From an optimization exercise on the open Yosys and OpenROAD flow, aimed at small area and a short achievable clock period; shortcuts taken in it are not production practice.
Where RTL was checked, it was by simulation tests only, not by an equivalence proof against the original.
The series may have gaps, and a smaller design here may also do less where the tests do not look.
The RTL of runs 2 and 3 was laid out without a check of its function.
Power is estimated from default activity; no workload was simulated.

`flow/config.mk`:
```
export PLATFORM = sky130hd
export DESIGN_NAME = rv32i_sc
export DESIGN_NICKNAME = rv32i_sc
export VERILOG_FILES = /design/flow/design.v
export SDC_FILE = /design/flow/constraint.sdc
export NUM_CORES = 4
export LEC_CHECK = 0
export CAP_MARGIN = 20
export CORE_MARGIN = 2
export CORE_UTILIZATION = 30
export SLEW_MARGIN = 20
```
`flow/constraint.sdc`:
```
create_clock -name core_clock -period 18.0 [get_ports {clk}]
set_input_delay 3.6000 -clock core_clock [delete_from_list [all_inputs] [get_ports {clk}]]
set_output_delay 3.6000 -clock core_clock [all_outputs]
set_load 0.01 [all_outputs]
```
`flow/design.v`:
```
module rv32i_sc (
	input  logic        clk, rst_n,
	output logic [31:0] imem_addr,
	input  logic [31:0] imem_rdata,
	output logic [31:0] dmem_addr,
	output logic [31:0] dmem_wdata,
	output logic        dmem_we,
	input  logic [31:0] dmem_rdata,
	input  logic        SW_Src,
	input  logic [7:0]  io,
	output logic [31:0] out_read
);
logic [31:0] ins;
assign ins = imem_rdata;
logic [4:0] rs1, rs2, rd;
logic [2:0] f3;
assign rs1 = ins[19:15];
assign rs2 = ins[24:20];
assign rd  = ins[11:7];
assign f3  = ins[14:12];
logic b6, b5, b4, b3, b2;
assign {b6, b5, b4, b3, b2} = ins[6:2];
logic is_store, is_load, is_branch, is_jal, is_jalr, is_op;
assign is_store  = ~b6 &  b5 & ~b4;
assign is_load   = ~b6 & ~b5 & ~b4;
assign is_branch =  b6 & ~b2;
assign is_jal    =  b6 &  b2 &  b3;
assign is_jalr   =  b6 &  b2 & ~b3;
assign is_op     = ~b6 &  b5 &  b4 & ~b2;
logic reg_we;
assign reg_we = ~(is_store | is_branch);
logic [31:0] imm_i, imm_b, imm_j, imm_u, imm_agu, imm_pc;
assign imm_i   = {{20{ins[31]}}, ins[31:20]};
assign imm_b   = {{20{ins[31]}}, ins[7], ins[30:25], ins[11:8], 1'b0};
assign imm_j   = {{12{ins[31]}}, ins[19:12], ins[20], ins[30:21], 1'b0};
assign imm_u   = {ins[31:12], 12'h000};
assign imm_agu = {imm_i[31:5], (~b6 & b5) ? ins[11:7] : ins[24:20]};
assign imm_pc  = ~b6 ? imm_u : (b2 ? imm_j : imm_b);
logic [31:0] pc;
logic [31:0] regs [1:31];
logic [31:1] valid;
logic [31:0] wd;
logic [31:1] wsel, sel1, sel2;
always_ff @(posedge clk or negedge rst_n)
	if (~rst_n) valid <= '0;
	else        valid <= valid | wsel;
genvar gi;
generate
	for (gi = 1; gi < 32; gi++) begin : g_rf
		assign wsel[gi] = reg_we & (rd == gi);
		assign sel1[gi] = valid[gi] & (rs1 == gi);
		assign sel2[gi] = valid[gi] & (rs2 == gi);
		always_ff @(posedge clk)
			if (wsel[gi]) regs[gi] <= wd;
	end
endgenerate
logic [31:0] rd1, rd2;
always_comb begin
	rd1 = '0;
	rd2 = '0;
	for (int i = 1; i < 32; i++) begin
		rd1 = rd1 | ({32{sel1[i]}} & regs[i]);
		rd2 = rd2 | ({32{sel2[i]}} & regs[i]);
	end
end
logic [31:0] agu;
assign agu = rd1 + imm_agu;
assign dmem_addr  = SW_Src ? {24'h0, io} : agu;
assign dmem_we    = is_store;
assign dmem_wdata = f3[1] ? rd2 : (f3[0] ? {{16{rd2[15]}}, rd2[15:0]} : {{24{rd2[7]}}, rd2[7:0]});
logic [31:0] opb;
logic        sub;
assign opb = (b5 & ~b2) ? rd2 : imm_i;         
assign sub = b6 | (~f3[2] & (f3[1] | (b5 & ins[30])));
logic [32:0] diff;
assign diff = {1'b0, rd1} + {1'b0, opb ^ {32{sub}}} + {32'b0, sub};
logic ltu, lt, eq;
assign ltu = ~diff[32];
assign lt  = (rd1[31] ^ opb[31]) ? rd1[31] : diff[31];
assign eq  = (rd1 == opb);
logic [31:0] sh_in, sh_r, sh_out;
logic        fill;
logic [4:0]  shamt;
logic [31:0] t1, t2, t4, t8;
assign shamt = opb[4:0];
always_comb
	for (int i = 0; i < 32; i++) sh_in[i] = f3[2] ? rd1[i] : rd1[31 - i];
assign fill = ins[30] & f3[2] & sh_in[31];
assign t1   = shamt[0] ? {fill, sh_in[31:1]} : sh_in;
assign t2   = shamt[1] ? {{2{fill}}, t1[31:2]} : t1;
assign t4   = shamt[2] ? {{4{fill}}, t2[31:4]} : t2;
assign t8   = shamt[3] ? {{8{fill}}, t4[31:8]} : t4;
assign sh_r = shamt[4] ? {{16{fill}}, t8[31:16]} : t8;
always_comb
	for (int i = 0; i < 32; i++) sh_out[i] = f3[2] ? sh_r[i] : sh_r[31 - i];
logic [31:0] alu;
always_comb
	case (f3)
		3'b000: alu = diff[31:0];
		3'b001: alu = sh_out;
		3'b010: alu = {31'b0, lt};
		3'b011: alu = {31'b0, ltu};
		3'b100: alu = rd1 ^ opb;
		3'b101: alu = sh_out;
		3'b110: alu = rd1 | opb;
		default: alu = rd1 & opb;
	endcase
logic [31:0] pc4, pct;
assign pc4 = {pc[31:2] + 30'd1, pc[1:0]};
assign pct = pc + imm_pc;
logic taken;
assign taken = ((f3[2] ? (f3[1] ? ltu : lt) : eq) ^ f3[0]);
logic [31:0] pc_next;
always_comb
	if (is_jalr)                          pc_next = {agu[31:1], 1'b0};
	else if (is_jal | (is_branch & taken)) pc_next = pct;
	else                                   pc_next = pc4;
always_ff @(posedge clk or negedge rst_n)
	if (~rst_n) pc <= '0;
	else        pc <= pc_next;
assign imem_addr = pc;
logic [31:0] ld;
always_comb
	case (f3[1:0])
		2'b00:   ld = {{24{dmem_rdata[7] & ~f3[2]}}, dmem_rdata[7:0]};
		2'b01:   ld = {{16{dmem_rdata[15] & ~f3[2]}}, dmem_rdata[15:0]};
		default: ld = dmem_rdata;
	endcase
always_comb
	if (b6)            wd = pc4;
	else if (~b4)      wd = ld;
	else if (~b2)      wd = alu;
	else if (~b5)      wd = pct;
	else               wd = imm_u;
always_ff @(posedge clk or negedge rst_n)
	if (~rst_n)      out_read <= '0;
	else if (SW_Src) out_read <= dmem_rdata;
endmodule
```
`flow/run.sh`:
```
#!/bin/bash
# synth_recipe.tcl (not shown) runs the flow's synth.tcl, then flattens the netlist and writes it again
# the make line also repeats each setting of config.mk as NAME=value (left out here)
make -C /OpenROAD-flow-scripts/flow DESIGN_CONFIG=/design/flow/config.mk WORK_HOME=/design/flow/orfs CLKGATE_MAP_FILE= SYNTH_SCRIPT=/design/flow/synth_recipe.tcl finish
```
Fig. 1: run 1, metal 1
(1 px per um) Cells faint in the background.
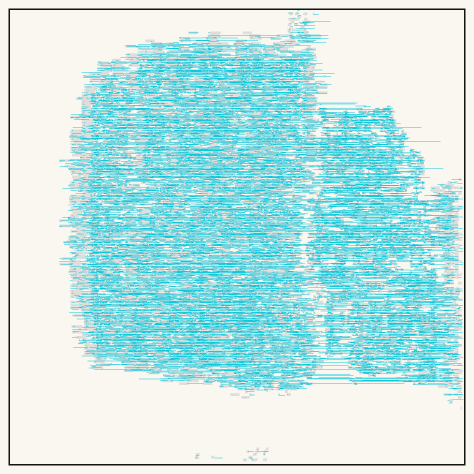
The layer holds 32% of the routed length. The wires run mostly horizontal. The longest straight run is 91.5 um. The layer carries 111 mm of wire.
Detailed Route WL: 346000 um
met1 Use GR: 0.370

Fig. 2: run 1, the metal 2 layer
(1.5 px per um) Cells faint in the background.
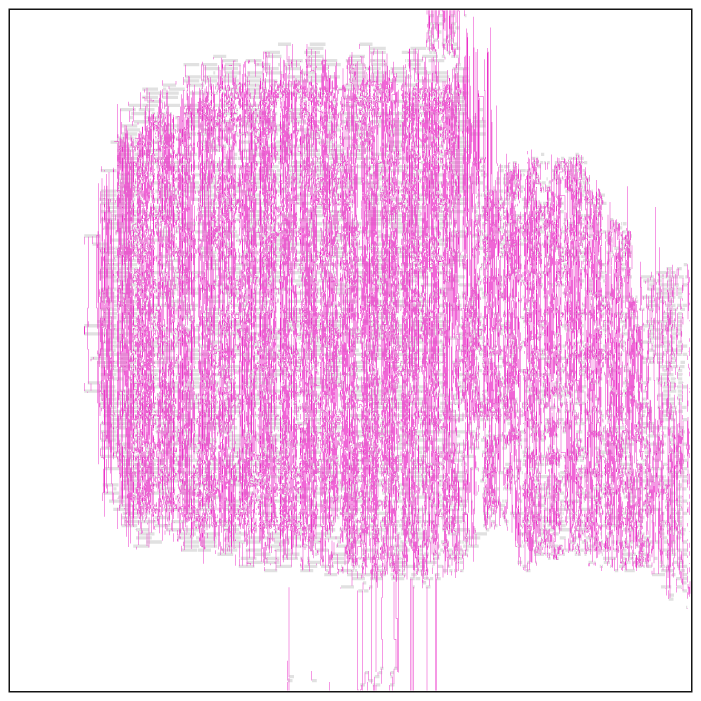
The layer carries 134 mm of wire. The wires run mostly vertical. The longest straight run is 187 um. The layer holds 39% of the routed length.

Fig. 3: run 1, met3 routing
(1 px per um)
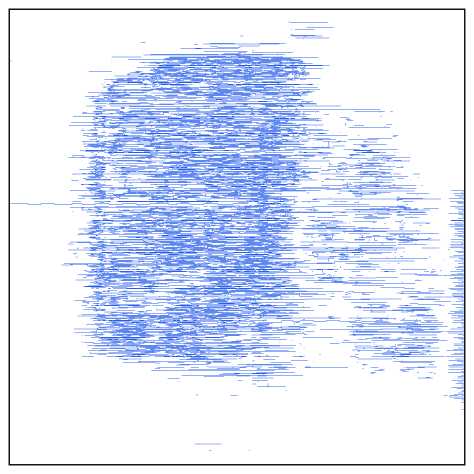
1307 nets have wire on it. The layer carries 63.5 mm of wire. The layer holds 18% of the routed length. The longest straight run is 196 um.
DR vias: 61000
GR Util met3: 0.167

Fig. 4: run 1, the metal 4 layer
(1.5 px per um) Cells faint in the background.
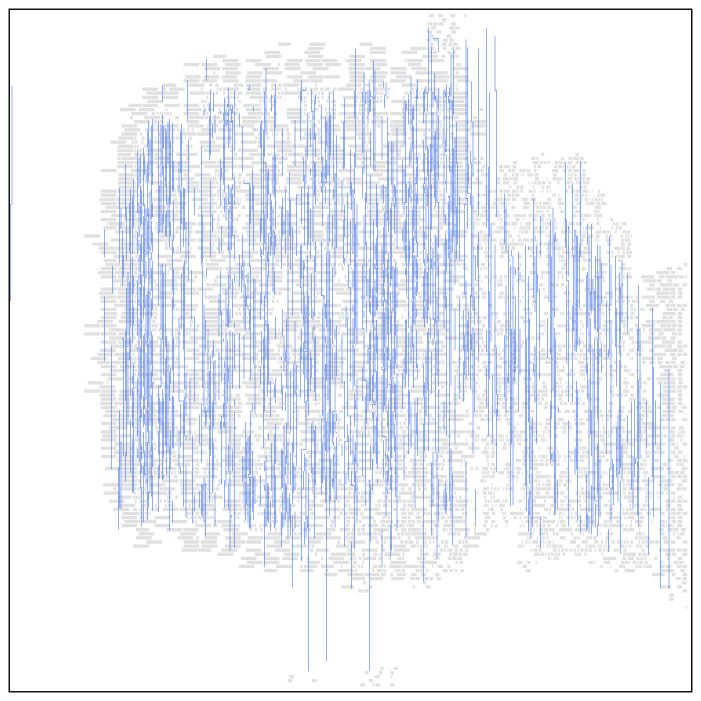
The wires run mostly vertical. 432 nets have wire on it. The longest straight run is 179 um. The layer holds 11% of the routed length. The layer carries 37.0 mm of wire.

==> metrics.md, run 1 <==
| Metric | Value |
|---|---|
| Reg-to-Reg Start | valid[27]$_DFF_PN0_ |
| Total stage count of the critical path | 22 |
| Seq pwr share | 0.388 |
| Power per cell area | approximately 120 nW/um^2 |
| Die area | around 200000 sq um |
| Final Instance Count excl. Fillers | 8514 |
| Xor/xnor share of the synthesized area | 0.0199 |
| Seq area share | 0.456 |
| CLK BUF | ~140 |
| Layout non-clock buf frac | 0.0534 |
| CTS hold repair buffers | 0 |
| Post-synthesis cell type count | between 100 and 150 |
| Placed Area | approximately 67000 sq um |
| Met2 WL | approximately 130000 um |
| Worst-path fanout max | 31 |
| Mux cell area share after synthesis | 0.0330 |
| Sw Share | 0.365 |
| Dpl hpwl | roughly 200000 um |
| Fraction of area in multi-input gates | 0.381 |
| Crit path largest cell delay | approximately 0.76 ns |
| Met1 wire length | around 110000 um |
| CP cell instances | buf_2 -> buf_4 -> and3b_2 -> buf_4 -> nand3_1 -> nand4_1 -> nor4_1 -> nand3_1 -> ha_1 -> o21ai_0 -> a21oi_1 -> o21bai_1 -> a311oi_1 -> a211oi_1 -> nor4b_1 -> a211oi_1 -> a2111oi_0 -> nor2_1 -> a21oi_1 -> xor2_1 -> nor2b_1 -> clkdlybuf4s50_1 |
| Crit path buf inv count | 4 |
| Core area | roughly 200000 sq um |
| Crit share post-route | 0.870 |
| Place WS | between 2 and 3 ns |
| Worst Hold Path EP | valid[1]$_DFF_PN0_ |
| Fin Setup TNS | 0 ns |
| Largest cell class by area | registers |
| Die X | about 450 um |
| Die Y | approximately 450 um |
| RSZ-0062 raised after global routing | false |
| Worst EP arrival | 12.05 ns |
| Busiest grt layer | met2 |
| Synth Area in Adders | 0.0333 |
| Share of layout cells above drive strength 1 | 0.119 |
| Hold Path Class | flip-flop to flip-flop |
| Synth Instances | about 5600 |
| Worst slew margin | 0.150 |
| Invs w/o clock | 111 |
| Number of port buffers | 200 |
| Crit path max-delay cell type | nand3_1 |
| Outcome | finished clean |
| Most instantiated cells after synthesis | 992 x edfxtp_1, 883 x nand3_1, 289 x a22oi_1 |
| R2R depth | 24 |
| CP endpoint | dmem_addr[30] |
| Final Core Density | 0.350 |
| Clock root buffer | clkbuf_16 |
| Global Route met2 Usage | 0.445 |
| Nets | roughly 6000 |
| Multi-input combinational cell count | ~4000 |
| Biggest register | regs |
| I/O pin cnt | about 200 |
| # Taps | approximately 2700 |
| Largest net degree at the start of global routing | between 100 and 150 |
| Worst r2r dst | pc[18]$_DFF_PN0_ |
| Int Power | roughly 5.2 mW |
| Clock-cell share | 0.0555 |
| First-pass GRT wire length | 459000 um |
| Inserted Diodes | 30 |
| Post-Syn Area per Cell | 10.9 sq um |
| Minimum clock period | 15.65 ns |
| Area added between synthesis and finish | 16.1% |
| Post-DRT Antenna Nets | 0 |
| Max Clk Rate | between 0.06 and 0.07 GHz |
| Req. time, crit path | roughly 14 ns |
| CP startpoint kind | primary input |
| Vias per std cell | around 7.2 |
| Setup violations, final | 0 |
| DR iter-0 viols | between 10000 and 15000 |
| CTS Buffer Depth | 3 |
| Setup CP Type | primary input to output port |
| Most common cell in the netlist | edfxtp_1 |
| Largest family of logic cells by synthesized area | simple AND/OR/NAND/NOR gates |
Fig. 5: run 1, the routed nets
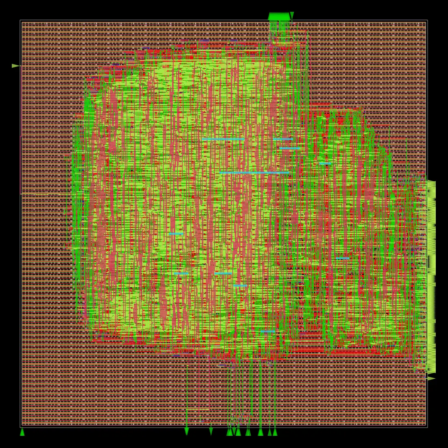

--- run 2 (diff from run 1) ---
--- a/flow/design.v
+++ b/flow/design.v
@@ -39,3 +39,3 @@
 logic [31:0] pc;
-logic [31:0] regs [1:31];
+logic [31:1][31:0] regs;
 logic [31:1] valid;
@@ -57,10 +57,4 @@
 logic [31:0] rd1, rd2;
-always_comb begin
-	rd1 = '0;
-	rd2 = '0;
-	for (int i = 1; i < 32; i++) begin
-		rd1 = rd1 | ({32{sel1[i]}} & regs[i]);
-		rd2 = rd2 | ({32{sel2[i]}} & regs[i]);
-	end
-end
+rf_read rp1 (.sel(sel1), .regs(regs), .q(rd1));
+rf_read rp2 (.sel(sel2), .regs(regs), .q(rd2));
 logic [31:0] agu;
@@ -138 +132,42 @@
 endmodule
+module rf_read (
+	input  logic [31:1]       sel,
+	input  logic [31:1][31:0] regs,
+	output logic [31:0]       q
+);
+logic [32:0] s;
+assign s = {1'b0, sel, 1'b0};
+genvar b, k;
+generate
+	for (b = 0; b < 32; b++) begin : g_bit
+		logic [32:0] d;
+		logic [10:0] n;
+		logic [2:0]  m;
+		assign d[0]  = 1'b0;
+		assign d[32] = 1'b0;
+		for (k = 1; k < 32; k++) begin : g_d
+			assign d[k] = regs[k][b];
+		end
+		for (k = 0; k < 11; k++) begin : g_aoi
+			rf_aoi222 u (.a(s[3*k]), .b(d[3*k]), .c(s[3*k+1]), .d(d[3*k+1]),
+			             .e(s[3*k+2]), .f(d[3*k+2]), .y(n[k]));
+		end
+		rf_nand4 u0 (.a(n[0]), .b(n[1]), .c(n[2]),  .d(n[3]), .y(m[0]));
+		rf_nand4 u1 (.a(n[4]), .b(n[5]), .c(n[6]),  .d(n[7]), .y(m[1]));
+		rf_nand4 u2 (.a(n[8]), .b(n[9]), .c(n[10]), .d(1'b1), .y(m[2]));
+		assign q[b] = |m;
+	end
+endgenerate
+endmodule
+module rf_aoi222 (
+	input  logic a, b, c, d, e, f,
+	output logic y
+);
+assign y = ~((a & b) | (c & d) | (e & f));
+endmodule
+module rf_nand4 (
+	input  logic a, b, c, d,
+	output logic y
+);
+assign y = ~(a & b & c & d);
+endmodule
--- a/flow/config.mk
+++ b/flow/config.mk
@@ -9,3 +9,5 @@
 export CORE_MARGIN = 2
-export CORE_UTILIZATION = 30
+export CORE_UTILIZATION = 55
+export SETUP_SLACK_MARGIN = 5
 export SLEW_MARGIN = 20
+export SYNTH_HIERARCHICAL = 1
Fig. 6: run 2, the routed nets
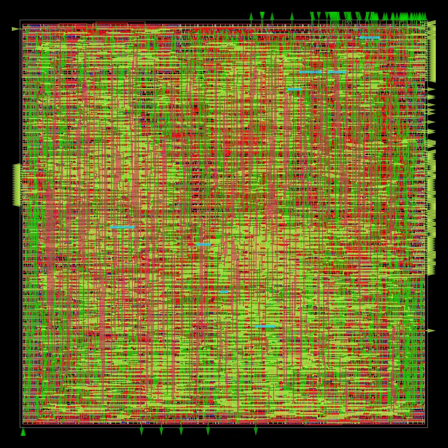
met2 WL: 102000 um
DR vias: 49700
met1 wire length: 85000 um
GRT Total Usage: 0.479

Fig. 7: run 2, met3 routing
(1.5 px per um)
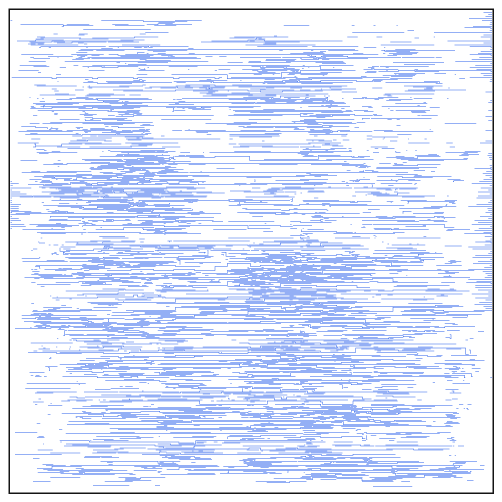
The longest straight run is 188 um. The layer holds 18% of the routed length. The wires run mostly horizontal. The layer carries 45.6 mm of wire. 1107 nets have wire on it.
GR Util met3: 0.188
Detailed Route WL: 256000 um

Fig. 8: run 2, the metal 2 layer
(2 px per um) Cells faint in the background.
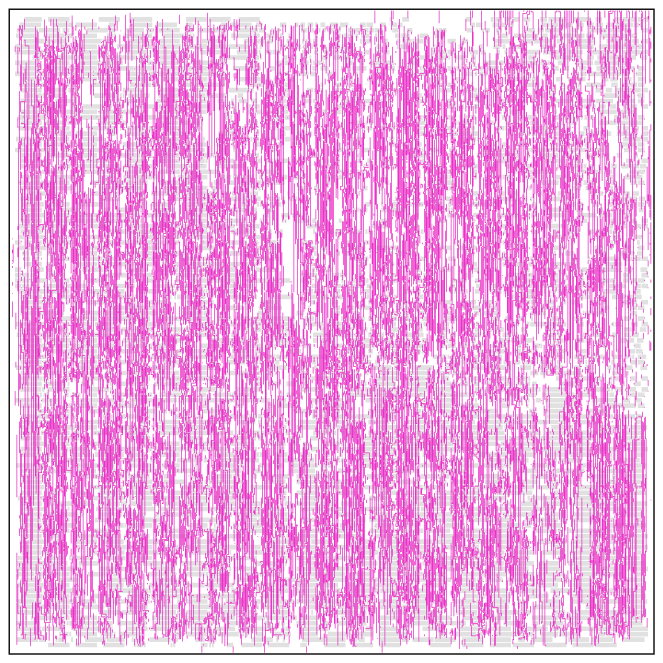
The layer carries 102 mm of wire. The layer holds 40% of the routed length. The wires run mostly vertical. 4476 nets have wire on it. The longest straight run is 151 um.

==> run 2 against run 1 <==
Fmax grew 18%. Global-route usage rose by 16 points. Largest power group unchanged. Critical endpoint is now dmem_addr[20]. Sequential power barely moved. Highest routed layer unchanged. Setup slack improved by 2.4 ns.
==> metrics.md, run 2 <==
| Metric | Value |
|---|---|
| Most instantiated cells after synthesis | 992 x edfxtp_1, 705 x a222oi_1, 233 x a21oi_1 |
| Sw Share | 0.338 (-0.0269) |
| Outcome | finished clean |
| Crit path largest cell delay | 0.56 ns (-0.20 ns) |
| Final Core Density | 0.654 (+0.304) |
| Largest family of logic cells by synthesized area | compound AO/OA/AOI/OAI gates |
| Synth Instances | 4261 (-24%) |
| Mux cell area share after synthesis | 0.0344 (+0.00141) |
| Crit share post-route | 0.736 (-0.133) |
| Worst Setup SP | imem_rdata[19] |
| CTS Buffer Depth | 3 (unchanged) |
| Post-DRT Antenna Nets | 0 (unchanged) |
| Worst Hold Path EP | valid[26]$_DFF_PN0_ |
| Die area | 103000 sq um (-50%) |
| Xor/xnor share of the synthesized area | 0.0219 (+0.00205) |
| Placed Area | 61400 sq um (-7.7%) |
| CTS hold repair buffers | 0 (unchanged) |
| Largest cell class by area | registers |
| R2R depth | 18 (-25%) |
| Share of layout cells above drive strength 1 | 0.117 (-0.00197) |
| Worst slew margin | 0.173 (+0.0225) |
| Clock-cell share | 0.0544 (-0.00106) |
| Busiest grt layer | met2 |
| Dpl hpwl | 164000 um (-19%) |
| Layout non-clock buf frac | 0.0525 (-0.000845) |
| Req. time, crit path | 14.40 ns (about the same) |
| Die X | 322 um (-29%) |
| CP cell instances | buf_4 -> nor2b_1 -> and2_1 -> and3_1 -> buf_4 -> a222oi_1 -> nand4_1 -> or3_1 -> buf_4 -> fa_1 -> a21o_1 -> a211oi_1 -> o211ai_1 -> a31oi_1 -> o21ai_0 -> o41ai_2 -> o21a_1 -> xor2_2 -> nor2_1 -> clkdlybuf4s50_1 |
| RSZ-0062 raised after global routing | true |
| Worst r2r dst | regs[736]$_DFFE_PP_ |
| Invs w/o clock | 111 (unchanged) |
| Seq pwr share | 0.417 (+0.029) |
| Place WS | 3.63 ns (+0.662 ns) |
| Crit path max-delay cell type | nand4_1 |
| Vias per std cell | 7.84 (+9.4%) |
| Post-Syn Area per Cell | 13.0 sq um (+20%) |
| Reg-to-Reg Start | valid[2]$_DFF_PN0_ |
| Fraction of area in multi-input gates | 0.369 (-0.0116) |
| Area added between synthesis and finish | 17.8% |
| Inserted Diodes | 20 (-33%) |
| Multi-input combinational cell count | 3241 (-18%) |
| Die Y | 322 um (-29%) |
| Setup violations, final | 0 (unchanged) |
| Worst-path fanout max | 32 (+3.2%) |
| Fin Setup TNS | 0 ns (unchanged) |
| Final Instance Count excl. Fillers | 6336 (-26%) |
| Crit path buf inv count | 4 (unchanged) |
| Total stage count of the critical path | 20 (-9.1%) |
| First-pass GRT wire length | 343000 um (-25%) |
| CLK BUF | 135 (-1.5%) |
| Maximum VDD drop | approximately 0.094 mV |
| Met1 Use GR | 0.613 (+0.244) |
| Most common cell in the netlist | edfxtp_1 |
| Post-synthesis cell type count | 98 (-14%) |
| Largest net degree at the start of global routing | 70 (-39%) |
| Nets | 5170 (-13%) |
| Biggest register | regs |
| Minimum clock period | 13.25 ns (-2.40 ns) |
| Hold Path Class | flip-flop to flip-flop |
| Power per cell area | 116 nW/um^2 (-0.57%) |
| Clock root buffer | clkbuf_16 |
| Max Clk Rate | 0.0755 GHz (+18%) |
| Number of port buffers | 200 (unchanged) |
Fig. 9: run 2, the metal 4 layer
(2 px per um) Cells faint in the background.
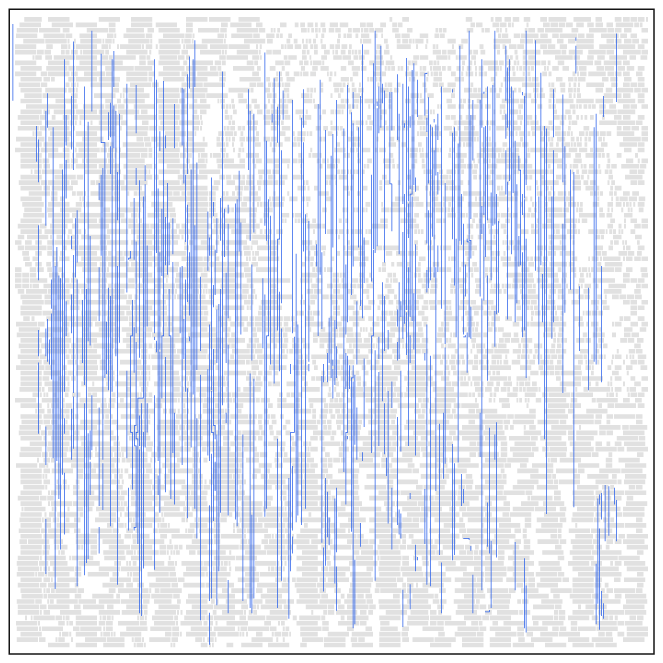

--- run 3 (diff from run 2) ---
==> flow/flow/run.sh (new file) <==
#!/bin/bash
# Standard ORFS layout with a tighter setup target for timing repair.
# Every tool's output goes to standard.log here; ORFS keeps its per-step logs under orfs/logs.
set -euo pipefail
bash standard.sh SETUP_SLACK_MARGIN=${MARGIN:-7} finish > standard.log 2>&1
==> flow/standard.sh (new file) <==
#!/bin/bash
# synth_recipe.tcl (not shown) runs the flow's synth.tcl, then flattens the netlist and writes it again
# the make line also repeats each setting of config.mk as NAME=value (left out here)
make -C /OpenROAD-flow-scripts/flow DESIGN_CONFIG=/design/flow/config.mk WORK_HOME=/design/flow/orfs CLKGATE_MAP_FILE= SYNTH_SCRIPT=/design/flow/synth_recipe.tcl "${@:-finish}"
--- a/flow/config.mk
+++ b/flow/config.mk
@@ -10,3 +10,2 @@
 export CORE_UTILIZATION = 55
-export SETUP_SLACK_MARGIN = 5
 export SLEW_MARGIN = 20
removed: flow/run.sh
Fig. 10: run 3, the metal 4 layer
(2 px per um) Cells faint in the background.
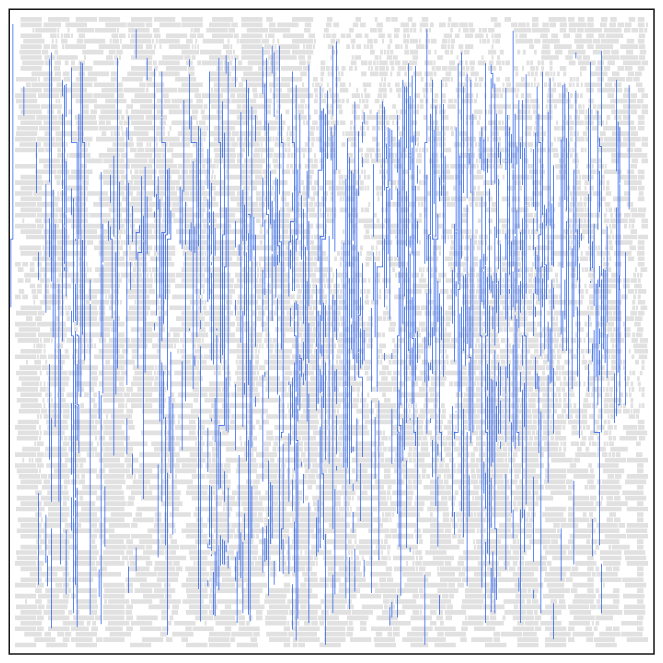
The wires run mostly vertical. The layer carries 27.2 mm of wire. The longest straight run is 185 um.

Fig. 11: run 3, the metal 2 layer
(2 px per um) Cells faint in the background.
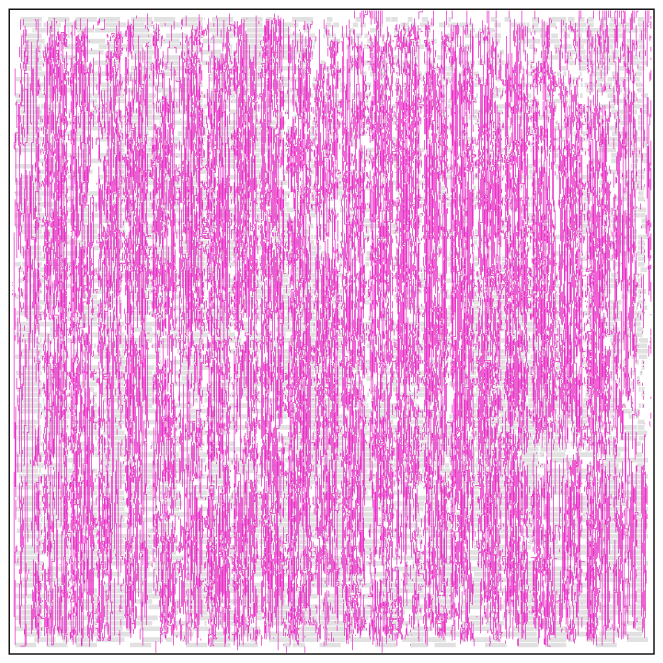
4787 nets have wire on it. The layer carries 107 mm of wire.
Detailed Route WL: 271000 um
Global Route met2 Usage: 0.688
DR vias: 52200

==> run 3 against run 2 <==
Die area unchanged. Critical path depth up 1. Sequential share of layout area is 2.8 points lower. Clock power about the same. Global-route usage rose by 2.5 points. Sequential cell count stayed put. Core utilization grew 4.0 points. Power up 2.5%. Largest cell class unchanged.
==> metrics.md, run 3 <==
| Metric | Value |
|---|---|
| Power per cell area | 112 nW/um^2 (-3.4%) |
| Fraction of area in multi-input gates | 0.368 (-0.00124) |
| DRC | 0 |
| CTS resizes | roughly 490 |
| DR pass1 iterations | 14 |
| Yosys warnings | 7 |
| Worst-path fanout max | 16 (-50%) |
| Mux cell area share after synthesis | 0.0344 (unchanged) |
| CP cell instances | buf_12 -> nor2b_4 -> buf_8 -> buf_4 -> and3_4 -> a222oi_1 -> nand4_1 -> or3_4 -> ha_4 -> fa_2 -> a21o_1 -> a211oi_2 -> o211ai_1 -> a31oi_2 -> o21ai_2 -> o41ai_2 -> buf_4 -> o21a_4 -> xor2_4 -> nor2_1 -> buf_2 |
| Clock transition at path regs | about 0.06 ns |
| Synth Instances | 4261 (unchanged) |
| Seq area share | 0.464 |
| CTS tree | yes |
| Crit path max-delay cell type | or3_4 |
| Worst Hold Path EP | valid[24]$_DFF_PN0_ |
| Placed Area | 61500 sq um (about the same) |
| Reg-to-Reg Start | valid[9]$_DFF_PN0_ |
| Top layer in use | met5 |
| Worst slew margin | 0.168 (-0.00468) |
| Req. time, crit path | 14.40 ns (about the same) |
| Die area | 103000 sq um (unchanged) |
| Synth Register Bits | 1086 |
| Seq pwr share | 0.410 (-0.007) |
| Crit path largest cell delay | 0.67 ns (+0.11 ns) |
| Dpl hpwl | 163000 um (-0.41%) |
| Most common cell in the netlist | edfxtp_1 |
| Die Y | 322 um (unchanged) |
| Post-Syn Area per Cell | 13.0 sq um (unchanged) |
| Most frequent cells in the layout | 992 x edfxtp_1, 705 x a222oi_1, 321 x conb_1 |
| Worst Setup SP | imem_rdata[17] |
| Clk latency of the worst-skew pair | approximately 0.73 ns |
| Fin Setup TNS | 0 ns (unchanged) |
| Setup violations, final | 0 (unchanged) |
| Met1 wire length | 87800 um (+3.3%) |
| Total stage count of the critical path | 21 (+5.0%) |
| Busiest grt layer | met2 |
| Inserted Diodes | 29 (+45%) |
| Max reg flops | ~1000 |
| Largest family of logic cells by synthesized area | compound AO/OA/AOI/OAI gates |
| Final Instance Count excl. Fillers | 6591 (+4.0%) |
| Multi-input combinational cell count | 3259 (+0.56%) |
| Synth Area in Adders | 0.0369 |
| First-pass GRT wire length | 362000 um (+5.5%) |
| Crit path buf inv count | 5 (+1) |
| Layout non-clock buf frac | 0.0861 (+0.0335) |
| Total global routing overflow | 0 |
| EDFF count, synth | 992 |
| Outcome | finished clean |
| WL/cell | approximately 41 um |
| Post-DRT Antenna Nets | 0 (unchanged) |
| Met1 Use GR | 0.630 (+0.0166) |
| CLK BUF | 144 (+6.7%) |
| Place WS | 3.44 ns (-0.183 ns) |
| Most instantiated cells after synthesis | 992 x edfxtp_1, 705 x a222oi_1, 233 x a21oi_1 |
| Number of global-route vias before repair | around 47000 |
| Int Power | about 5.1 mW |
| Largest cell class by area | registers |
| Clock-cell share | 0.0517 (-0.00275) |
| Minimum clock period | 12.42 ns (-0.831 ns) |
| Nets | 5410 (+4.6%) |
| Share of layout cells above drive strength 1 | 0.191 (+0.0745) |
| Area added between synthesis and finish | 25.0% |
| Worst path most repeated cell | buf_4 |
| Largest net degree at the start of global routing | 70 (unchanged) |
| P_comb | roughly 2.3 mW |
| Final Core Density | 0.693 (+0.0398) |
| Met2 WL | 107000 um (+4.4%) |
| Die X | 322 um (unchanged) |
| Setup WS post-layout | between 5 and 6 ns |
| Max Clk Rate | 0.0805 GHz (+6.7%) |
| Maximum VDD drop | 0.105 mV (+12%) |
| CTS hold repair buffers | 0 (unchanged) |
| Crit share post-route | 0.690 (-0.0461) |
| Setup CP Type | primary input to output port |
| # clock sinks | ~1100 |
| FF-to-FF setup slack | slightly above 10 ns |
| Clock root buffer | clkbuf_16 |
| Vias per std cell | 7.92 (+1.1%) |
| Xor/xnor share of the synthesized area | 0.0219 (unchanged) |
| CTS Buffer Depth | 3 (unchanged) |
| Final clock skew | 0.0338 ns |
| Invs w/o clock | 111 (unchanged) |
| Worst r2r dst | regs[56]$_DFFE_PP_ |
| Cts bufs inserted | roughly 110 |
| Biggest register | regs |
| Number of port buffers | 200 (unchanged) |
| GRT Total Usage | 0.503 (+0.0247) |
| GP Congestion | 1.11 |
| Hold Path Class | flip-flop to flip-flop |
| Largest registers | regs x992, out_read x32 |
| Initial core utilization | 0.555 |
| Sw Share | 0.340 (+0.00186) |
| Hold path cells | 1 |
| Post-synthesis cell type count | 98 (unchanged) |
| Signal buffers | just over 600 |
| Core area | between 100000 and 150000 sq um |
| R2R depth | 20 (+2) |
| RSZ-0062 raised after global routing | true |
Fig. 12: run 3, met3 routing
(1.5 px per um)
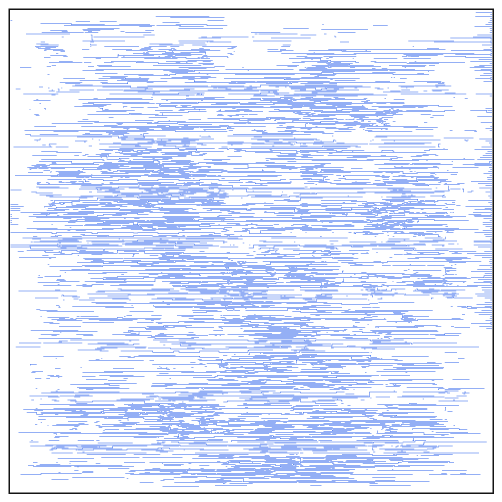
The wires run mostly horizontal. 1383 nets have wire on it. The layer holds 18% of the routed length. The longest straight run is 174 um. The layer carries 48.3 mm of wire.
GR Util met3: 0.204

Fig. 13: run 3, metal 1
(1.5 px per um) Cells faint in the background.
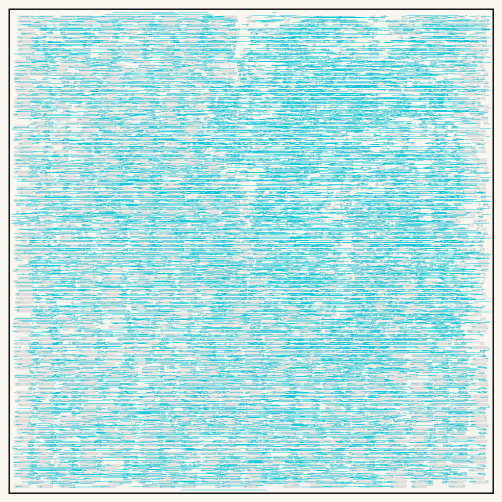

--- run 4 (changed files replaced; the others as in run 3) ---
==> flow/design.v <==
module rv32i_sc (
	input  logic        clk, rst_n,
	output logic [31:0] imem_addr,
	input  logic [31:0] imem_rdata,
	output logic [31:0] dmem_addr,
	output logic [31:0] dmem_wdata,
	output logic        dmem_we,
	input  logic [31:0] dmem_rdata,
	input  logic        SW_Src,
	input  logic [7:0]  io,
	output logic [31:0] out_read
);
logic [31:0] ins;
assign ins = imem_rdata;
logic [4:0] rs1, rs2, rd;
logic [2:0] f3;
assign rs1 = ins[19:15];
assign rs2 = ins[24:20];
assign rd  = ins[11:7];
assign f3  = ins[14:12];
logic b6, b5, b4, b3, b2;
assign {b6, b5, b4, b3, b2} = ins[6:2];
logic is_store, is_load, is_branch, is_jal, is_jalr, is_op;
assign is_store  = ~b6 &  b5 & ~b4;
assign is_load   = ~b6 & ~b5 & ~b4;
assign is_branch =  b6 & ~b2;
assign is_jal    =  b6 &  b2 &  b3;
assign is_jalr   =  b6 &  b2 & ~b3;
assign is_op     = ~b6 &  b5 &  b4 & ~b2;
logic reg_we;
assign reg_we = ~(is_store | is_branch);
logic [31:0] imm_i, imm_b, imm_j, imm_u, imm_agu, imm_pc;
assign imm_i   = {{20{ins[31]}}, ins[31:20]};
assign imm_b   = {{20{ins[31]}}, ins[7], ins[30:25], ins[11:8], 1'b0};
assign imm_j   = {{12{ins[31]}}, ins[19:12], ins[20], ins[30:21], 1'b0};
assign imm_u   = {ins[31:12], 12'h000};
assign imm_agu = {imm_i[31:5], (~b6 & b5) ? ins[11:7] : ins[24:20]};
assign imm_pc  = ~b6 ? imm_u : (b2 ? imm_j : imm_b);
logic [31:0] pc;
logic [31:1][31:0] regs;
logic [31:1] valid;
logic [31:0] wd;
logic [31:1] wsel, sel1, sel2;
always_ff @(posedge clk or negedge rst_n)
	if (~rst_n) valid <= '0;
	else        valid <= valid | wsel;
genvar gi;
generate
	for (gi = 1; gi < 32; gi++) begin : g_rf
		assign wsel[gi] = reg_we & (rd == gi);
		assign sel1[gi] = valid[gi] & (rs1 == gi);
		assign sel2[gi] = valid[gi] & (rs2 == gi);
		always_ff @(posedge clk)
			if (wsel[gi]) regs[gi] <= wd;
	end
endgenerate
logic [31:0] rd1, rd2;
logic [31:0][10:0] n1, n2;
rf_read   rp1 (.sel(sel1), .regs(regs), .n(n1));
rf_read   rp2 (.sel(sel2), .regs(regs), .n(n2));
rf_reduce rr2 (.n(n2), .q(rd2));
logic [31:0] agu;
logic [31:0] rd1_n, agu_n;
agu_unit u_agu (.n(n1), .imm_n(~imm_agu), .sw_src(SW_Src), .io_n(~io), .rd1_n(rd1_n), .sum_n(agu_n), .addr(dmem_addr));
assign rd1 = ~rd1_n;
assign agu = ~agu_n;
assign dmem_we    = is_store;
assign dmem_wdata = f3[1] ? rd2 : (f3[0] ? {{16{rd2[15]}}, rd2[15:0]} : {{24{rd2[7]}}, rd2[7:0]});
logic [31:0] opb;
logic        sub;
assign opb = (b5 & ~b2) ? rd2 : imm_i;         
assign sub = b6 | (~f3[2] & (f3[1] | (b5 & ins[30])));
logic [32:0] diff;
assign diff = {1'b0, rd1} + {1'b0, opb ^ {32{sub}}} + {32'b0, sub};
logic ltu, lt, eq;
assign ltu = ~diff[32];
assign lt  = (rd1[31] ^ opb[31]) ? rd1[31] : diff[31];
assign eq  = (rd1 == opb);
logic [31:0] sh_in, sh_r, sh_out;
logic        fill;
logic [4:0]  shamt;
logic [31:0] t1, t2, t4, t8;
assign shamt = opb[4:0];
always_comb
	for (int i = 0; i < 32; i++) sh_in[i] = f3[2] ? rd1[i] : rd1[31 - i];
assign fill = ins[30] & f3[2] & sh_in[31];
assign t1   = shamt[0] ? {fill, sh_in[31:1]} : sh_in;
assign t2   = shamt[1] ? {{2{fill}}, t1[31:2]} : t1;
assign t4   = shamt[2] ? {{4{fill}}, t2[31:4]} : t2;
assign t8   = shamt[3] ? {{8{fill}}, t4[31:8]} : t4;
assign sh_r = shamt[4] ? {{16{fill}}, t8[31:16]} : t8;
always_comb
	for (int i = 0; i < 32; i++) sh_out[i] = f3[2] ? sh_r[i] : sh_r[31 - i];
logic [31:0] alu;
always_comb
	case (f3)
		3'b000: alu = diff[31:0];
		3'b001: alu = sh_out;
		3'b010: alu = {31'b0, lt};
		3'b011: alu = {31'b0, ltu};
		3'b100: alu = rd1 ^ opb;
		3'b101: alu = sh_out;
		3'b110: alu = rd1 | opb;
		default: alu = rd1 & opb;
	endcase
logic [31:0] pc4, pct;
assign pc4 = {pc[31:2] + 30'd1, pc[1:0]};
assign pct = pc + imm_pc;
logic taken;
assign taken = ((f3[2] ? (f3[1] ? ltu : lt) : eq) ^ f3[0]);
logic [31:0] pc_next;
always_comb
	if (is_jalr)                          pc_next = {agu[31:1], 1'b0};
	else if (is_jal | (is_branch & taken)) pc_next = pct;
	else                                   pc_next = pc4;
always_ff @(posedge clk or negedge rst_n)
	if (~rst_n) pc <= '0;
	else        pc <= pc_next;
assign imem_addr = pc;
logic [31:0] ld;
always_comb
	case (f3[1:0])
		2'b00:   ld = {{24{dmem_rdata[7] & ~f3[2]}}, dmem_rdata[7:0]};
		2'b01:   ld = {{16{dmem_rdata[15] & ~f3[2]}}, dmem_rdata[15:0]};
		default: ld = dmem_rdata;
	endcase
always_comb
	if (b6)            wd = pc4;
	else if (~b4)      wd = ld;
	else if (~b2)      wd = alu;
	else if (~b5)      wd = pct;
	else               wd = imm_u;
always_ff @(posedge clk or negedge rst_n)
	if (~rst_n)      out_read <= '0;
	else if (SW_Src) out_read <= dmem_rdata;
endmodule
module rf_read (
	input  logic [31:1]       sel,
	input  logic [31:1][31:0] regs,
	output logic [31:0][10:0] n
);
logic [32:0] s;
assign s = {1'b0, sel, 1'b0};
genvar b, k;
generate
	for (b = 0; b < 32; b++) begin : g_bit
		logic [32:0] d;
		assign d[0]  = 1'b0;
		assign d[32] = 1'b0;
		for (k = 1; k < 32; k++) begin : g_d
			assign d[k] = regs[k][b];
		end
		for (k = 0; k < 11; k++) begin : g_aoi
			rf_aoi222 u (.a(s[3*k]), .b(d[3*k]), .c(s[3*k+1]), .d(d[3*k+1]),
			             .e(s[3*k+2]), .f(d[3*k+2]), .y(n[b][k]));
		end
	end
endgenerate
endmodule
module rf_reduce (
	input  logic [31:0][10:0] n,
	output logic [31:0]       q
);
always_comb
	for (int b = 0; b < 32; b++) q[b] = ~&n[b];
endmodule
module agu_unit (
	input  logic [31:0][10:0] n,       
	input  logic [31:0]       imm_n,   
	input  logic              sw_src,
	input  logic [7:0]        io_n,    
	output logic [31:0]       rd1_n,   
	output logic [31:0]       sum_n,   
	output logic [31:0]       addr
);
logic [31:0][2:0] m;
genvar b;
generate
	for (b = 0; b < 32; b++) begin : g_rd
		g_nand4 u0 (.a(n[b][0]), .b(n[b][1]), .c(n[b][2]),  .d(n[b][3]), .y(m[b][0]));
		g_nand4 u1 (.a(n[b][4]), .b(n[b][5]), .c(n[b][6]),  .d(n[b][7]), .y(m[b][1]));
		g_nand3 u2 (.a(n[b][8]), .b(n[b][9]), .c(n[b][10]), .y(m[b][2]));
		g_nor3  u3 (.a(m[b][0]), .b(m[b][1]), .c(m[b][2]), .y(rd1_n[b]));
	end
endgenerate
logic [31:0] g0, p0, x;
generate
	for (b = 0; b < 32; b++) begin : g_l0
		g_nor2  ug (.a(rd1_n[b]), .b(imm_n[b]), .y(g0[b]));
		g_nand2 up (.a(rd1_n[b]), .b(imm_n[b]), .y(p0[b]));
		g_xor2  ux (.a(rd1_n[b]), .b(imm_n[b]), .y(x[b]));
	end
endgenerate
logic [31:0] g1, p1;
g_inv   u_g1_0 (.a(g0[0]), .y(g1[0]));
assign p1[0] = 1'b0;
g_aoi21 u_g1_1 (.a(p0[1]), .b(g0[0]), .c(g0[1]), .y(g1[1]));
assign p1[1] = 1'b0;
g_aoi21 u_g1_2 (.a(p0[2]), .b(g0[1]), .c(g0[2]), .y(g1[2]));
g_nand2 u_p1_2 (.a(p0[2]), .b(p0[1]), .y(p1[2]));
g_aoi21 u_g1_3 (.a(p0[3]), .b(g0[2]), .c(g0[3]), .y(g1[3]));
g_nand2 u_p1_3 (.a(p0[3]), .b(p0[2]), .y(p1[3]));
g_aoi21 u_g1_4 (.a(p0[4]), .b(g0[3]), .c(g0[4]), .y(g1[4]));
g_nand2 u_p1_4 (.a(p0[4]), .b(p0[3]), .y(p1[4]));
g_aoi21 u_g1_5 (.a(p0[5]), .b(g0[4]), .c(g0[5]), .y(g1[5]));
g_nand2 u_p1_5 (.a(p0[5]), .b(p0[4]), .y(p1[5]));
g_aoi21 u_g1_6 (.a(p0[6]), .b(g0[5]), .c(g0[6]), .y(g1[6]));
g_nand2 u_p1_6 (.a(p0[6]), .b(p0[5]), .y(p1[6]));
g_aoi21 u_g1_7 (.a(p0[7]), .b(g0[6]), .c(g0[7]), .y(g1[7]));
g_nand2 u_p1_7 (.a(p0[7]), .b(p0[6]), .y(p1[7]));
g_aoi21 u_g1_8 (.a(p0[8]), .b(g0[7]), .c(g0[8]), .y(g1[8]));
g_nand2 u_p1_8 (.a(p0[8]), .b(p0[7]), .y(p1[8]));
g_aoi21 u_g1_9 (.a(p0[9]), .b(g0[8]), .c(g0[9]), .y(g1[9]));
g_nand2 u_p1_9 (.a(p0[9]), .b(p0[8]), .y(p1[9]));
g_aoi21 u_g1_10 (.a(p0[10]), .b(g0[9]), .c(g0[10]), .y(g1[10]));
g_nand2 u_p1_10 (.a(p0[10]), .b(p0[9]), .y(p1[10]));
g_aoi21 u_g1_11 (.a(p0[11]), .b(g0[10]), .c(g0[11]), .y(g1[11]));
g_nand2 u_p1_11 (.a(p0[11]), .b(p0[10]), .y(p1[11]));
g_aoi21 u_g1_12 (.a(p0[12]), .b(g0[11]), .c(g0[12]), .y(g1[12]));
g_nand2 u_p1_12 (.a(p0[12]), .b(p0[11]), .y(p1[12]));
g_aoi21 u_g1_13 (.a(p0[13]), .b(g0[12]), .c(g0[13]), .y(g1[13]));
g_nand2 u_p1_13 (.a(p0[13]), .b(p0[12]), .y(p1[13]));
g_aoi21 u_g1_14 (.a(p0[14]), .b(g0[13]), .c(g0[14]), .y(g1[14]));
g_nand2 u_p1_14 (.a(p0[14]), .b(p0[13]), .y(p1[14]));
g_aoi21 u_g1_15 (.a(p0[15]), .b(g0[14]), .c(g0[15]), .y(g1[15]));
g_nand2 u_p1_15 (.a(p0[15]), .b(p0[14]), .y(p1[15]));
g_aoi21 u_g1_16 (.a(p0[16]), .b(g0[15]), .c(g0[16]), .y(g1[16]));
g_nand2 u_p1_16 (.a(p0[16]), .b(p0[15]), .y(p1[16]));
g_aoi21 u_g1_17 (.a(p0[17]), .b(g0[16]), .c(g0[17]), .y(g1[17]));
g_nand2 u_p1_17 (.a(p0[17]), .b(p0[16]), .y(p1[17]));
g_aoi21 u_g1_18 (.a(p0[18]), .b(g0[17]), .c(g0[18]), .y(g1[18]));
g_nand2 u_p1_18 (.a(p0[18]), .b(p0[17]), .y(p1[18]));
g_aoi21 u_g1_19 (.a(p0[19]), .b(g0[18]), .c(g0[19]), .y(g1[19]));
g_nand2 u_p1_19 (.a(p0[19]), .b(p0[18]), .y(p1[19]));
g_aoi21 u_g1_20 (.a(p0[20]), .b(g0[19]), .c(g0[20]), .y(g1[20]));
g_nand2 u_p1_20 (.a(p0[20]), .b(p0[19]), .y(p1[20]));
g_aoi21 u_g1_21 (.a(p0[21]), .b(g0[20]), .c(g0[21]), .y(g1[21]));
g_nand2 u_p1_21 (.a(p0[21]), .b(p0[20]), .y(p1[21]));
g_aoi21 u_g1_22 (.a(p0[22]), .b(g0[21]), .c(g0[22]), .y(g1[22]));
g_nand2 u_p1_22 (.a(p0[22]), .b(p0[21]), .y(p1[22]));
g_aoi21 u_g1_23 (.a(p0[23]), .b(g0[22]), .c(g0[23]), .y(g1[23]));
g_nand2 u_p1_23 (.a(p0[23]), .b(p0[22]), .y(p1[23]));
g_aoi21 u_g1_24 (.a(p0[24]), .b(g0[23]), .c(g0[24]), .y(g1[24]));
g_nand2 u_p1_24 (.a(p0[24]), .b(p0[23]), .y(p1[24]));
g_aoi21 u_g1_25 (.a(p0[25]), .b(g0[24]), .c(g0[25]), .y(g1[25]));
g_nand2 u_p1_25 (.a(p0[25]), .b(p0[24]), .y(p1[25]));
g_aoi21 u_g1_26 (.a(p0[26]), .b(g0[25]), .c(g0[26]), .y(g1[26]));
g_nand2 u_p1_26 (.a(p0[26]), .b(p0[25]), .y(p1[26]));
g_aoi21 u_g1_27 (.a(p0[27]), .b(g0[26]), .c(g0[27]), .y(g1[27]));
g_nand2 u_p1_27 (.a(p0[27]), .b(p0[26]), .y(p1[27]));
g_aoi21 u_g1_28 (.a(p0[28]), .b(g0[27]), .c(g0[28]), .y(g1[28]));
g_nand2 u_p1_28 (.a(p0[28]), .b(p0[27]), .y(p1[28]));
g_aoi21 u_g1_29 (.a(p0[29]), .b(g0[28]), .c(g0[29]), .y(g1[29]));
g_nand2 u_p1_29 (.a(p0[29]), .b(p0[28]), .y(p1[29]));
g_aoi21 u_g1_30 (.a(p0[30]), .b(g0[29]), .c(g0[30]), .y(g1[30]));
g_nand2 u_p1_30 (.a(p0[30]), .b(p0[29]), .y(p1[30]));
g_aoi21 u_g1_31 (.a(p0[31]), .b(g0[30]), .c(g0[31]), .y(g1[31]));
g_nand2 u_p1_31 (.a(p0[31]), .b(p0[30]), .y(p1[31]));
logic [31:0] g2, p2;
g_inv   u_g2_0 (.a(g1[0]), .y(g2[0]));
assign p2[0] = 1'b0;
g_inv   u_g2_1 (.a(g1[1]), .y(g2[1]));
assign p2[1] = 1'b0;
g_oai21 u_g2_2 (.a(p1[2]), .b(g1[0]), .c(g1[2]), .y(g2[2]));
assign p2[2] = 1'b0;
g_oai21 u_g2_3 (.a(p1[3]), .b(g1[1]), .c(g1[3]), .y(g2[3]));
assign p2[3] = 1'b0;
g_oai21 u_g2_4 (.a(p1[4]), .b(g1[2]), .c(g1[4]), .y(g2[4]));
g_nor2  u_p2_4 (.a(p1[4]), .b(p1[2]), .y(p2[4]));
g_oai21 u_g2_5 (.a(p1[5]), .b(g1[3]), .c(g1[5]), .y(g2[5]));
g_nor2  u_p2_5 (.a(p1[5]), .b(p1[3]), .y(p2[5]));
g_oai21 u_g2_6 (.a(p1[6]), .b(g1[4]), .c(g1[6]), .y(g2[6]));
g_nor2  u_p2_6 (.a(p1[6]), .b(p1[4]), .y(p2[6]));
g_oai21 u_g2_7 (.a(p1[7]), .b(g1[5]), .c(g1[7]), .y(g2[7]));
g_nor2  u_p2_7 (.a(p1[7]), .b(p1[5]), .y(p2[7]));
g_oai21 u_g2_8 (.a(p1[8]), .b(g1[6]), .c(g1[8]), .y(g2[8]));
g_nor2  u_p2_8 (.a(p1[8]), .b(p1[6]), .y(p2[8]));
g_oai21 u_g2_9 (.a(p1[9]), .b(g1[7]), .c(g1[9]), .y(g2[9]));
g_nor2  u_p2_9 (.a(p1[9]), .b(p1[7]), .y(p2[9]));
g_oai21 u_g2_10 (.a(p1[10]), .b(g1[8]), .c(g1[10]), .y(g2[10]));
g_nor2  u_p2_10 (.a(p1[10]), .b(p1[8]), .y(p2[10]));
g_oai21 u_g2_11 (.a(p1[11]), .b(g1[9]), .c(g1[11]), .y(g2[11]));
g_nor2  u_p2_11 (.a(p1[11]), .b(p1[9]), .y(p2[11]));
g_oai21 u_g2_12 (.a(p1[12]), .b(g1[10]), .c(g1[12]), .y(g2[12]));
g_nor2  u_p2_12 (.a(p1[12]), .b(p1[10]), .y(p2[12]));
g_oai21 u_g2_13 (.a(p1[13]), .b(g1[11]), .c(g1[13]), .y(g2[13]));
g_nor2  u_p2_13 (.a(p1[13]), .b(p1[11]), .y(p2[13]));
g_oai21 u_g2_14 (.a(p1[14]), .b(g1[12]), .c(g1[14]), .y(g2[14]));
g_nor2  u_p2_14 (.a(p1[14]), .b(p1[12]), .y(p2[14]));
g_oai21 u_g2_15 (.a(p1[15]), .b(g1[13]), .c(g1[15]), .y(g2[15]));
g_nor2  u_p2_15 (.a(p1[15]), .b(p1[13]), .y(p2[15]));
g_oai21 u_g2_16 (.a(p1[16]), .b(g1[14]), .c(g1[16]), .y(g2[16]));
g_nor2  u_p2_16 (.a(p1[16]), .b(p1[14]), .y(p2[16]));
g_oai21 u_g2_17 (.a(p1[17]), .b(g1[15]), .c(g1[17]), .y(g2[17]));
g_nor2  u_p2_17 (.a(p1[17]), .b(p1[15]), .y(p2[17]));
g_oai21 u_g2_18 (.a(p1[18]), .b(g1[16]), .c(g1[18]), .y(g2[18]));
g_nor2  u_p2_18 (.a(p1[18]), .b(p1[16]), .y(p2[18]));
g_oai21 u_g2_19 (.a(p1[19]), .b(g1[17]), .c(g1[19]), .y(g2[19]));
g_nor2  u_p2_19 (.a(p1[19]), .b(p1[17]), .y(p2[19]));
g_oai21 u_g2_20 (.a(p1[20]), .b(g1[18]), .c(g1[20]), .y(g2[20]));
g_nor2  u_p2_20 (.a(p1[20]), .b(p1[18]), .y(p2[20]));
g_oai21 u_g2_21 (.a(p1[21]), .b(g1[19]), .c(g1[21]), .y(g2[21]));
g_nor2  u_p2_21 (.a(p1[21]), .b(p1[19]), .y(p2[21]));
g_oai21 u_g2_22 (.a(p1[22]), .b(g1[20]), .c(g1[22]), .y(g2[22]));
g_nor2  u_p2_22 (.a(p1[22]), .b(p1[20]), .y(p2[22]));
g_oai21 u_g2_23 (.a(p1[23]), .b(g1[21]), .c(g1[23]), .y(g2[23]));
g_nor2  u_p2_23 (.a(p1[23]), .b(p1[21]), .y(p2[23]));
g_oai21 u_g2_24 (.a(p1[24]), .b(g1[22]), .c(g1[24]), .y(g2[24]));
g_nor2  u_p2_24 (.a(p1[24]), .b(p1[22]), .y(p2[24]));
g_oai21 u_g2_25 (.a(p1[25]), .b(g1[23]), .c(g1[25]), .y(g2[25]));
g_nor2  u_p2_25 (.a(p1[25]), .b(p1[23]), .y(p2[25]));
g_oai21 u_g2_26 (.a(p1[26]), .b(g1[24]), .c(g1[26]), .y(g2[26]));
g_nor2  u_p2_26 (.a(p1[26]), .b(p1[24]), .y(p2[26]));
g_oai21 u_g2_27 (.a(p1[27]), .b(g1[25]), .c(g1[27]), .y(g2[27]));
g_nor2  u_p2_27 (.a(p1[27]), .b(p1[25]), .y(p2[27]));
g_oai21 u_g2_28 (.a(p1[28]), .b(g1[26]), .c(g1[28]), .y(g2[28]));
g_nor2  u_p2_28 (.a(p1[28]), .b(p1[26]), .y(p2[28]));
g_oai21 u_g2_29 (.a(p1[29]), .b(g1[27]), .c(g1[29]), .y(g2[29]));
g_nor2  u_p2_29 (.a(p1[29]), .b(p1[27]), .y(p2[29]));
g_oai21 u_g2_30 (.a(p1[30]), .b(g1[28]), .c(g1[30]), .y(g2[30]));
g_nor2  u_p2_30 (.a(p1[30]), .b(p1[28]), .y(p2[30]));
g_oai21 u_g2_31 (.a(p1[31]), .b(g1[29]), .c(g1[31]), .y(g2[31]));
g_nor2  u_p2_31 (.a(p1[31]), .b(p1[29]), .y(p2[31]));
logic [31:0] g3, p3;
g_inv   u_g3_0 (.a(g2[0]), .y(g3[0]));
assign p3[0] = 1'b0;
g_inv   u_g3_1 (.a(g2[1]), .y(g3[1]));
assign p3[1] = 1'b0;
g_inv   u_g3_2 (.a(g2[2]), .y(g3[2]));
assign p3[2] = 1'b0;
g_inv   u_g3_3 (.a(g2[3]), .y(g3[3]));
assign p3[3] = 1'b0;
g_aoi21 u_g3_4 (.a(p2[4]), .b(g2[0]), .c(g2[4]), .y(g3[4]));
assign p3[4] = 1'b0;
g_aoi21 u_g3_5 (.a(p2[5]), .b(g2[1]), .c(g2[5]), .y(g3[5]));
assign p3[5] = 1'b0;
g_aoi21 u_g3_6 (.a(p2[6]), .b(g2[2]), .c(g2[6]), .y(g3[6]));
assign p3[6] = 1'b0;
g_aoi21 u_g3_7 (.a(p2[7]), .b(g2[3]), .c(g2[7]), .y(g3[7]));
assign p3[7] = 1'b0;
g_aoi21 u_g3_8 (.a(p2[8]), .b(g2[4]), .c(g2[8]), .y(g3[8]));
g_nand2 u_p3_8 (.a(p2[8]), .b(p2[4]), .y(p3[8]));
g_aoi21 u_g3_9 (.a(p2[9]), .b(g2[5]), .c(g2[9]), .y(g3[9]));
g_nand2 u_p3_9 (.a(p2[9]), .b(p2[5]), .y(p3[9]));
g_aoi21 u_g3_10 (.a(p2[10]), .b(g2[6]), .c(g2[10]), .y(g3[10]));
g_nand2 u_p3_10 (.a(p2[10]), .b(p2[6]), .y(p3[10]));
g_aoi21 u_g3_11 (.a(p2[11]), .b(g2[7]), .c(g2[11]), .y(g3[11]));
g_nand2 u_p3_11 (.a(p2[11]), .b(p2[7]), .y(p3[11]));
g_aoi21 u_g3_12 (.a(p2[12]), .b(g2[8]), .c(g2[12]), .y(g3[12]));
g_nand2 u_p3_12 (.a(p2[12]), .b(p2[8]), .y(p3[12]));
g_aoi21 u_g3_13 (.a(p2[13]), .b(g2[9]), .c(g2[13]), .y(g3[13]));
g_nand2 u_p3_13 (.a(p2[13]), .b(p2[9]), .y(p3[13]));
g_aoi21 u_g3_14 (.a(p2[14]), .b(g2[10]), .c(g2[14]), .y(g3[14]));
g_nand2 u_p3_14 (.a(p2[14]), .b(p2[10]), .y(p3[14]));
g_aoi21 u_g3_15 (.a(p2[15]), .b(g2[11]), .c(g2[15]), .y(g3[15]));
g_nand2 u_p3_15 (.a(p2[15]), .b(p2[11]), .y(p3[15]));
g_aoi21 u_g3_16 (.a(p2[16]), .b(g2[12]), .c(g2[16]), .y(g3[16]));
g_nand2 u_p3_16 (.a(p2[16]), .b(p2[12]), .y(p3[16]));
g_aoi21 u_g3_17 (.a(p2[17]), .b(g2[13]), .c(g2[17]), .y(g3[17]));
g_nand2 u_p3_17 (.a(p2[17]), .b(p2[13]), .y(p3[17]));
g_aoi21 u_g3_18 (.a(p2[18]), .b(g2[14]), .c(g2[18]), .y(g3[18]));
g_nand2 u_p3_18 (.a(p2[18]), .b(p2[14]), .y(p3[18]));
g_aoi21 u_g3_19 (.a(p2[19]), .b(g2[15]), .c(g2[19]), .y(g3[19]));
g_nand2 u_p3_19 (.a(p2[19]), .b(p2[15]), .y(p3[19]));
g_aoi21 u_g3_20 (.a(p2[20]), .b(g2[16]), .c(g2[20]), .y(g3[20]));
g_nand2 u_p3_20 (.a(p2[20]), .b(p2[16]), .y(p3[20]));
g_aoi21 u_g3_21 (.a(p2[21]), .b(g2[17]), .c(g2[21]), .y(g3[21]));
g_nand2 u_p3_21 (.a(p2[21]), .b(p2[17]), .y(p3[21]));
g_aoi21 u_g3_22 (.a(p2[22]), .b(g2[18]), .c(g2[22]), .y(g3[22]));
g_nand2 u_p3_22 (.a(p2[22]), .b(p2[18]), .y(p3[22]));
g_aoi21 u_g3_23 (.a(p2[23]), .b(g2[19]), .c(g2[23]), .y(g3[23]));
g_nand2 u_p3_23 (.a(p2[23]), .b(p2[19]), .y(p3[23]));
g_aoi21 u_g3_24 (.a(p2[24]), .b(g2[20]), .c(g2[24]), .y(g3[24]));
g_nand2 u_p3_24 (.a(p2[24]), .b(p2[20]), .y(p3[24]));
g_aoi21 u_g3_25 (.a(p2[25]), .b(g2[21]), .c(g2[25]), .y(g3[25]));
g_nand2 u_p3_25 (.a(p2[25]), .b(p2[21]), .y(p3[25]));
g_aoi21 u_g3_26 (.a(p2[26]), .b(g2[22]), .c(g2[26]), .y(g3[26]));
g_nand2 u_p3_26 (.a(p2[26]), .b(p2[22]), .y(p3[26]));
g_aoi21 u_g3_27 (.a(p2[27]), .b(g2[23]), .c(g2[27]), .y(g3[27]));
g_nand2 u_p3_27 (.a(p2[27]), .b(p2[23]), .y(p3[27]));
g_aoi21 u_g3_28 (.a(p2[28]), .b(g2[24]), .c(g2[28]), .y(g3[28]));
g_nand2 u_p3_28 (.a(p2[28]), .b(p2[24]), .y(p3[28]));
g_aoi21 u_g3_29 (.a(p2[29]), .b(g2[25]), .c(g2[29]), .y(g3[29]));
g_nand2 u_p3_29 (.a(p2[29]), .b(p2[25]), .y(p3[29]));
g_aoi21 u_g3_30 (.a(p2[30]), .b(g2[26]), .c(g2[30]), .y(g3[30]));
g_nand2 u_p3_30 (.a(p2[30]), .b(p2[26]), .y(p3[30]));
g_aoi21 u_g3_31 (.a(p2[31]), .b(g2[27]), .c(g2[31]), .y(g3[31]));
g_nand2 u_p3_31 (.a(p2[31]), .b(p2[27]), .y(p3[31]));
logic [31:0] g4, p4;
g_inv   u_g4_0 (.a(g3[0]), .y(g4[0]));
assign p4[0] = 1'b0;
g_inv   u_g4_1 (.a(g3[1]), .y(g4[1]));
assign p4[1] = 1'b0;
g_inv   u_g4_2 (.a(g3[2]), .y(g4[2]));
assign p4[2] = 1'b0;
g_inv   u_g4_3 (.a(g3[3]), .y(g4[3]));
assign p4[3] = 1'b0;
g_inv   u_g4_4 (.a(g3[4]), .y(g4[4]));
assign p4[4] = 1'b0;
g_inv   u_g4_5 (.a(g3[5]), .y(g4[5]));
assign p4[5] = 1'b0;
g_inv   u_g4_6 (.a(g3[6]), .y(g4[6]));
assign p4[6] = 1'b0;
g_inv   u_g4_7 (.a(g3[7]), .y(g4[7]));
assign p4[7] = 1'b0;
g_oai21 u_g4_8 (.a(p3[8]), .b(g3[0]), .c(g3[8]), .y(g4[8]));
assign p4[8] = 1'b0;
g_oai21 u_g4_9 (.a(p3[9]), .b(g3[1]), .c(g3[9]), .y(g4[9]));
assign p4[9] = 1'b0;
g_oai21 u_g4_10 (.a(p3[10]), .b(g3[2]), .c(g3[10]), .y(g4[10]));
assign p4[10] = 1'b0;
g_oai21 u_g4_11 (.a(p3[11]), .b(g3[3]), .c(g3[11]), .y(g4[11]));
assign p4[11] = 1'b0;
g_oai21 u_g4_12 (.a(p3[12]), .b(g3[4]), .c(g3[12]), .y(g4[12]));
assign p4[12] = 1'b0;
g_oai21 u_g4_13 (.a(p3[13]), .b(g3[5]), .c(g3[13]), .y(g4[13]));
assign p4[13] = 1'b0;
g_oai21 u_g4_14 (.a(p3[14]), .b(g3[6]), .c(g3[14]), .y(g4[14]));
assign p4[14] = 1'b0;
g_oai21 u_g4_15 (.a(p3[15]), .b(g3[7]), .c(g3[15]), .y(g4[15]));
assign p4[15] = 1'b0;
g_oai21 u_g4_16 (.a(p3[16]), .b(g3[8]), .c(g3[16]), .y(g4[16]));
g_nor2  u_p4_16 (.a(p3[16]), .b(p3[8]), .y(p4[16]));
g_oai21 u_g4_17 (.a(p3[17]), .b(g3[9]), .c(g3[17]), .y(g4[17]));
g_nor2  u_p4_17 (.a(p3[17]), .b(p3[9]), .y(p4[17]));
g_oai21 u_g4_18 (.a(p3[18]), .b(g3[10]), .c(g3[18]), .y(g4[18]));
g_nor2  u_p4_18 (.a(p3[18]), .b(p3[10]), .y(p4[18]));
g_oai21 u_g4_19 (.a(p3[19]), .b(g3[11]), .c(g3[19]), .y(g4[19]));
g_nor2  u_p4_19 (.a(p3[19]), .b(p3[11]), .y(p4[19]));
g_oai21 u_g4_20 (.a(p3[20]), .b(g3[12]), .c(g3[20]), .y(g4[20]));
g_nor2  u_p4_20 (.a(p3[20]), .b(p3[12]), .y(p4[20]));
g_oai21 u_g4_21 (.a(p3[21]), .b(g3[13]), .c(g3[21]), .y(g4[21]));
g_nor2  u_p4_21 (.a(p3[21]), .b(p3[13]), .y(p4[21]));
g_oai21 u_g4_22 (.a(p3[22]), .b(g3[14]), .c(g3[22]), .y(g4[22]));
g_nor2  u_p4_22 (.a(p3[22]), .b(p3[14]), .y(p4[22]));
g_oai21 u_g4_23 (.a(p3[23]), .b(g3[15]), .c(g3[23]), .y(g4[23]));
g_nor2  u_p4_23 (.a(p3[23]), .b(p3[15]), .y(p4[23]));
g_oai21 u_g4_24 (.a(p3[24]), .b(g3[16]), .c(g3[24]), .y(g4[24]));
g_nor2  u_p4_24 (.a(p3[24]), .b(p3[16]), .y(p4[24]));
g_oai21 u_g4_25 (.a(p3[25]), .b(g3[17]), .c(g3[25]), .y(g4[25]));
g_nor2  u_p4_25 (.a(p3[25]), .b(p3[17]), .y(p4[25]));
g_oai21 u_g4_26 (.a(p3[26]), .b(g3[18]), .c(g3[26]), .y(g4[26]));
g_nor2  u_p4_26 (.a(p3[26]), .b(p3[18]), .y(p4[26]));
g_oai21 u_g4_27 (.a(p3[27]), .b(g3[19]), .c(g3[27]), .y(g4[27]));
g_nor2  u_p4_27 (.a(p3[27]), .b(p3[19]), .y(p4[27]));
g_oai21 u_g4_28 (.a(p3[28]), .b(g3[20]), .c(g3[28]), .y(g4[28]));
g_nor2  u_p4_28 (.a(p3[28]), .b(p3[20]), .y(p4[28]));
g_oai21 u_g4_29 (.a(p3[29]), .b(g3[21]), .c(g3[29]), .y(g4[29]));
g_nor2  u_p4_29 (.a(p3[29]), .b(p3[21]), .y(p4[29]));
g_oai21 u_g4_30 (.a(p3[30]), .b(g3[22]), .c(g3[30]), .y(g4[30]));
g_nor2  u_p4_30 (.a(p3[30]), .b(p3[22]), .y(p4[30]));
g_oai21 u_g4_31 (.a(p3[31]), .b(g3[23]), .c(g3[31]), .y(g4[31]));
g_nor2  u_p4_31 (.a(p3[31]), .b(p3[23]), .y(p4[31]));
logic [31:0] g5, p5;
g_inv   u_g5_0 (.a(g4[0]), .y(g5[0]));
assign p5[0] = 1'b0;
g_inv   u_g5_1 (.a(g4[1]), .y(g5[1]));
assign p5[1] = 1'b0;
g_inv   u_g5_2 (.a(g4[2]), .y(g5[2]));
assign p5[2] = 1'b0;
g_inv   u_g5_3 (.a(g4[3]), .y(g5[3]));
assign p5[3] = 1'b0;
g_inv   u_g5_4 (.a(g4[4]), .y(g5[4]));
assign p5[4] = 1'b0;
g_inv   u_g5_5 (.a(g4[5]), .y(g5[5]));
assign p5[5] = 1'b0;
g_inv   u_g5_6 (.a(g4[6]), .y(g5[6]));
assign p5[6] = 1'b0;
g_inv   u_g5_7 (.a(g4[7]), .y(g5[7]));
assign p5[7] = 1'b0;
g_inv   u_g5_8 (.a(g4[8]), .y(g5[8]));
assign p5[8] = 1'b0;
g_inv   u_g5_9 (.a(g4[9]), .y(g5[9]));
assign p5[9] = 1'b0;
g_inv   u_g5_10 (.a(g4[10]), .y(g5[10]));
assign p5[10] = 1'b0;
g_inv   u_g5_11 (.a(g4[11]), .y(g5[11]));
assign p5[11] = 1'b0;
g_inv   u_g5_12 (.a(g4[12]), .y(g5[12]));
assign p5[12] = 1'b0;
g_inv   u_g5_13 (.a(g4[13]), .y(g5[13]));
assign p5[13] = 1'b0;
g_inv   u_g5_14 (.a(g4[14]), .y(g5[14]));
assign p5[14] = 1'b0;
g_inv   u_g5_15 (.a(g4[15]), .y(g5[15]));
assign p5[15] = 1'b0;
g_aoi21 u_g5_16 (.a(p4[16]), .b(g4[0]), .c(g4[16]), .y(g5[16]));
assign p5[16] = 1'b0;
g_aoi21 u_g5_17 (.a(p4[17]), .b(g4[1]), .c(g4[17]), .y(g5[17]));
assign p5[17] = 1'b0;
g_aoi21 u_g5_18 (.a(p4[18]), .b(g4[2]), .c(g4[18]), .y(g5[18]));
assign p5[18] = 1'b0;
g_aoi21 u_g5_19 (.a(p4[19]), .b(g4[3]), .c(g4[19]), .y(g5[19]));
assign p5[19] = 1'b0;
g_aoi21 u_g5_20 (.a(p4[20]), .b(g4[4]), .c(g4[20]), .y(g5[20]));
assign p5[20] = 1'b0;
g_aoi21 u_g5_21 (.a(p4[21]), .b(g4[5]), .c(g4[21]), .y(g5[21]));
assign p5[21] = 1'b0;
g_aoi21 u_g5_22 (.a(p4[22]), .b(g4[6]), .c(g4[22]), .y(g5[22]));
assign p5[22] = 1'b0;
g_aoi21 u_g5_23 (.a(p4[23]), .b(g4[7]), .c(g4[23]), .y(g5[23]));
assign p5[23] = 1'b0;
g_aoi21 u_g5_24 (.a(p4[24]), .b(g4[8]), .c(g4[24]), .y(g5[24]));
assign p5[24] = 1'b0;
g_aoi21 u_g5_25 (.a(p4[25]), .b(g4[9]), .c(g4[25]), .y(g5[25]));
assign p5[25] = 1'b0;
g_aoi21 u_g5_26 (.a(p4[26]), .b(g4[10]), .c(g4[26]), .y(g5[26]));
assign p5[26] = 1'b0;
g_aoi21 u_g5_27 (.a(p4[27]), .b(g4[11]), .c(g4[27]), .y(g5[27]));
assign p5[27] = 1'b0;
g_aoi21 u_g5_28 (.a(p4[28]), .b(g4[12]), .c(g4[28]), .y(g5[28]));
assign p5[28] = 1'b0;
g_aoi21 u_g5_29 (.a(p4[29]), .b(g4[13]), .c(g4[29]), .y(g5[29]));
assign p5[29] = 1'b0;
g_aoi21 u_g5_30 (.a(p4[30]), .b(g4[14]), .c(g4[30]), .y(g5[30]));
assign p5[30] = 1'b0;
g_aoi21 u_g5_31 (.a(p4[31]), .b(g4[15]), .c(g4[31]), .y(g5[31]));
assign p5[31] = 1'b0;
g_inv u_s0 (.a(x[0]), .y(sum_n[0]));
g_xor2 u_s1 (.a(x[1]), .b(g5[0]), .y(sum_n[1]));
g_xor2 u_s2 (.a(x[2]), .b(g5[1]), .y(sum_n[2]));
g_xor2 u_s3 (.a(x[3]), .b(g5[2]), .y(sum_n[3]));
g_xor2 u_s4 (.a(x[4]), .b(g5[3]), .y(sum_n[4]));
g_xor2 u_s5 (.a(x[5]), .b(g5[4]), .y(sum_n[5]));
g_xor2 u_s6 (.a(x[6]), .b(g5[5]), .y(sum_n[6]));
g_xor2 u_s7 (.a(x[7]), .b(g5[6]), .y(sum_n[7]));
g_xor2 u_s8 (.a(x[8]), .b(g5[7]), .y(sum_n[8]));
g_xor2 u_s9 (.a(x[9]), .b(g5[8]), .y(sum_n[9]));
g_xor2 u_s10 (.a(x[10]), .b(g5[9]), .y(sum_n[10]));
g_xor2 u_s11 (.a(x[11]), .b(g5[10]), .y(sum_n[11]));
g_xor2 u_s12 (.a(x[12]), .b(g5[11]), .y(sum_n[12]));
g_xor2 u_s13 (.a(x[13]), .b(g5[12]), .y(sum_n[13]));
g_xor2 u_s14 (.a(x[14]), .b(g5[13]), .y(sum_n[14]));
g_xor2 u_s15 (.a(x[15]), .b(g5[14]), .y(sum_n[15]));
g_xor2 u_s16 (.a(x[16]), .b(g5[15]), .y(sum_n[16]));
g_xor2 u_s17 (.a(x[17]), .b(g5[16]), .y(sum_n[17]));
g_xor2 u_s18 (.a(x[18]), .b(g5[17]), .y(sum_n[18]));
g_xor2 u_s19 (.a(x[19]), .b(g5[18]), .y(sum_n[19]));
g_xor2 u_s20 (.a(x[20]), .b(g5[19]), .y(sum_n[20]));
g_xor2 u_s21 (.a(x[21]), .b(g5[20]), .y(sum_n[21]));
g_xor2 u_s22 (.a(x[22]), .b(g5[21]), .y(sum_n[22]));
g_xor2 u_s23 (.a(x[23]), .b(g5[22]), .y(sum_n[23]));
g_xor2 u_s24 (.a(x[24]), .b(g5[23]), .y(sum_n[24]));
g_xor2 u_s25 (.a(x[25]), .b(g5[24]), .y(sum_n[25]));
g_xor2 u_s26 (.a(x[26]), .b(g5[25]), .y(sum_n[26]));
g_xor2 u_s27 (.a(x[27]), .b(g5[26]), .y(sum_n[27]));
g_xor2 u_s28 (.a(x[28]), .b(g5[27]), .y(sum_n[28]));
g_xor2 u_s29 (.a(x[29]), .b(g5[28]), .y(sum_n[29]));
g_xor2 u_s30 (.a(x[30]), .b(g5[29]), .y(sum_n[30]));
g_xor2 u_s31 (.a(x[31]), .b(g5[30]), .y(sum_n[31]));
g_mux2i u_a0 (.a0(sum_n[0]), .a1(io_n[0]), .s(sw_src), .y(addr[0]));
g_mux2i u_a1 (.a0(sum_n[1]), .a1(io_n[1]), .s(sw_src), .y(addr[1]));
g_mux2i u_a2 (.a0(sum_n[2]), .a1(io_n[2]), .s(sw_src), .y(addr[2]));
g_mux2i u_a3 (.a0(sum_n[3]), .a1(io_n[3]), .s(sw_src), .y(addr[3]));
g_mux2i u_a4 (.a0(sum_n[4]), .a1(io_n[4]), .s(sw_src), .y(addr[4]));
g_mux2i u_a5 (.a0(sum_n[5]), .a1(io_n[5]), .s(sw_src), .y(addr[5]));
g_mux2i u_a6 (.a0(sum_n[6]), .a1(io_n[6]), .s(sw_src), .y(addr[6]));
g_mux2i u_a7 (.a0(sum_n[7]), .a1(io_n[7]), .s(sw_src), .y(addr[7]));
g_nor2  u_a8 (.a(sum_n[8]), .b(sw_src), .y(addr[8]));
g_nor2  u_a9 (.a(sum_n[9]), .b(sw_src), .y(addr[9]));
g_nor2  u_a10 (.a(sum_n[10]), .b(sw_src), .y(addr[10]));
g_nor2  u_a11 (.a(sum_n[11]), .b(sw_src), .y(addr[11]));
g_nor2  u_a12 (.a(sum_n[12]), .b(sw_src), .y(addr[12]));
g_nor2  u_a13 (.a(sum_n[13]), .b(sw_src), .y(addr[13]));
g_nor2  u_a14 (.a(sum_n[14]), .b(sw_src), .y(addr[14]));
g_nor2  u_a15 (.a(sum_n[15]), .b(sw_src), .y(addr[15]));
g_nor2  u_a16 (.a(sum_n[16]), .b(sw_src), .y(addr[16]));
g_nor2  u_a17 (.a(sum_n[17]), .b(sw_src), .y(addr[17]));
g_nor2  u_a18 (.a(sum_n[18]), .b(sw_src), .y(addr[18]));
g_nor2  u_a19 (.a(sum_n[19]), .b(sw_src), .y(addr[19]));
g_nor2  u_a20 (.a(sum_n[20]), .b(sw_src), .y(addr[20]));
g_nor2  u_a21 (.a(sum_n[21]), .b(sw_src), .y(addr[21]));
g_nor2  u_a22 (.a(sum_n[22]), .b(sw_src), .y(addr[22]));
g_nor2  u_a23 (.a(sum_n[23]), .b(sw_src), .y(addr[23]));
g_nor2  u_a24 (.a(sum_n[24]), .b(sw_src), .y(addr[24]));
g_nor2  u_a25 (.a(sum_n[25]), .b(sw_src), .y(addr[25]));
g_nor2  u_a26 (.a(sum_n[26]), .b(sw_src), .y(addr[26]));
g_nor2  u_a27 (.a(sum_n[27]), .b(sw_src), .y(addr[27]));
g_nor2  u_a28 (.a(sum_n[28]), .b(sw_src), .y(addr[28]));
g_nor2  u_a29 (.a(sum_n[29]), .b(sw_src), .y(addr[29]));
g_nor2  u_a30 (.a(sum_n[30]), .b(sw_src), .y(addr[30]));
g_nor2  u_a31 (.a(sum_n[31]), .b(sw_src), .y(addr[31]));
endmodule
module g_inv (input logic a, output logic y);
assign y = ~a;
endmodule
module g_nand2 (input logic a, b, output logic y);
assign y = ~(a & b);
endmodule
module g_nor2 (input logic a, b, output logic y);
assign y = ~(a | b);
endmodule
module g_xor2 (input logic a, b, output logic y);
assign y = a ^ b;
endmodule
module g_nand3 (input logic a, b, c, output logic y);
assign y = ~(a & b & c);
endmodule
module g_nor3 (input logic a, b, c, output logic y);
assign y = ~(a | b | c);
endmodule
module g_nand4 (input logic a, b, c, d, output logic y);
assign y = ~(a & b & c & d);
endmodule
module g_aoi21 (input logic a, b, c, output logic y);
assign y = ~((a & b) | c);
endmodule
module g_oai21 (input logic a, b, c, output logic y);
assign y = ~((a | b) & c);
endmodule
module g_mux2i (input logic a0, a1, s, output logic y);
assign y = ~(s ? a1 : a0);
endmodule
module rf_aoi222 (
	input  logic a, b, c, d, e, f,
	output logic y
);
assign y = ~((a & b) | (c & d) | (e & f));
endmodule
==> flow/flow/run.sh <==
#!/bin/bash
# Standard ORFS layout with a tighter setup target for timing repair.
# make's output goes to standard.log here; ORFS keeps each step's log under orfs/logs.
set -euo pipefail
bash standard.sh SETUP_SLACK_MARGIN=7 finish > standard.log 2>&1
Fig. 14: run 4, metal 1
(1.5 px per um) Cells faint in the background.
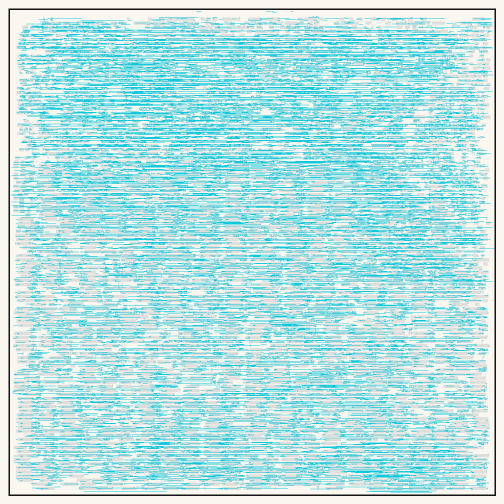
DR vias: 50900
met1 Use GR: 0.613
Detailed Route WL: 259000 um

Fig. 15: run 4, the routed nets
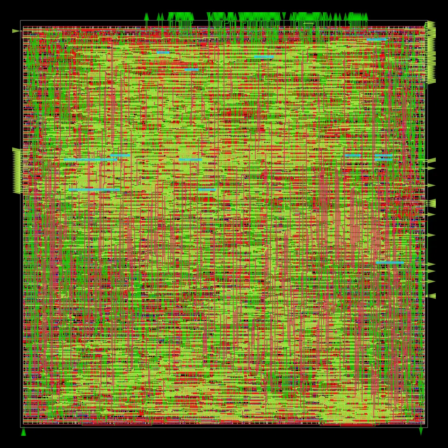
met1 wire length: 85600 um
WL/cell: 39.7 um
top layer in use: met5
met2 WL: 102000 um

Fig. 16: run 4, the metal 2 layer
(2 px per um) Cells faint in the background.
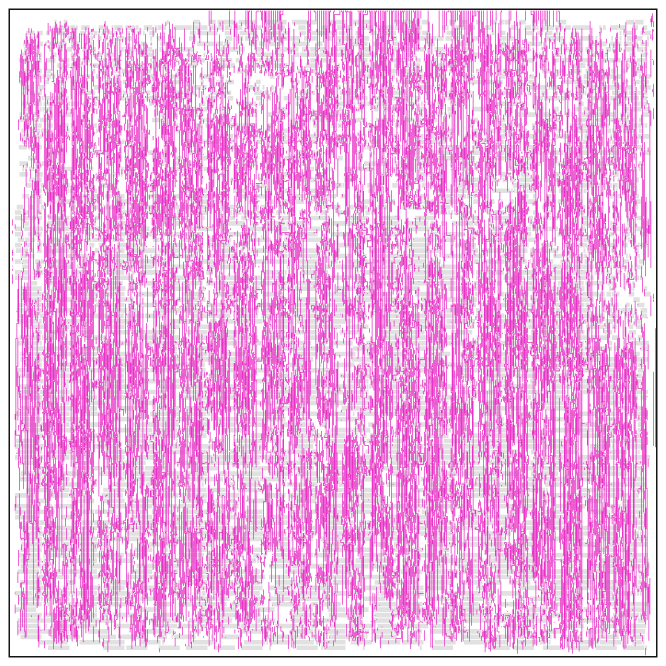
The layer carries 102 mm of wire. The wires run mostly vertical. 4580 nets have wire on it. The longest straight run is 165 um. The layer holds 40% of the routed length.
Global Route met2 Usage: 0.646

==> run 4 against run 3 <==
Still clean on timing, DRC and antenna. Setup slack gained 1.3 ns. Register-to-register slack gained 0.08 ns. Critical path type unchanged. Die area grew 0.84%. Sequential power is essentially flat. First-iteration DRC count shrank 8.6%. Global-route usage shrank 2.0 points. Largest cell class unchanged. Critical endpoint is now dmem_addr[12].
==> metrics.md, run 4 <==
| Metric | Value |
|---|---|
| Worst-path fanout max | 32 (+16) |
| Crit path max-delay cell type | clkdlybuf4s50_1 |
| Signal buffers | 443 (-27%) |
| Outcome | finished clean |
| Xor/xnor share of the synthesized area | 0.0276 (+0.00561) |
| Yosys warnings | 8 (+1) |
| Cts bufs inserted | 107 (-1.8%) |
| Invs w/o clock | 138 (+24%) |
| Power per cell area | 116 nW/um^2 (+3.7%) |
| Busiest grt layer | met2 |
| Biggest register | regs |
| Die Y | 323 um (+0.42%) |
| GRT Total Usage | 0.483 (-0.0202) |
| Largest cell class by area | registers |
| Synth Area in Adders | 0.0289 (-0.00805) |
| Post-synthesis cell type count | 82 (-16%) |
| Crit share post-route | 0.617 (-0.0729) |
| Dpl hpwl | 155000 um (-4.9%) |
| Layout non-clock buf frac | 0.0634 (-0.0226) |
| RSZ-0062 raised after global routing | true |
| DRC | 0 (unchanged) |
| Synth Register Bits | 1086 (unchanged) |
| Worst Setup SP | imem_rdata[19] |
| DR pass1 iterations | 13 (-1) |
| Largest registers | regs x992, out_read x32 |
| Synth Instances | 4377 (+2.7%) |
| Worst Hold Path EP | valid[20]$_DFF_PN0_ |
| Setup CP Type | primary input to output port |
| Most instantiated cells after synthesis | 992 x edfxtp_1, 704 x a222oi_1, 274 x nor2_1 |
| CTS Buffer Depth | 3 (unchanged) |
| FF-to-FF setup slack | 10.38 ns (+0.08 ns) |
| Post-DRT Antenna Nets | 0 (unchanged) |
| Initial core utilization | 0.557 (+0.00230) |
| Mux cell area share after synthesis | 0.0353 (+0.000917) |
| CLK BUF | 141 (-2.1%) |
| Largest net degree at the start of global routing | 65 (-7.1%) |
| Vias per std cell | 7.81 (-1.4%) |
| Placed Area | 61900 sq um (+0.74%) |
| Number of global-route vias before repair | 47200 (-0.33%) |
| Hold Path Class | flip-flop to flip-flop |
| Total global routing overflow | 0 (unchanged) |
| Die X | 323 um (+0.42%) |
| Setup violations, final | 0 (unchanged) |
| Clock root buffer | clkbuf_16 |
| Clock-cell share | 0.0517 (about the same) |
| Area added between synthesis and finish | 19.4% |
| Sw Share | 0.345 (+0.00517) |
| R2R depth | 23 (+15%) |
| GR Util met3 | 0.263 (+0.0585) |
| Setup WS post-layout | 6.89 ns (+1.31 ns) |
| First-pass GRT wire length | 349000 um (-3.6%) |
| Clk latency of the worst-skew pair | 0.73 ns (about the same) |
| Hold path cells | 1 (unchanged) |
| Fin Setup TNS | 0 ns (unchanged) |
| Req. time, crit path | 14.40 ns (about the same) |
| GP Congestion | 1.05 (-5.5%) |
| Crit path largest cell delay | 0.51 ns (-0.16 ns) |
| Die area | 104000 sq um (+0.84%) |
| Nets | 5257 (-2.8%) |
| Final Instance Count excl. Fillers | 6517 (-1.1%) |
| Seq pwr share | 0.408 (-0.002) |
| Crit path buf inv count | 5 (unchanged) |
| Largest family of logic cells by synthesized area | compound AO/OA/AOI/OAI gates |
| Inserted Diodes | 18 (-38%) |
| Number of port buffers | 200 (unchanged) |
| # clock sinks | 1086 (unchanged) |
| Minimum clock period | 11.11 ns (-1.31 ns) |
| Maximum VDD drop | 0.151 mV (+43%) |
| Most common cell in the netlist | edfxtp_1 |
| Fraction of area in multi-input gates | 0.370 (+0.00173) |
| Clock transition at path regs | 0.06 ns (about the same) |
| Post-Syn Area per Cell | 12.8 sq um (-1.8%) |
| Most frequent cells in the layout | 992 x edfxtp_1, 704 x a222oi_1, 257 x conb_1 |
| Place WS | 5.12 ns (+1.68 ns) |
| Max reg flops | 992 (unchanged) |
| Multi-input combinational cell count | 3278 (+0.58%) |
Fig. 17: run 4, the metal 4 layer
(2 px per um) Cells faint in the background.
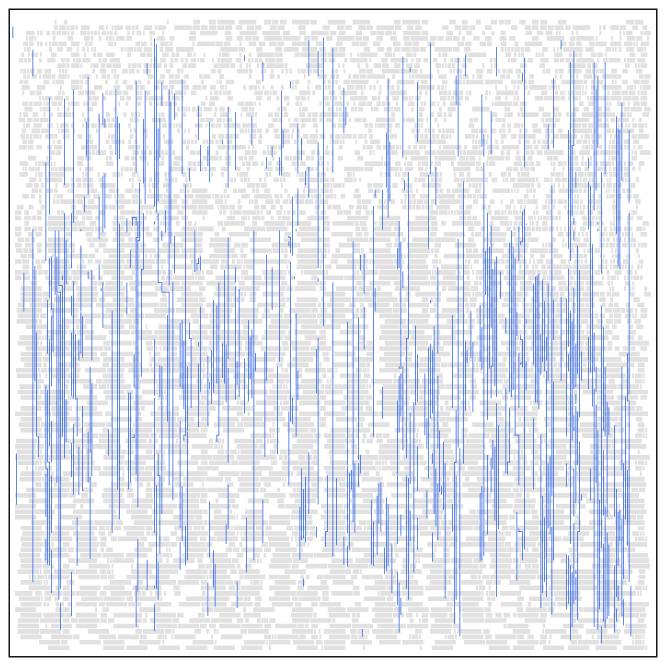

--- run 5: outline of the changes from run 4 ---
flow/design.v: 619 -> 1092 lines; modules unchanged: 12
  rv32i_sc: edited, 136 -> 139 lines
  rf_read: edited, 23 -> 16 lines
  rf_red: new, 15 lines
  alu_add: new, 463 lines
  g_xnor2: new, 3 lines
  g_maj3n: new, 3 lines
  removed: rf_reduce
==> module g_maj3n as of run 5 <==
module g_maj3n (input logic a, b, c, output logic y);
assign y = (~a & ~b) | ((~a | ~b) & c);
endmodule
==> module rv32i_sc as of run 5 <==
module rv32i_sc (
	input  logic        clk, rst_n,
	output logic [31:0] imem_addr,
	input  logic [31:0] imem_rdata,
	output logic [31:0] dmem_addr,
	output logic [31:0] dmem_wdata,
	output logic        dmem_we,
	input  logic [31:0] dmem_rdata,
	input  logic        SW_Src,
	input  logic [7:0]  io,
	output logic [31:0] out_read
);
logic [31:0] ins;
assign ins = imem_rdata;
logic [4:0] rs1, rs2, rd;
logic [2:0] f3;
assign rs1 = ins[19:15];
assign rs2 = ins[24:20];
assign rd  = ins[11:7];
assign f3  = ins[14:12];
logic b6, b5, b4, b3, b2;
assign {b6, b5, b4, b3, b2} = ins[6:2];
logic is_store, is_load, is_branch, is_jal, is_jalr, is_op;
assign is_store  = ~b6 &  b5 & ~b4;
assign is_load   = ~b6 & ~b5 & ~b4;
assign is_branch =  b6 & ~b2;
assign is_jal    =  b6 &  b2 &  b3;
assign is_jalr   =  b6 &  b2 & ~b3;
assign is_op     = ~b6 &  b5 &  b4 & ~b2;
logic reg_we;
assign reg_we = ~(is_store | is_branch);
logic [31:0] imm_i, imm_b, imm_j, imm_u, imm_agu, imm_pc;
assign imm_i   = {{20{ins[31]}}, ins[31:20]};
assign imm_b   = {{20{ins[31]}}, ins[7], ins[30:25], ins[11:8], 1'b0};
assign imm_j   = {{12{ins[31]}}, ins[19:12], ins[20], ins[30:21], 1'b0};
assign imm_u   = {ins[31:12], 12'h000};
assign imm_agu = {imm_i[31:5], (~b6 & b5) ? ins[11:7] : ins[24:20]};
assign imm_pc  = ~b6 ? imm_u : (b2 ? imm_j : imm_b);
logic [31:0] pc;
logic [31:1][31:0] regs;
logic [31:1] valid;
logic [31:0] wd;
logic [31:1] wsel, sel1, sel2;
always_ff @(posedge clk or negedge rst_n)
	if (~rst_n) valid <= '0;
	else        valid <= valid | wsel;
genvar gi;
generate
	for (gi = 1; gi < 32; gi++) begin : g_rf
		assign wsel[gi] = reg_we & (rd == gi);
		assign sel1[gi] = valid[gi] & (rs1 == gi);
		assign sel2[gi] = valid[gi] & (rs2 == gi);
		always_ff @(posedge clk)
			if (wsel[gi]) regs[gi] <= wd;
	end
endgenerate
logic [31:0] rd1, rd2;
logic [31:0][10:0] n1, n2;
rf_read   rp1 (.sel(sel1), .regs(regs), .n(n1));
rf_read   rp2 (.sel(sel2), .regs(regs), .n(n2));
logic [31:0] rd2_n, rda_n;
rf_red    rr2 (.n(n2), .q_n(rd2_n));
rf_red    rra (.n(n1), .q_n(rda_n));       
assign rd2 = ~rd2_n;
logic [31:0] agu;
logic [31:0] rd1_n, agu_n;
agu_unit u_agu (.n(n1), .imm_n(~imm_agu), .sw_src(SW_Src), .io_n(~io), .rd1_n(rd1_n), .sum_n(agu_n), .addr(dmem_addr));
assign rd1 = ~rd1_n;
assign agu = ~agu_n;
assign dmem_we    = is_store;
assign dmem_wdata = f3[1] ? rd2 : (f3[0] ? {{16{rd2[15]}}, rd2[15:0]} : {{24{rd2[7]}}, rd2[7:0]});
logic [31:0] opb;
logic        sub;
assign opb = (b5 & ~b2) ? rd2 : imm_i;         
assign sub = b6 | (~f3[2] & (f3[1] | (b5 & ins[30])));
logic [32:0] diff;
alu_add u_add (.a_n(rda_n), .bn(~(opb ^ {32{sub}})), .cin(sub), .sum(diff[31:0]), .cout(diff[32]));
logic ltu, lt, eq;
assign ltu = ~diff[32];
assign lt  = (rd1[31] ^ opb[31]) ? rd1[31] : diff[31];
assign eq  = (rd1 == opb);
logic [31:0] sh_in, sh_r, sh_out;
logic        fill;
logic [4:0]  shamt;
logic [31:0] t1, t2, t4, t8;
assign shamt = opb[4:0];
always_comb
	for (int i = 0; i < 32; i++) sh_in[i] = f3[2] ? rd1[i] : rd1[31 - i];
assign fill = ins[30] & f3[2] & sh_in[31];
assign t1   = shamt[0] ? {fill, sh_in[31:1]} : sh_in;
assign t2   = shamt[1] ? {{2{fill}}, t1[31:2]} : t1;
assign t4   = shamt[2] ? {{4{fill}}, t2[31:4]} : t2;
assign t8   = shamt[3] ? {{8{fill}}, t4[31:8]} : t4;
assign sh_r = shamt[4] ? {{16{fill}}, t8[31:16]} : t8;
always_comb
	for (int i = 0; i < 32; i++) sh_out[i] = f3[2] ? sh_r[i] : sh_r[31 - i];
logic [31:0] alu;
always_comb
	case (f3)
		3'b000: alu = diff[31:0];
		3'b001: alu = sh_out;
		3'b010: alu = {31'b0, lt};
		3'b011: alu = {31'b0, ltu};
		3'b100: alu = rd1 ^ opb;
		3'b101: alu = sh_out;
		3'b110: alu = rd1 | opb;
		default: alu = rd1 & opb;
	endcase
logic [31:0] pc4, pct;
assign pc4 = {pc[31:2] + 30'd1, pc[1:0]};
assign pct = pc + imm_pc;
logic taken;
assign taken = ((f3[2] ? (f3[1] ? ltu : lt) : eq) ^ f3[0]);
logic [31:0] pc_next;
always_comb
	if (is_jalr)                          pc_next = {agu[31:1], 1'b0};
	else if (is_jal | (is_branch & taken)) pc_next = pct;
	else                                   pc_next = pc4;
always_ff @(posedge clk or negedge rst_n)
	if (~rst_n) pc <= '0;
	else        pc <= pc_next;
assign imem_addr = pc;
logic [31:0] ld;
always_comb
	case (f3[1:0])
		2'b00:   ld = {{24{dmem_rdata[7] & ~f3[2]}}, dmem_rdata[7:0]};
		2'b01:   ld = {{16{dmem_rdata[15] & ~f3[2]}}, dmem_rdata[15:0]};
		default: ld = dmem_rdata;
	endcase
always_comb
	if (b6)            wd = pc4;
	else if (~b4)      wd = ld;
	else if (~b2)      wd = alu;
	else if (~b5)      wd = pct;
	else               wd = imm_u;
always_ff @(posedge clk or negedge rst_n)
	if (~rst_n)      out_read <= '0;
	else if (SW_Src) out_read <= dmem_rdata;
endmodule
==> module rf_red as of run 5 <==
module rf_red (
	input  logic [31:0][10:0] n,
	output logic [31:0]       q_n
);
logic [31:0][2:0] m;
genvar b;
generate
	for (b = 0; b < 32; b++) begin : g_rd
		g_nand4 u0 (.a(n[b][0]), .b(n[b][1]), .c(n[b][2]),  .d(n[b][3]), .y(m[b][0]));
		g_nand4 u1 (.a(n[b][4]), .b(n[b][5]), .c(n[b][6]),  .d(n[b][7]), .y(m[b][1]));
		g_nand3 u2 (.a(n[b][8]), .b(n[b][9]), .c(n[b][10]), .y(m[b][2]));
		g_nor3  u3 (.a(m[b][0]), .b(m[b][1]), .c(m[b][2]), .y(q_n[b]));
	end
endgenerate
endmodule
==> module rf_read as of run 5 <==
module rf_read (
	input  logic [31:1]       sel,
	input  logic [31:1][31:0] regs,
	output logic [31:0][10:0] n
);
genvar b, k;
generate
	for (b = 0; b < 32; b++) begin : g_bit
		for (k = 0; k < 10; k++) begin : g_aoi
			rf_aoi222 u (.a(sel[3*k+1]), .b(regs[3*k+1][b]), .c(sel[3*k+2]), .d(regs[3*k+2][b]),
			             .e(sel[3*k+3]), .f(regs[3*k+3][b]), .y(n[b][k]));
		end
		g_nand2 u31 (.a(sel[31]), .b(regs[31][b]), .y(n[b][10]));
	end
endgenerate
endmodule
==> module g_xnor2 as of run 5 <==
module g_xnor2 (input logic a, b, output logic y);
assign y = ~(a ^ b);
endmodule
==> flow/flow/run.sh (replaced) <==
#!/bin/bash
# The standard ORFS layout (standard.sh) with two changes: timing
# repair aims for 7 ns of setup slack, and ports are buffered with buf_2.
# make's output goes to standard.log here; ORFS keeps each step's log under orfs/logs.
set -euo pipefail
bash standard.sh SETUP_SLACK_MARGIN=7 "BUFFER_PORTS_ARGS=-buffer_cell sky130_fd_sc_hd__buf_2" finish > standard.log 2>&1
--- a/flow/config.mk
+++ b/flow/config.mk
@@ -9,4 +9,5 @@
 export CORE_MARGIN = 2
 export CORE_UTILIZATION = 55
+export CTS_BUF_LIST = sky130_fd_sc_hd__clkbuf_8
 export SLEW_MARGIN = 20
 export SYNTH_HIERARCHICAL = 1
Fig. 18: run 5, the metal 4 layer
(2 px per um) Cells faint in the background.
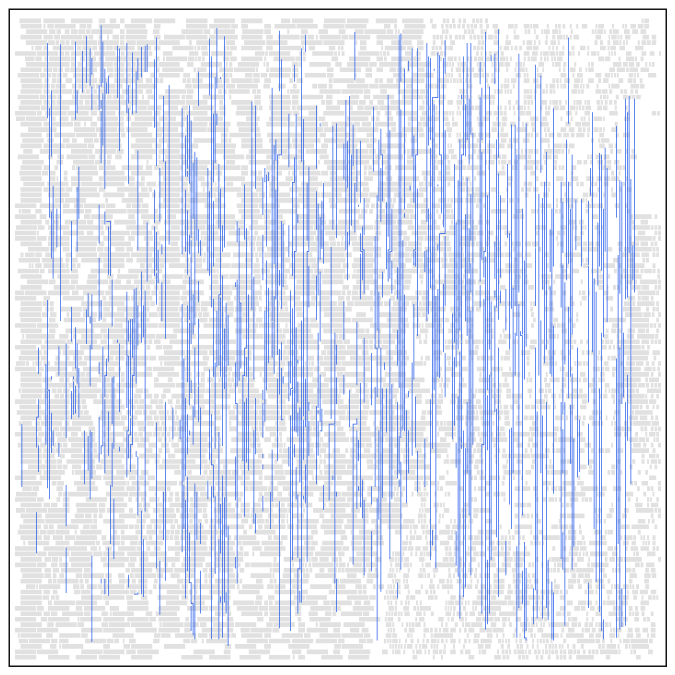
The longest straight run is 186 um. The wires run mostly vertical. The layer carries 25.5 mm of wire. 339 nets have wire on it. The layer holds 9.4% of the routed length.
DR vias: 53600
Detailed Route WL: 271000 um

Fig. 19: run 5, met3 routing
(1.5 px per um)
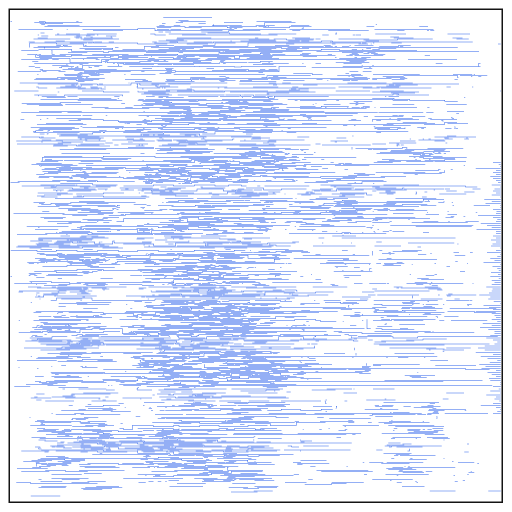
The layer carries 46.8 mm of wire. The layer holds 17% of the routed length. The wires run mostly horizontal. 1146 nets have wire on it.
GR Util met3: 0.209

Fig. 20: run 5, the routed nets
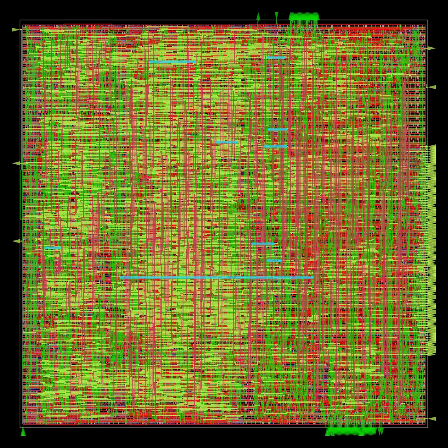
WL/cell: 39.5 um
met2 WL: 110000 um
Met3 Wirelength: 46800 um
met1 wire length: 87700 um
GRT Total Usage: 0.488

==> run 5 against run 4 <==
Global-route usage rose by 0.47 points. Via count rose by 5.3%. Hold slack got worse by 0.0023 ns. Critical endpoint is now pc[27]$_DFF_PN0_. Largest cell class unchanged.
==> metrics.md, run 5 <==
| Metric | Value |
|---|---|
| Outcome | finished clean |
| Cts bufs inserted | 174 (+63%) |
| Largest net degree at the start of global routing | 65 (unchanged) |
| Most frequent cells in the layout | 992 x edfxtp_1, 645 x a222oi_1, 385 x nand2_1 |
| Largest area contributor in the netlist | edfxtp_1 |
| Setup violations, final | 0 (unchanged) |
| Worst r2r dst | pc[27]$_DFF_PN0_ |
| Postcts setup bufs | 134 |
| Crit share post-route | 0.620 (+0.00348) |
| Worst Setup SP | imem_rdata[24] |
| # fillers | 8081 |
| Busiest grt layer | met2 |
| Layout non-clock buf frac | 0.0581 (-0.00530) |
| Global Route met2 Usage | 0.698 (+0.0510) |
| DR iter-0 viols | roughly 13000 |
| Top cells by area, synth | edfxtp_1 52%, a222oi_1 11%, dfrtp_1 4.1% |
| Commonest non-fill, non-tap cell in the layout | edfxtp_1 |
| R2R depth | 41 (+78%) |
| Top FF cell, synth | edfxtp_1 |
| Hold Path Class | flip-flop to flip-flop |
| Die X | 328 um (+1.5%) |
| Worst slew pin tran | between 1 and 1.5 ns |
| Invs w/o clock | 172 (+25%) |
| Max-cap violations | 0 |
| Largest registers | regs x992, out_read x32 |
| Dpl hpwl | 174000 um (+12%) |
| Post-DRT Antenna Nets | 0 (unchanged) |
| # Taps | roughly 1400 |
| Max Clk Rate | just under 0.09 GHz |
| Synthesized cell area | between 50000 and 60000 sq um |
| Final Instance Count excl. Fillers | 6849 (+5.1%) |
| Worst path most repeated cell | nand2_1 |
| Fin Setup TNS | 0 ns (unchanged) |
| Maximum VDD drop | 0.0909 mV (-40%) |
| Clock root buffer | clkbuf_8 |
| # clock sinks | 1086 (unchanged) |
| Post-synthesis cell type count | 84 (+2.4%) |
| CTS hold repair buffers | 0 |
| CP endpoint | pc[27]$_DFF_PN0_ |
| Nets | 5496 (+4.5%) |
| Met1 Use GR | 0.593 (-0.0208) |
| Synth Instances | 4725 (+8.0%) |
| Crit path buf inv count | 4 (-1) |
| Fraction of registers with async set/reset | 0.0866 |
| Yosys warnings | 7 (-1) |
| Total global routing overflow | 0 (unchanged) |
| DR pass1 iterations | 15 (+2) |
| Req. time, crit path | 18.74 ns (+4.34 ns) |
| I/O pin cnt | approximately 200 |
| Die area | 107000 sq um (+3.0%) |
| Worst-path fanout max | 32 (unchanged) |
| CP Capture Type | flip-flop |
| Synth Area in Adders | 0.0207 (-0.00816) |
| Die Y | 328 um (+1.5%) |
| FF-to-FF setup slack | 9.90 ns (-0.48 ns) |
| Inserted Diodes | 7 (-11) |
| Clock-cell share | 0.0502 (-0.00147) |
| Fin. max-slew vios | 0 |
| Placed Area | 61600 sq um (-0.56%) |
| CTS tree | yes |
| Clock transition at path regs | 0.06 ns (about the same) |
| Area occupied by registers | approximately 32000 sq um |
| Share of layout cells above drive strength 1 | 0.236 |
| First-pass GRT wire length | 366000 um (+4.9%) |
| Seq pwr share | 0.407 (about the same) |
| Crit path largest cell delay | 1.02 ns (+0.51 ns) |
| Int Power | about 4.8 mW |
| Multi-input gate area | between 20000 and 30000 sq um |
| Biggest register | regs |
| Xor/xnor share of the synthesized area | 0.0322 (+0.00466) |
| Initial core utilization | 0.555 (-0.00171) |
| Post-Syn Area per Cell | 12.2 sq um (-4.6%) |
| Place WS | 5.82 ns (+0.700 ns) |
| Placed cells | between 6000 and 7000 |
| Vias per std cell | 7.83 (+0.18%) |
| Multi-input combinational cell count | 3344 (+2.0%) |
| Most instantiated cells after synthesis | 992 x edfxtp_1, 645 x a222oi_1, 387 x nand2_1 |
| Top layer in use | met5 |
| P_comb | ~2.5 mW |
| Setup WS post-layout | 6.83 ns (-0.0626 ns) |
| Sw Share | 0.377 (+0.0315) |
| Compound-gate portion of the synthesized area | 0.210 |
| Fraction of area in multi-input gates | 0.376 (+0.00660) |
| Clk latency of the worst-skew pair | 0.95 ns (+0.22 ns) |
| Psw | about 2.9 mW |
| DRC | 0 (unchanged) |
| Max reg flops | 992 (unchanged) |
| Area added between synthesis and finish | 16.3% |
| RSZ-0062 raised after global routing | true |
| Largest cell class by area | registers |
| Core area | between 100000 and 150000 sq um |
| Hold path cells | 1 (unchanged) |
| Setup CP Type | primary input to flip-flop |
| Crit path max-delay cell type | and3_2 |
| Signal buffers | 549 (+24%) |
| Htree depth | 4 |
| Largest family of logic cells by synthesized area | compound AO/OA/AOI/OAI gates |
| Most common cell in the netlist | edfxtp_1 |
| Final clock skew | between 0.08 and 0.09 ns |
| Synth Register Bits | 1086 (unchanged) |
| GP Congestion | 1.03 (-1.4%) |
| Number of global-route vias before repair | 49700 (+5.4%) |
| Minimum clock period | 11.17 ns (+0.0626 ns) |
| Fin Hold WS | around 0.48 ns |
| Worst Hold Path EP | valid[17]$_DFF_PN0_ |
| CLK BUF | 178 (+26%) |
| Mux cell area share after synthesis | 0.0382 (+0.00289) |
| Number of port buffers | 200 (unchanged) |
| Sequential cell count | about 1100 |
| Power per cell area | 115 nW/um^2 (-0.88%) |
| Simple-gate share of the synthesized area | 0.120 |
| Part of the power in combinational logic | 0.321 |
| Worst EP arrival | approximately 12 ns |
| CTS Buffer Depth | 3 (unchanged) |
Fig. 21: run 5, the metal 2 layer
(2 px per um) Cells faint in the background.
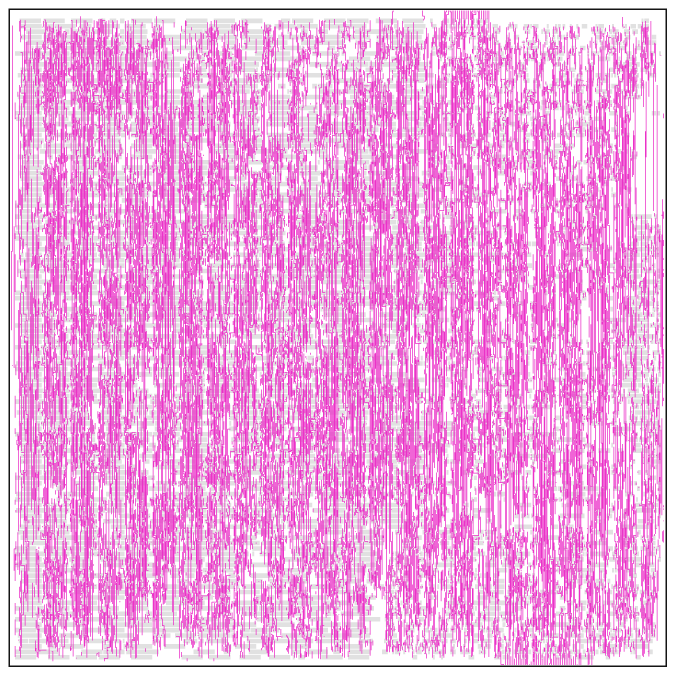

--- run 6 (diff from run 5) ---
--- a/flow/design.v
+++ b/flow/design.v
@@ -50,4 +50,2 @@
 		assign wsel[gi] = reg_we & (rd == gi);
-		assign sel1[gi] = valid[gi] & (rs1 == gi);
-		assign sel2[gi] = valid[gi] & (rs2 == gi);
 		always_ff @(posedge clk)
@@ -56,2 +54,4 @@
 endgenerate
+rf_dec d1 (.a(rs1), .valid(valid), .sel(sel1));
+rf_dec d2 (.a(rs2), .valid(valid), .sel(sel2));
 logic [31:0] rd1, rd2;
@@ -63,7 +63,7 @@
 rf_red    rra (.n(n1), .q_n(rda_n));       
+assign rd1 = ~rda_n;
 assign rd2 = ~rd2_n;
 logic [31:0] agu;
-logic [31:0] rd1_n, agu_n;
-agu_unit u_agu (.n(n1), .imm_n(~imm_agu), .sw_src(SW_Src), .io_n(~io), .rd1_n(rd1_n), .sum_n(agu_n), .addr(dmem_addr));
-assign rd1 = ~rd1_n;
+logic [31:0] agu_n;
+agu_unit u_agu (.n(n1), .imm_n(~imm_agu), .sw_src(SW_Src), .io_n(~io), .sum_n(agu_n), .addr(dmem_addr));
 assign agu = ~agu_n;
@@ -155,2 +155,28 @@
 endmodule
+module rf_dec (
+	input  logic [4:0]  a,
+	input  logic [31:1] valid,
+	output logic [31:1] sel
+);
+logic [4:0] an;
+logic [7:0] lo_n;
+logic [3:0] hi_n;
+genvar i;
+generate
+	for (i = 0; i < 5; i++) begin : g_an
+		g_inv u (.a(a[i]), .y(an[i]));
+	end
+	for (i = 0; i < 8; i++) begin : g_lo
+		g_nand3 u (.a(i[0] ? a[0] : an[0]), .b(i[1] ? a[1] : an[1]), .c(i[2] ? a[2] : an[2]), .y(lo_n[i]));
+	end
+	for (i = 0; i < 4; i++) begin : g_hi
+		g_nand2 u (.a(i[0] ? a[3] : an[3]), .b(i[1] ? a[4] : an[4]), .y(hi_n[i]));
+	end
+	for (i = 1; i < 32; i++) begin : g_sel
+		logic vn;
+		g_inv  uv (.a(valid[i]), .y(vn));
+		g_nor3 u  (.a(lo_n[i % 8]), .b(hi_n[i / 8]), .c(vn), .y(sel[i]));
+	end
+endgenerate
+endmodule
 module rf_red (
@@ -175,3 +201,2 @@
 	input  logic [7:0]        io_n,    
-	output logic [31:0]       rd1_n,   
 	output logic [31:0]       sum_n,   
@@ -180,2 +205,3 @@
 logic [31:0][2:0] m;
+logic [31:0]      rd1_n;   
 genvar b;
--- a/flow/config.mk
+++ b/flow/config.mk
@@ -10,3 +10,5 @@
 export CORE_UTILIZATION = 55
-export CTS_BUF_LIST = sky130_fd_sc_hd__clkbuf_8
+export CTS_BUF_LIST = sky130_fd_sc_hd__clkbuf_16
+export CTS_CLUSTER_DIAMETER = 120
+export CTS_CLUSTER_SIZE = 24
 export SLEW_MARGIN = 20
Fig. 22: run 6, the metal 2 layer
(2 px per um) Cells faint in the background.
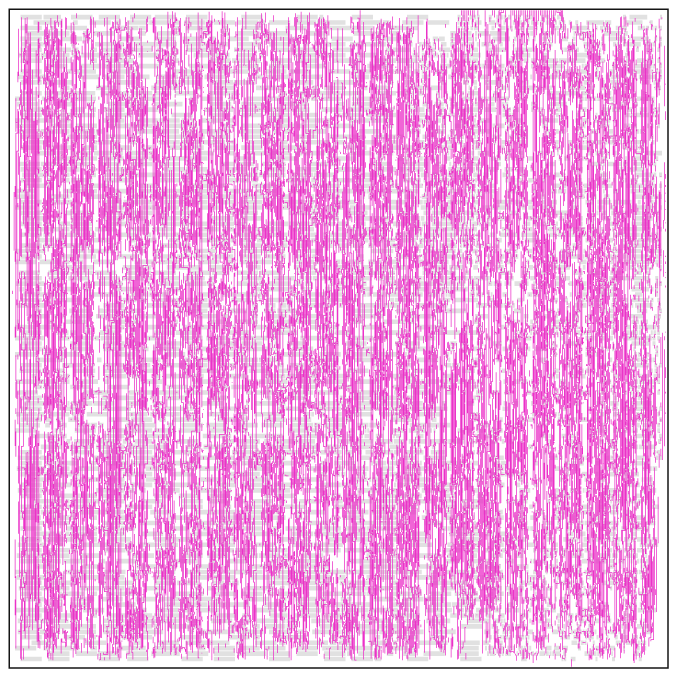
4854 nets have wire on it. The layer carries 112 mm of wire. The longest straight run is 134 um. The wires run mostly vertical. The layer holds 43% of the routed length.

Fig. 23: run 6, the metal 4 layer
(2 px per um) Cells faint in the background.
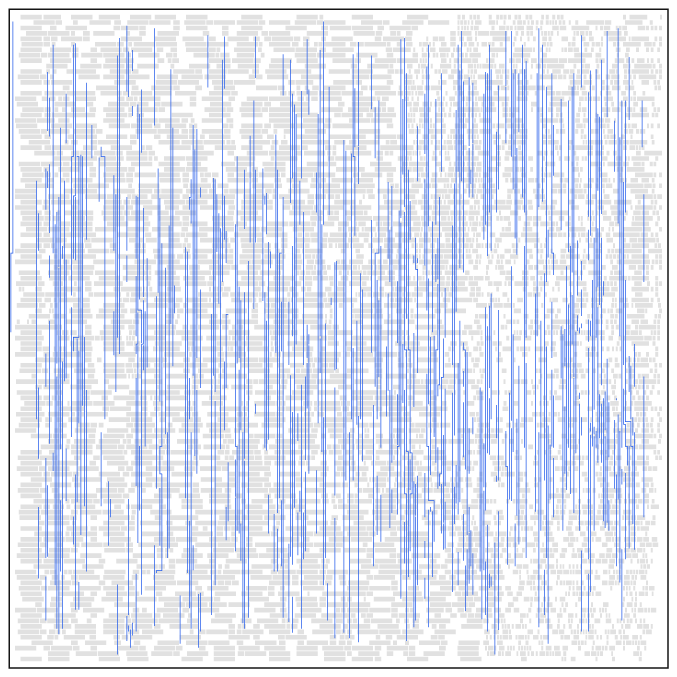
The layer holds 10% of the routed length. The wires run mostly vertical. The longest straight run is 246 um. 357 nets have wire on it. The layer carries 27.4 mm of wire.

Fig. 24: run 6, the routed nets
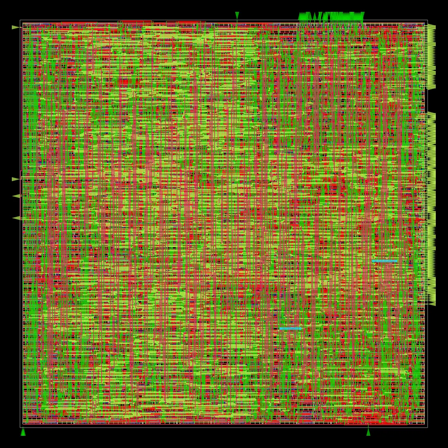
met1 wire length: 83500 um
WL/cell: 39.4 um
DR vias: 51300
Met3 Wirelength: 38500 um
met2 WL: 112000 um

==> run 6 against run 5 <==
Synthesized area up 0.54%. Still clean on timing, DRC and antenna. Clock skew fell by 0.050 ns. Global-route usage decreased by 2.1 points. Largest power group unchanged.
==> metrics.md, run 6 <==
| Metric | Value |
|---|---|
| Place WS | 5.80 ns (-0.0183 ns) |
| GR Util met3 | 0.127 (-0.0817) |
| Busiest grt layer | met2 |
| Cts bufs inserted | 53 (-70%) |
| DR pass1 iterations | 13 (-2) |
| Total global routing overflow | 0 (unchanged) |
| Multi-input gate area | 26000 sq um (+3.1%) |
| Crit path max-delay cell type | nand4_1 |
| GRT Total Usage | 0.467 (-0.0205) |
| RSZ-0062 raised after global routing | true |
| Dpl hpwl | 170000 um (-2.3%) |
| Maximum VDD drop | 0.0947 mV (+4.2%) |
| Max-cap violations | 0 (unchanged) |
| Htree depth | 2 (-2) |
| First-pass GRT wire length | 352000 um (-3.8%) |
| Synthesized cell area | 57900 sq um (+0.54%) |
| Largest registers | regs x992, out_read x32 |
| Worst path most repeated cell | a21oi_2 |
| Synth Area in Adders | 0.0206 (-0.000111) |
| Postcts setup bufs | 60 (-55%) |
| Post-Syn Area per Cell | 12.1 sq um (-0.50%) |
| Multi-input combinational cell count | 3323 (-0.63%) |
| Clock-cell share | 0.0229 (-0.0273) |
| Hold Path Class | flip-flop to flip-flop |
| Global Route met2 Usage | 0.699 (+0.00155) |
| Number of global-route vias before repair | 46500 (-6.5%) |
| Area occupied by registers | 32100 sq um (unchanged) |
| GP Congestion | 1.07 (+3.3%) |
| Final Instance Count excl. Fillers | 6641 (-3.0%) |
| Number of port buffers | 200 (unchanged) |
| Power per cell area | 106 nW/um^2 (-7.5%) |
| Setup CP Type | primary input to output port |
| Post-synthesis cell type count | 85 (+1.2%) |
| Xor/xnor share of the synthesized area | 0.0329 (+0.000735) |
| Initial core utilization | 0.553 (-0.00250) |
| Worst Hold Path EP | valid[22]$_DFF_PN0_ |
| Top FF cell, synth | edfxtp_1 |
| Commonest non-fill, non-tap cell in the layout | edfxtp_1 |
| Largest cell class by area | registers |
| P_comb | 2.54 mW (+3%) |
| Most instantiated cells after synthesis | 992 x edfxtp_1, 643 x a222oi_1, 370 x nand2_1 |
| CTS hold repair buffers | 0 (unchanged) |
| CTS tree | yes |
| Die Y | 329 um (+0.26%) |
| Area added between synthesis and finish | 14.5% |
| Yosys warnings | 7 (unchanged) |
| FF-to-FF setup slack | 10.57 ns (+0.67 ns) |
| Synth Register Bits | 1086 (unchanged) |
| DR iter-0 viols | 12100 (-6.1%) |
| Invs w/o clock | 240 (+40%) |
| Clock transition at path regs | 0.11 ns (+0.05 ns) |
| R2R depth | 17 (-59%) |
| Final clock skew | 0.0382 ns (-0.0499 ns) |
| Most frequent cells in the layout | 992 x edfxtp_1, 643 x a222oi_1, 359 x nand2_1 |
| Post-DRT Antenna Nets | 0 (unchanged) |
| Clock root buffer | clkbuf_16 |
| Placed cells | 6427 (+1.1%) |
| Worst EP arrival | 7.54 ns (-4.37 ns) |
| Layout non-clock buf frac | 0.0606 (+0.00242) |
| Signal buffers | 519 (-5.5%) |
| Top cells by area, synth | edfxtp_1 51%, a222oi_1 11%, dfrtp_1 4.1% |
| I/O pin cnt | 204 (unchanged) |
| Hold path cells | 1 (unchanged) |
| Crit path buf inv count | 6 (+2) |
| Die area | 108000 sq um (+0.53%) |
| Vias per std cell | 7.73 (-1.3%) |
| Met1 Use GR | 0.568 (-0.0246) |
| Worst-path fanout max | 8 (-75%) |
| Fraction of registers with async set/reset | 0.0866 (unchanged) |
| Seq pwr share | 0.444 (+0.037) |
| CP endpoint | dmem_addr[18] |
| Core area | 105000 sq um (+0.99%) |
| Fin Hold WS | 0.503 ns (+0.0212 ns) |
| # clock sinks | 1086 (unchanged) |
| CTS Buffer Depth | 3 (unchanged) |
| Setup WS post-layout | 6.86 ns (+0.0252 ns) |
| Crit path largest cell delay | 0.63 ns (-0.39 ns) |
| Synth Instances | 4774 (+1.0%) |
| Die X | 329 um (+0.26%) |
| Worst slew pin tran | 1.16 ns (-0.188 ns) |
| Clk latency of the worst-skew pair | 0.72 ns (-0.23 ns) |
| Outcome | finished clean |
| Req. time, crit path | 14.40 ns (-4.34 ns) |
| # fillers | 8304 (+2.8%) |
| CP Capture Type | output port |
| Minimum clock period | 11.14 ns (-0.0252 ns) |
| Sw Share | 0.382 (+0.00577) |
| Max Clk Rate | 0.0897 GHz (+0.23%) |
| Largest area contributor in the netlist | edfxtp_1 |
Fig. 25: run 6, met3 routing
(1.5 px per um)
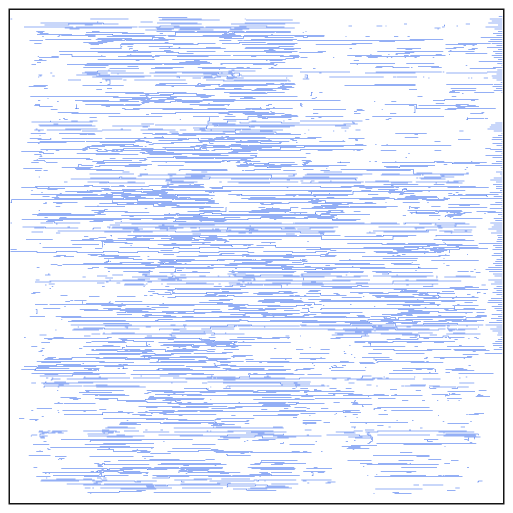

## Run 7: large edit since run 6, in outline
flow/design.v: 1118 -> 1154 lines; modules unchanged: 17
  rv32i_sc: edited, 139 -> 139 lines
  alu_add: edited, 463 -> 496 lines
  g_aoi21n: new, 3 lines
==> module g_aoi21n as of run 7 <==
module g_aoi21n (input logic a, b, c, output logic y);
assign y = ~((a & ~b) | c);
endmodule
Fig. 26: run 7, met3 routing
(1.5 px per um)
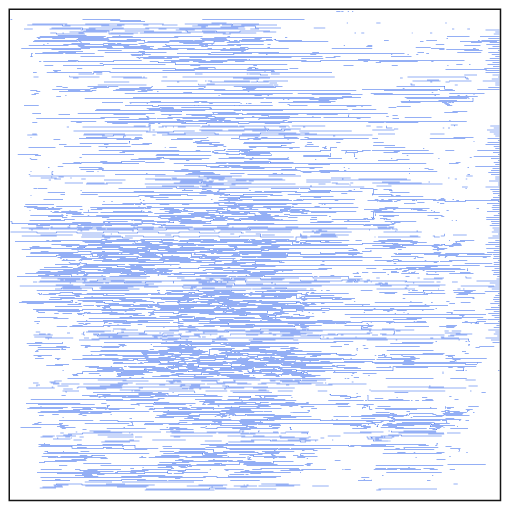
The wires run mostly horizontal. 1157 nets have wire on it. The layer carries 44.3 mm of wire. The layer holds 16% of the routed length. The longest straight run is 201 um.
Detailed Route WL: 273000 um
DR vias: 52200
GR Util met3: 0.169

Fig. 27: run 7, the metal 2 layer
(2 px per um) Cells faint in the background.
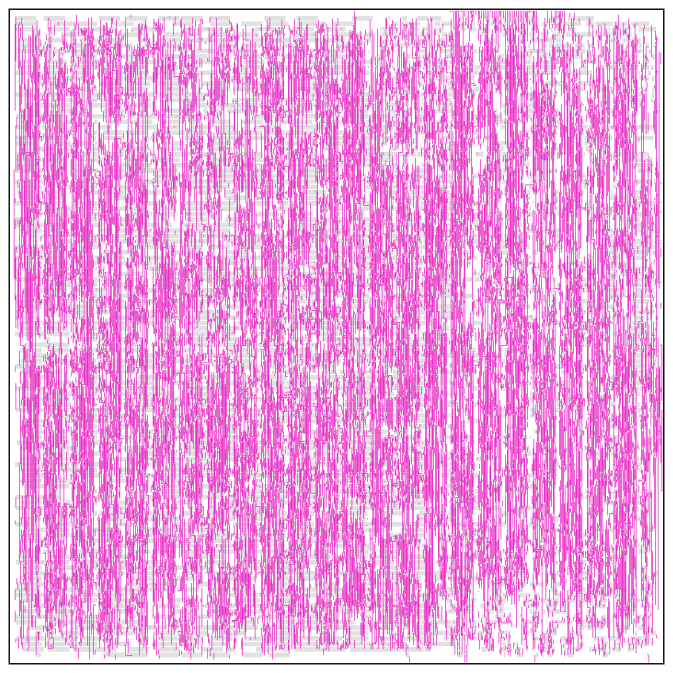
The longest straight run is 159 um. The layer holds 42% of the routed length. 4791 nets have wire on it.

==> run 7 against run 6 <==
Hold slack improved by 0.0012 ns. Sequential power about the same. Register-to-register slack got worse by 0.40 ns. Critical path type unchanged. Highest routed layer unchanged. Synthesized cell count decreased by 1.9%. Sequential cell count unchanged. Count of clock-buffer cells in the layout decreased by 1. Cell area decreased by 0.37%. Combinational power about the same.
==> metrics.md, run 7 <==
| Metric | Value |
|---|---|
| Outcome | finished clean |
| Worst Hold Path EP | valid[28]$_DFF_PN0_ |
| Htree depth | 2 (unchanged) |
| Maximum VDD drop | 0.103 mV (+8.6%) |
| RSZ-0062 raised after global routing | true |
| Final Core Density | 0.640 |
| Clk latency of the worst-skew pair | 0.77 ns (+0.05 ns) |
| Number of global-route vias before repair | 46300 (-0.34%) |
| Place WS | 5.90 ns (+0.0923 ns) |
| WL/cell | 41.5 um (+5.4%) |
| Die area | 107000 sq um (-1.3%) |
| Clock transition at path regs | 0.10 ns (about the same) |
| Minimum clock period | 11.20 ns (+0.0554 ns) |
| Simple-gate share of the synthesized area | 0.122 |
| Invs w/o clock | 249 (+3.8%) |
| Most frequent cells in the layout | 992 x edfxtp_1, 645 x a222oi_1, 331 x nand2_1 |
| DR pass1 iterations | 15 (+2) |
| Clock-cell share | 0.0224 (-0.000502) |
| CP Capture Type | output port |
| Postcts setup bufs | 48 (-20%) |
| Initial core utilization | 0.553 (+0.000643) |
| Met1 wire length | 85200 um (+2.0%) |
| Worst EP arrival | 7.60 ns (+0.06 ns) |
| Xor/xnor share of the synthesized area | 0.0328 (-0.000182) |
| Fin Hold WS | 0.504 ns (+0.00125 ns) |
| Setup WS post-layout | 6.80 ns (-0.0554 ns) |
| Post-Syn Area per Cell | 12.2 sq um (+0.63%) |
| Global Route met2 Usage | 0.709 (+0.0102) |
| First-pass GRT wire length | 359000 um (+2.0%) |
| Met1 Use GR | 0.579 (+0.0114) |
| CP endpoint | dmem_addr[27] |
| Crit path max-delay cell type | nand4_1 |
| Busiest grt layer | met2 |
| I/O pin cnt | 204 (unchanged) |
| Clock root buffer | clkbuf_16 |
| # clock sinks | 1086 (unchanged) |
| Number of port buffers | 200 (unchanged) |
| Hold Path Class | flip-flop to flip-flop |
| Core area | 103000 sq um (-1.4%) |
| Crit path buf inv count | 8 (+2) |
| # fillers | 8087 (-2.6%) |
| Clk pwr | 1.35 mW |
| CTS tree | yes |
| CTS hold repair buffers | 0 (unchanged) |
| R2R depth | 28 (+11) |
| Multi-input gate area | 25300 sq um (-2.8%) |
| Die X | 326 um (-0.64%) |
| Top FF cell, synth | edfxtp_1 |
| Max Clk Rate | 0.0893 GHz (-0.49%) |
| Final Instance Count excl. Fillers | 6578 (-0.95%) |
| Total global routing overflow | 0 (unchanged) |
| Most instantiated cells after synthesis | 992 x edfxtp_1, 645 x a222oi_1, 342 x nand2_1 |
| Commonest non-fill, non-tap cell in the layout | edfxtp_1 |
| Sw Share | 0.388 (+0.00574) |
| Hold path cells | 1 (unchanged) |
| Synth Register Bits | 1086 (unchanged) |
| Multi-input combinational cell count | 3225 (-2.9%) |
| Met2 WL | 114000 um (+1.2%) |
| Crit path largest cell delay | 0.77 ns (+0.14 ns) |
| Placed cells | 6331 (-1.5%) |
| Largest registers | regs x992, out_read x32 |
| Worst-path fanout max | 7 (-1) |
| Dpl hpwl | 174000 um (+2.3%) |
| Req. time, crit path | 14.40 ns (about the same) |
| Signal buffers | 547 (+5.4%) |
| Post-synthesis cell type count | 85 (unchanged) |
| FF-to-FF setup slack | 10.17 ns (-0.40 ns) |
| Area added between synthesis and finish | 15.6% |
| Synth Instances | 4683 (-1.9%) |
| CTS Buffer Depth | 3 (unchanged) |
| GRT Total Usage | 0.484 (+0.0170) |
| Post-DRT Antenna Nets | 0 (unchanged) |
| GP Congestion | 1.08 (+1.2%) |
| Vias per std cell | 7.93 (+2.7%) |
| Cts bufs inserted | 52 (-1.9%) |
| Yosys warnings | 7 (unchanged) |
| DR iter-0 viols | 14300 (+18%) |
| Area occupied by registers | 32100 sq um (unchanged) |
| Worst slew pin tran | 1.28 ns (+0.117 ns) |
| Largest cell class by area | registers |
| Met3 Wirelength | 44300 um (+15%) |
| Seq pwr share | 0.446 (+0.002) |
| Die Y | 326 um (-0.64%) |
Fig. 28: run 7, the metal 4 layer
(2 px per um) Cells faint in the background.
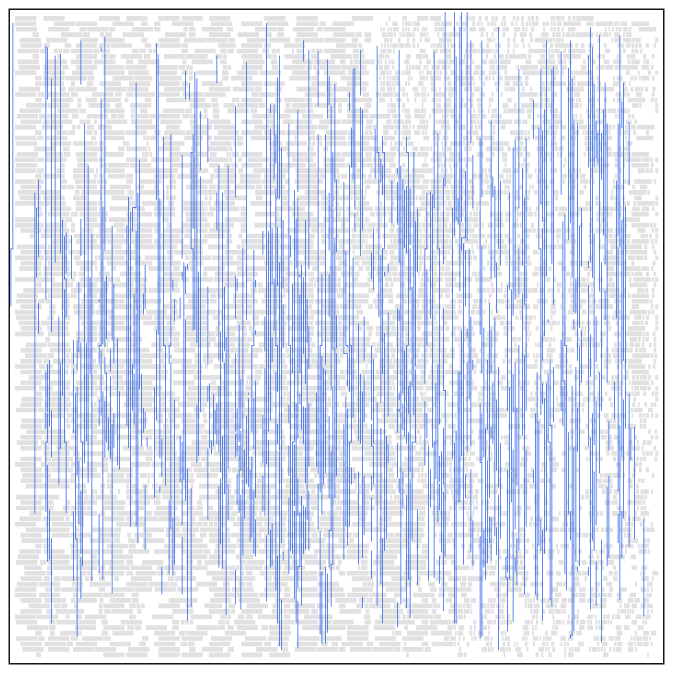
The longest straight run is 220 um. The layer holds 11% of the routed length. 422 nets have wire on it. The wires run mostly vertical.


## Gallery

Metal 1.
(1.5 px per um) Cells faint in the background.
Plate I
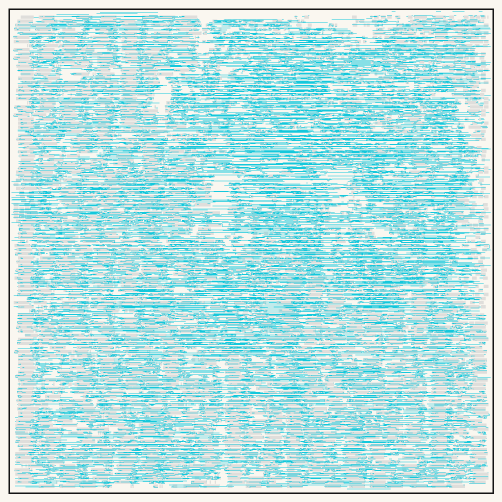
Plate II
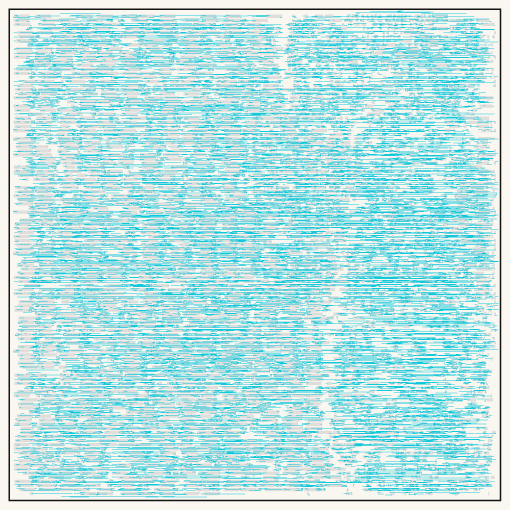
Plate III
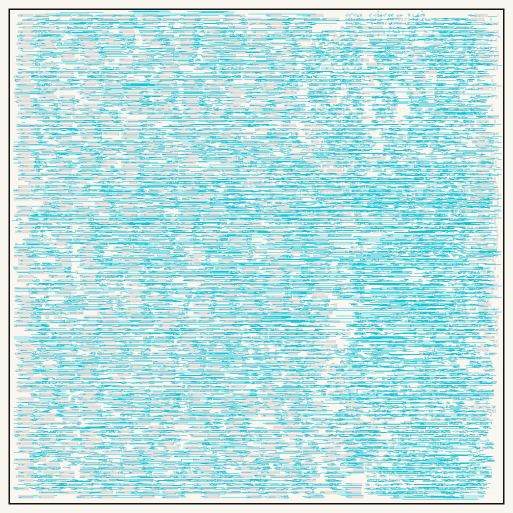
Plate IV
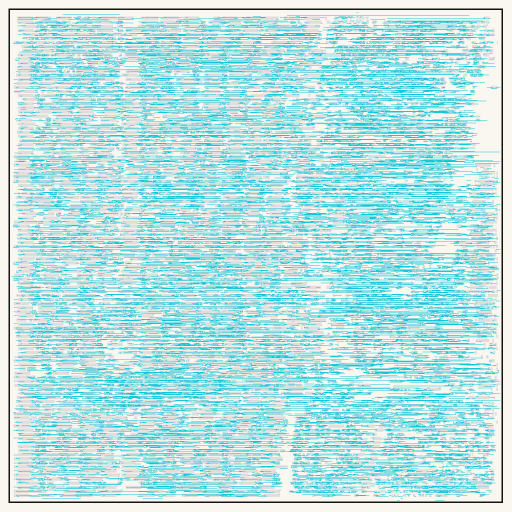
Plate III: run 6
Plate I: run 2
Plate IV: run 5
Plate II: run 7

Key to Plate IV:
5191 nets have wire on it. The longest straight run is 121 um. The layer carries 87.7 mm of wire.

==> separate check: timing with driven ports <==
Ports are ideal in the flow. The routed layouts listed here were re-timed in OpenROAD.
Step 1 assumes that a clkbuf_16 drives the clock port and a buf_2 every other input.
Step 2 adds t to the input delays and takes it off the output delays; t is the mean of the earliest and latest rising clock arrival at the registers after step 1. Input paths then give back, and output paths get back, about the clock's delay inside the block.
Slacks: ideal ports / drivers / drivers and shift; pairs: ideal ports / drivers.
run | shift t [ns] | setup WS [ns] | latest minus earliest clock arrival (ns) | worst register clock-pin slew, ns | worst data-port slew with drivers (ns)
run 1 | 0.839 | 2.349 / 2.327 / 2.327 | 0.107 / 0.107 | 0.07 / 0.07 | 0.09
run 2 | 0.789 | 4.751 / 4.724 / 4.724 | 0.066 / 0.066 | 0.07 / 0.07 | 0.08
run 3 | 0.787 | 5.581 / 5.528 / 5.528 | 0.034 / 0.034 | 0.08 / 0.08 | 0.15
run 4 | 0.786 | 6.894 / 6.854 / 6.381 | 0.048 / 0.047 | 0.08 / 0.08 | 0.09
run 5 | 0.972 | 6.832 / 6.808 / 5.898 | 0.089 / 0.089 | 0.08 / 0.08 | 0.07
run 6 | 0.775 | 6.857 / 6.763 / 6.382 | 0.038 / 0.038 | 0.11 / 0.11 | 0.17
run 7 | 0.799 | 6.802 / 6.668 / 6.109 | 0.086 / 0.087 | 0.11 / 0.11 | 0.20
After both steps setup and hold are still met in every run listed. For run 5, which loses most, drivers alone change the setup slack by -0.024 ns; drivers and shift together by -0.934 ns.
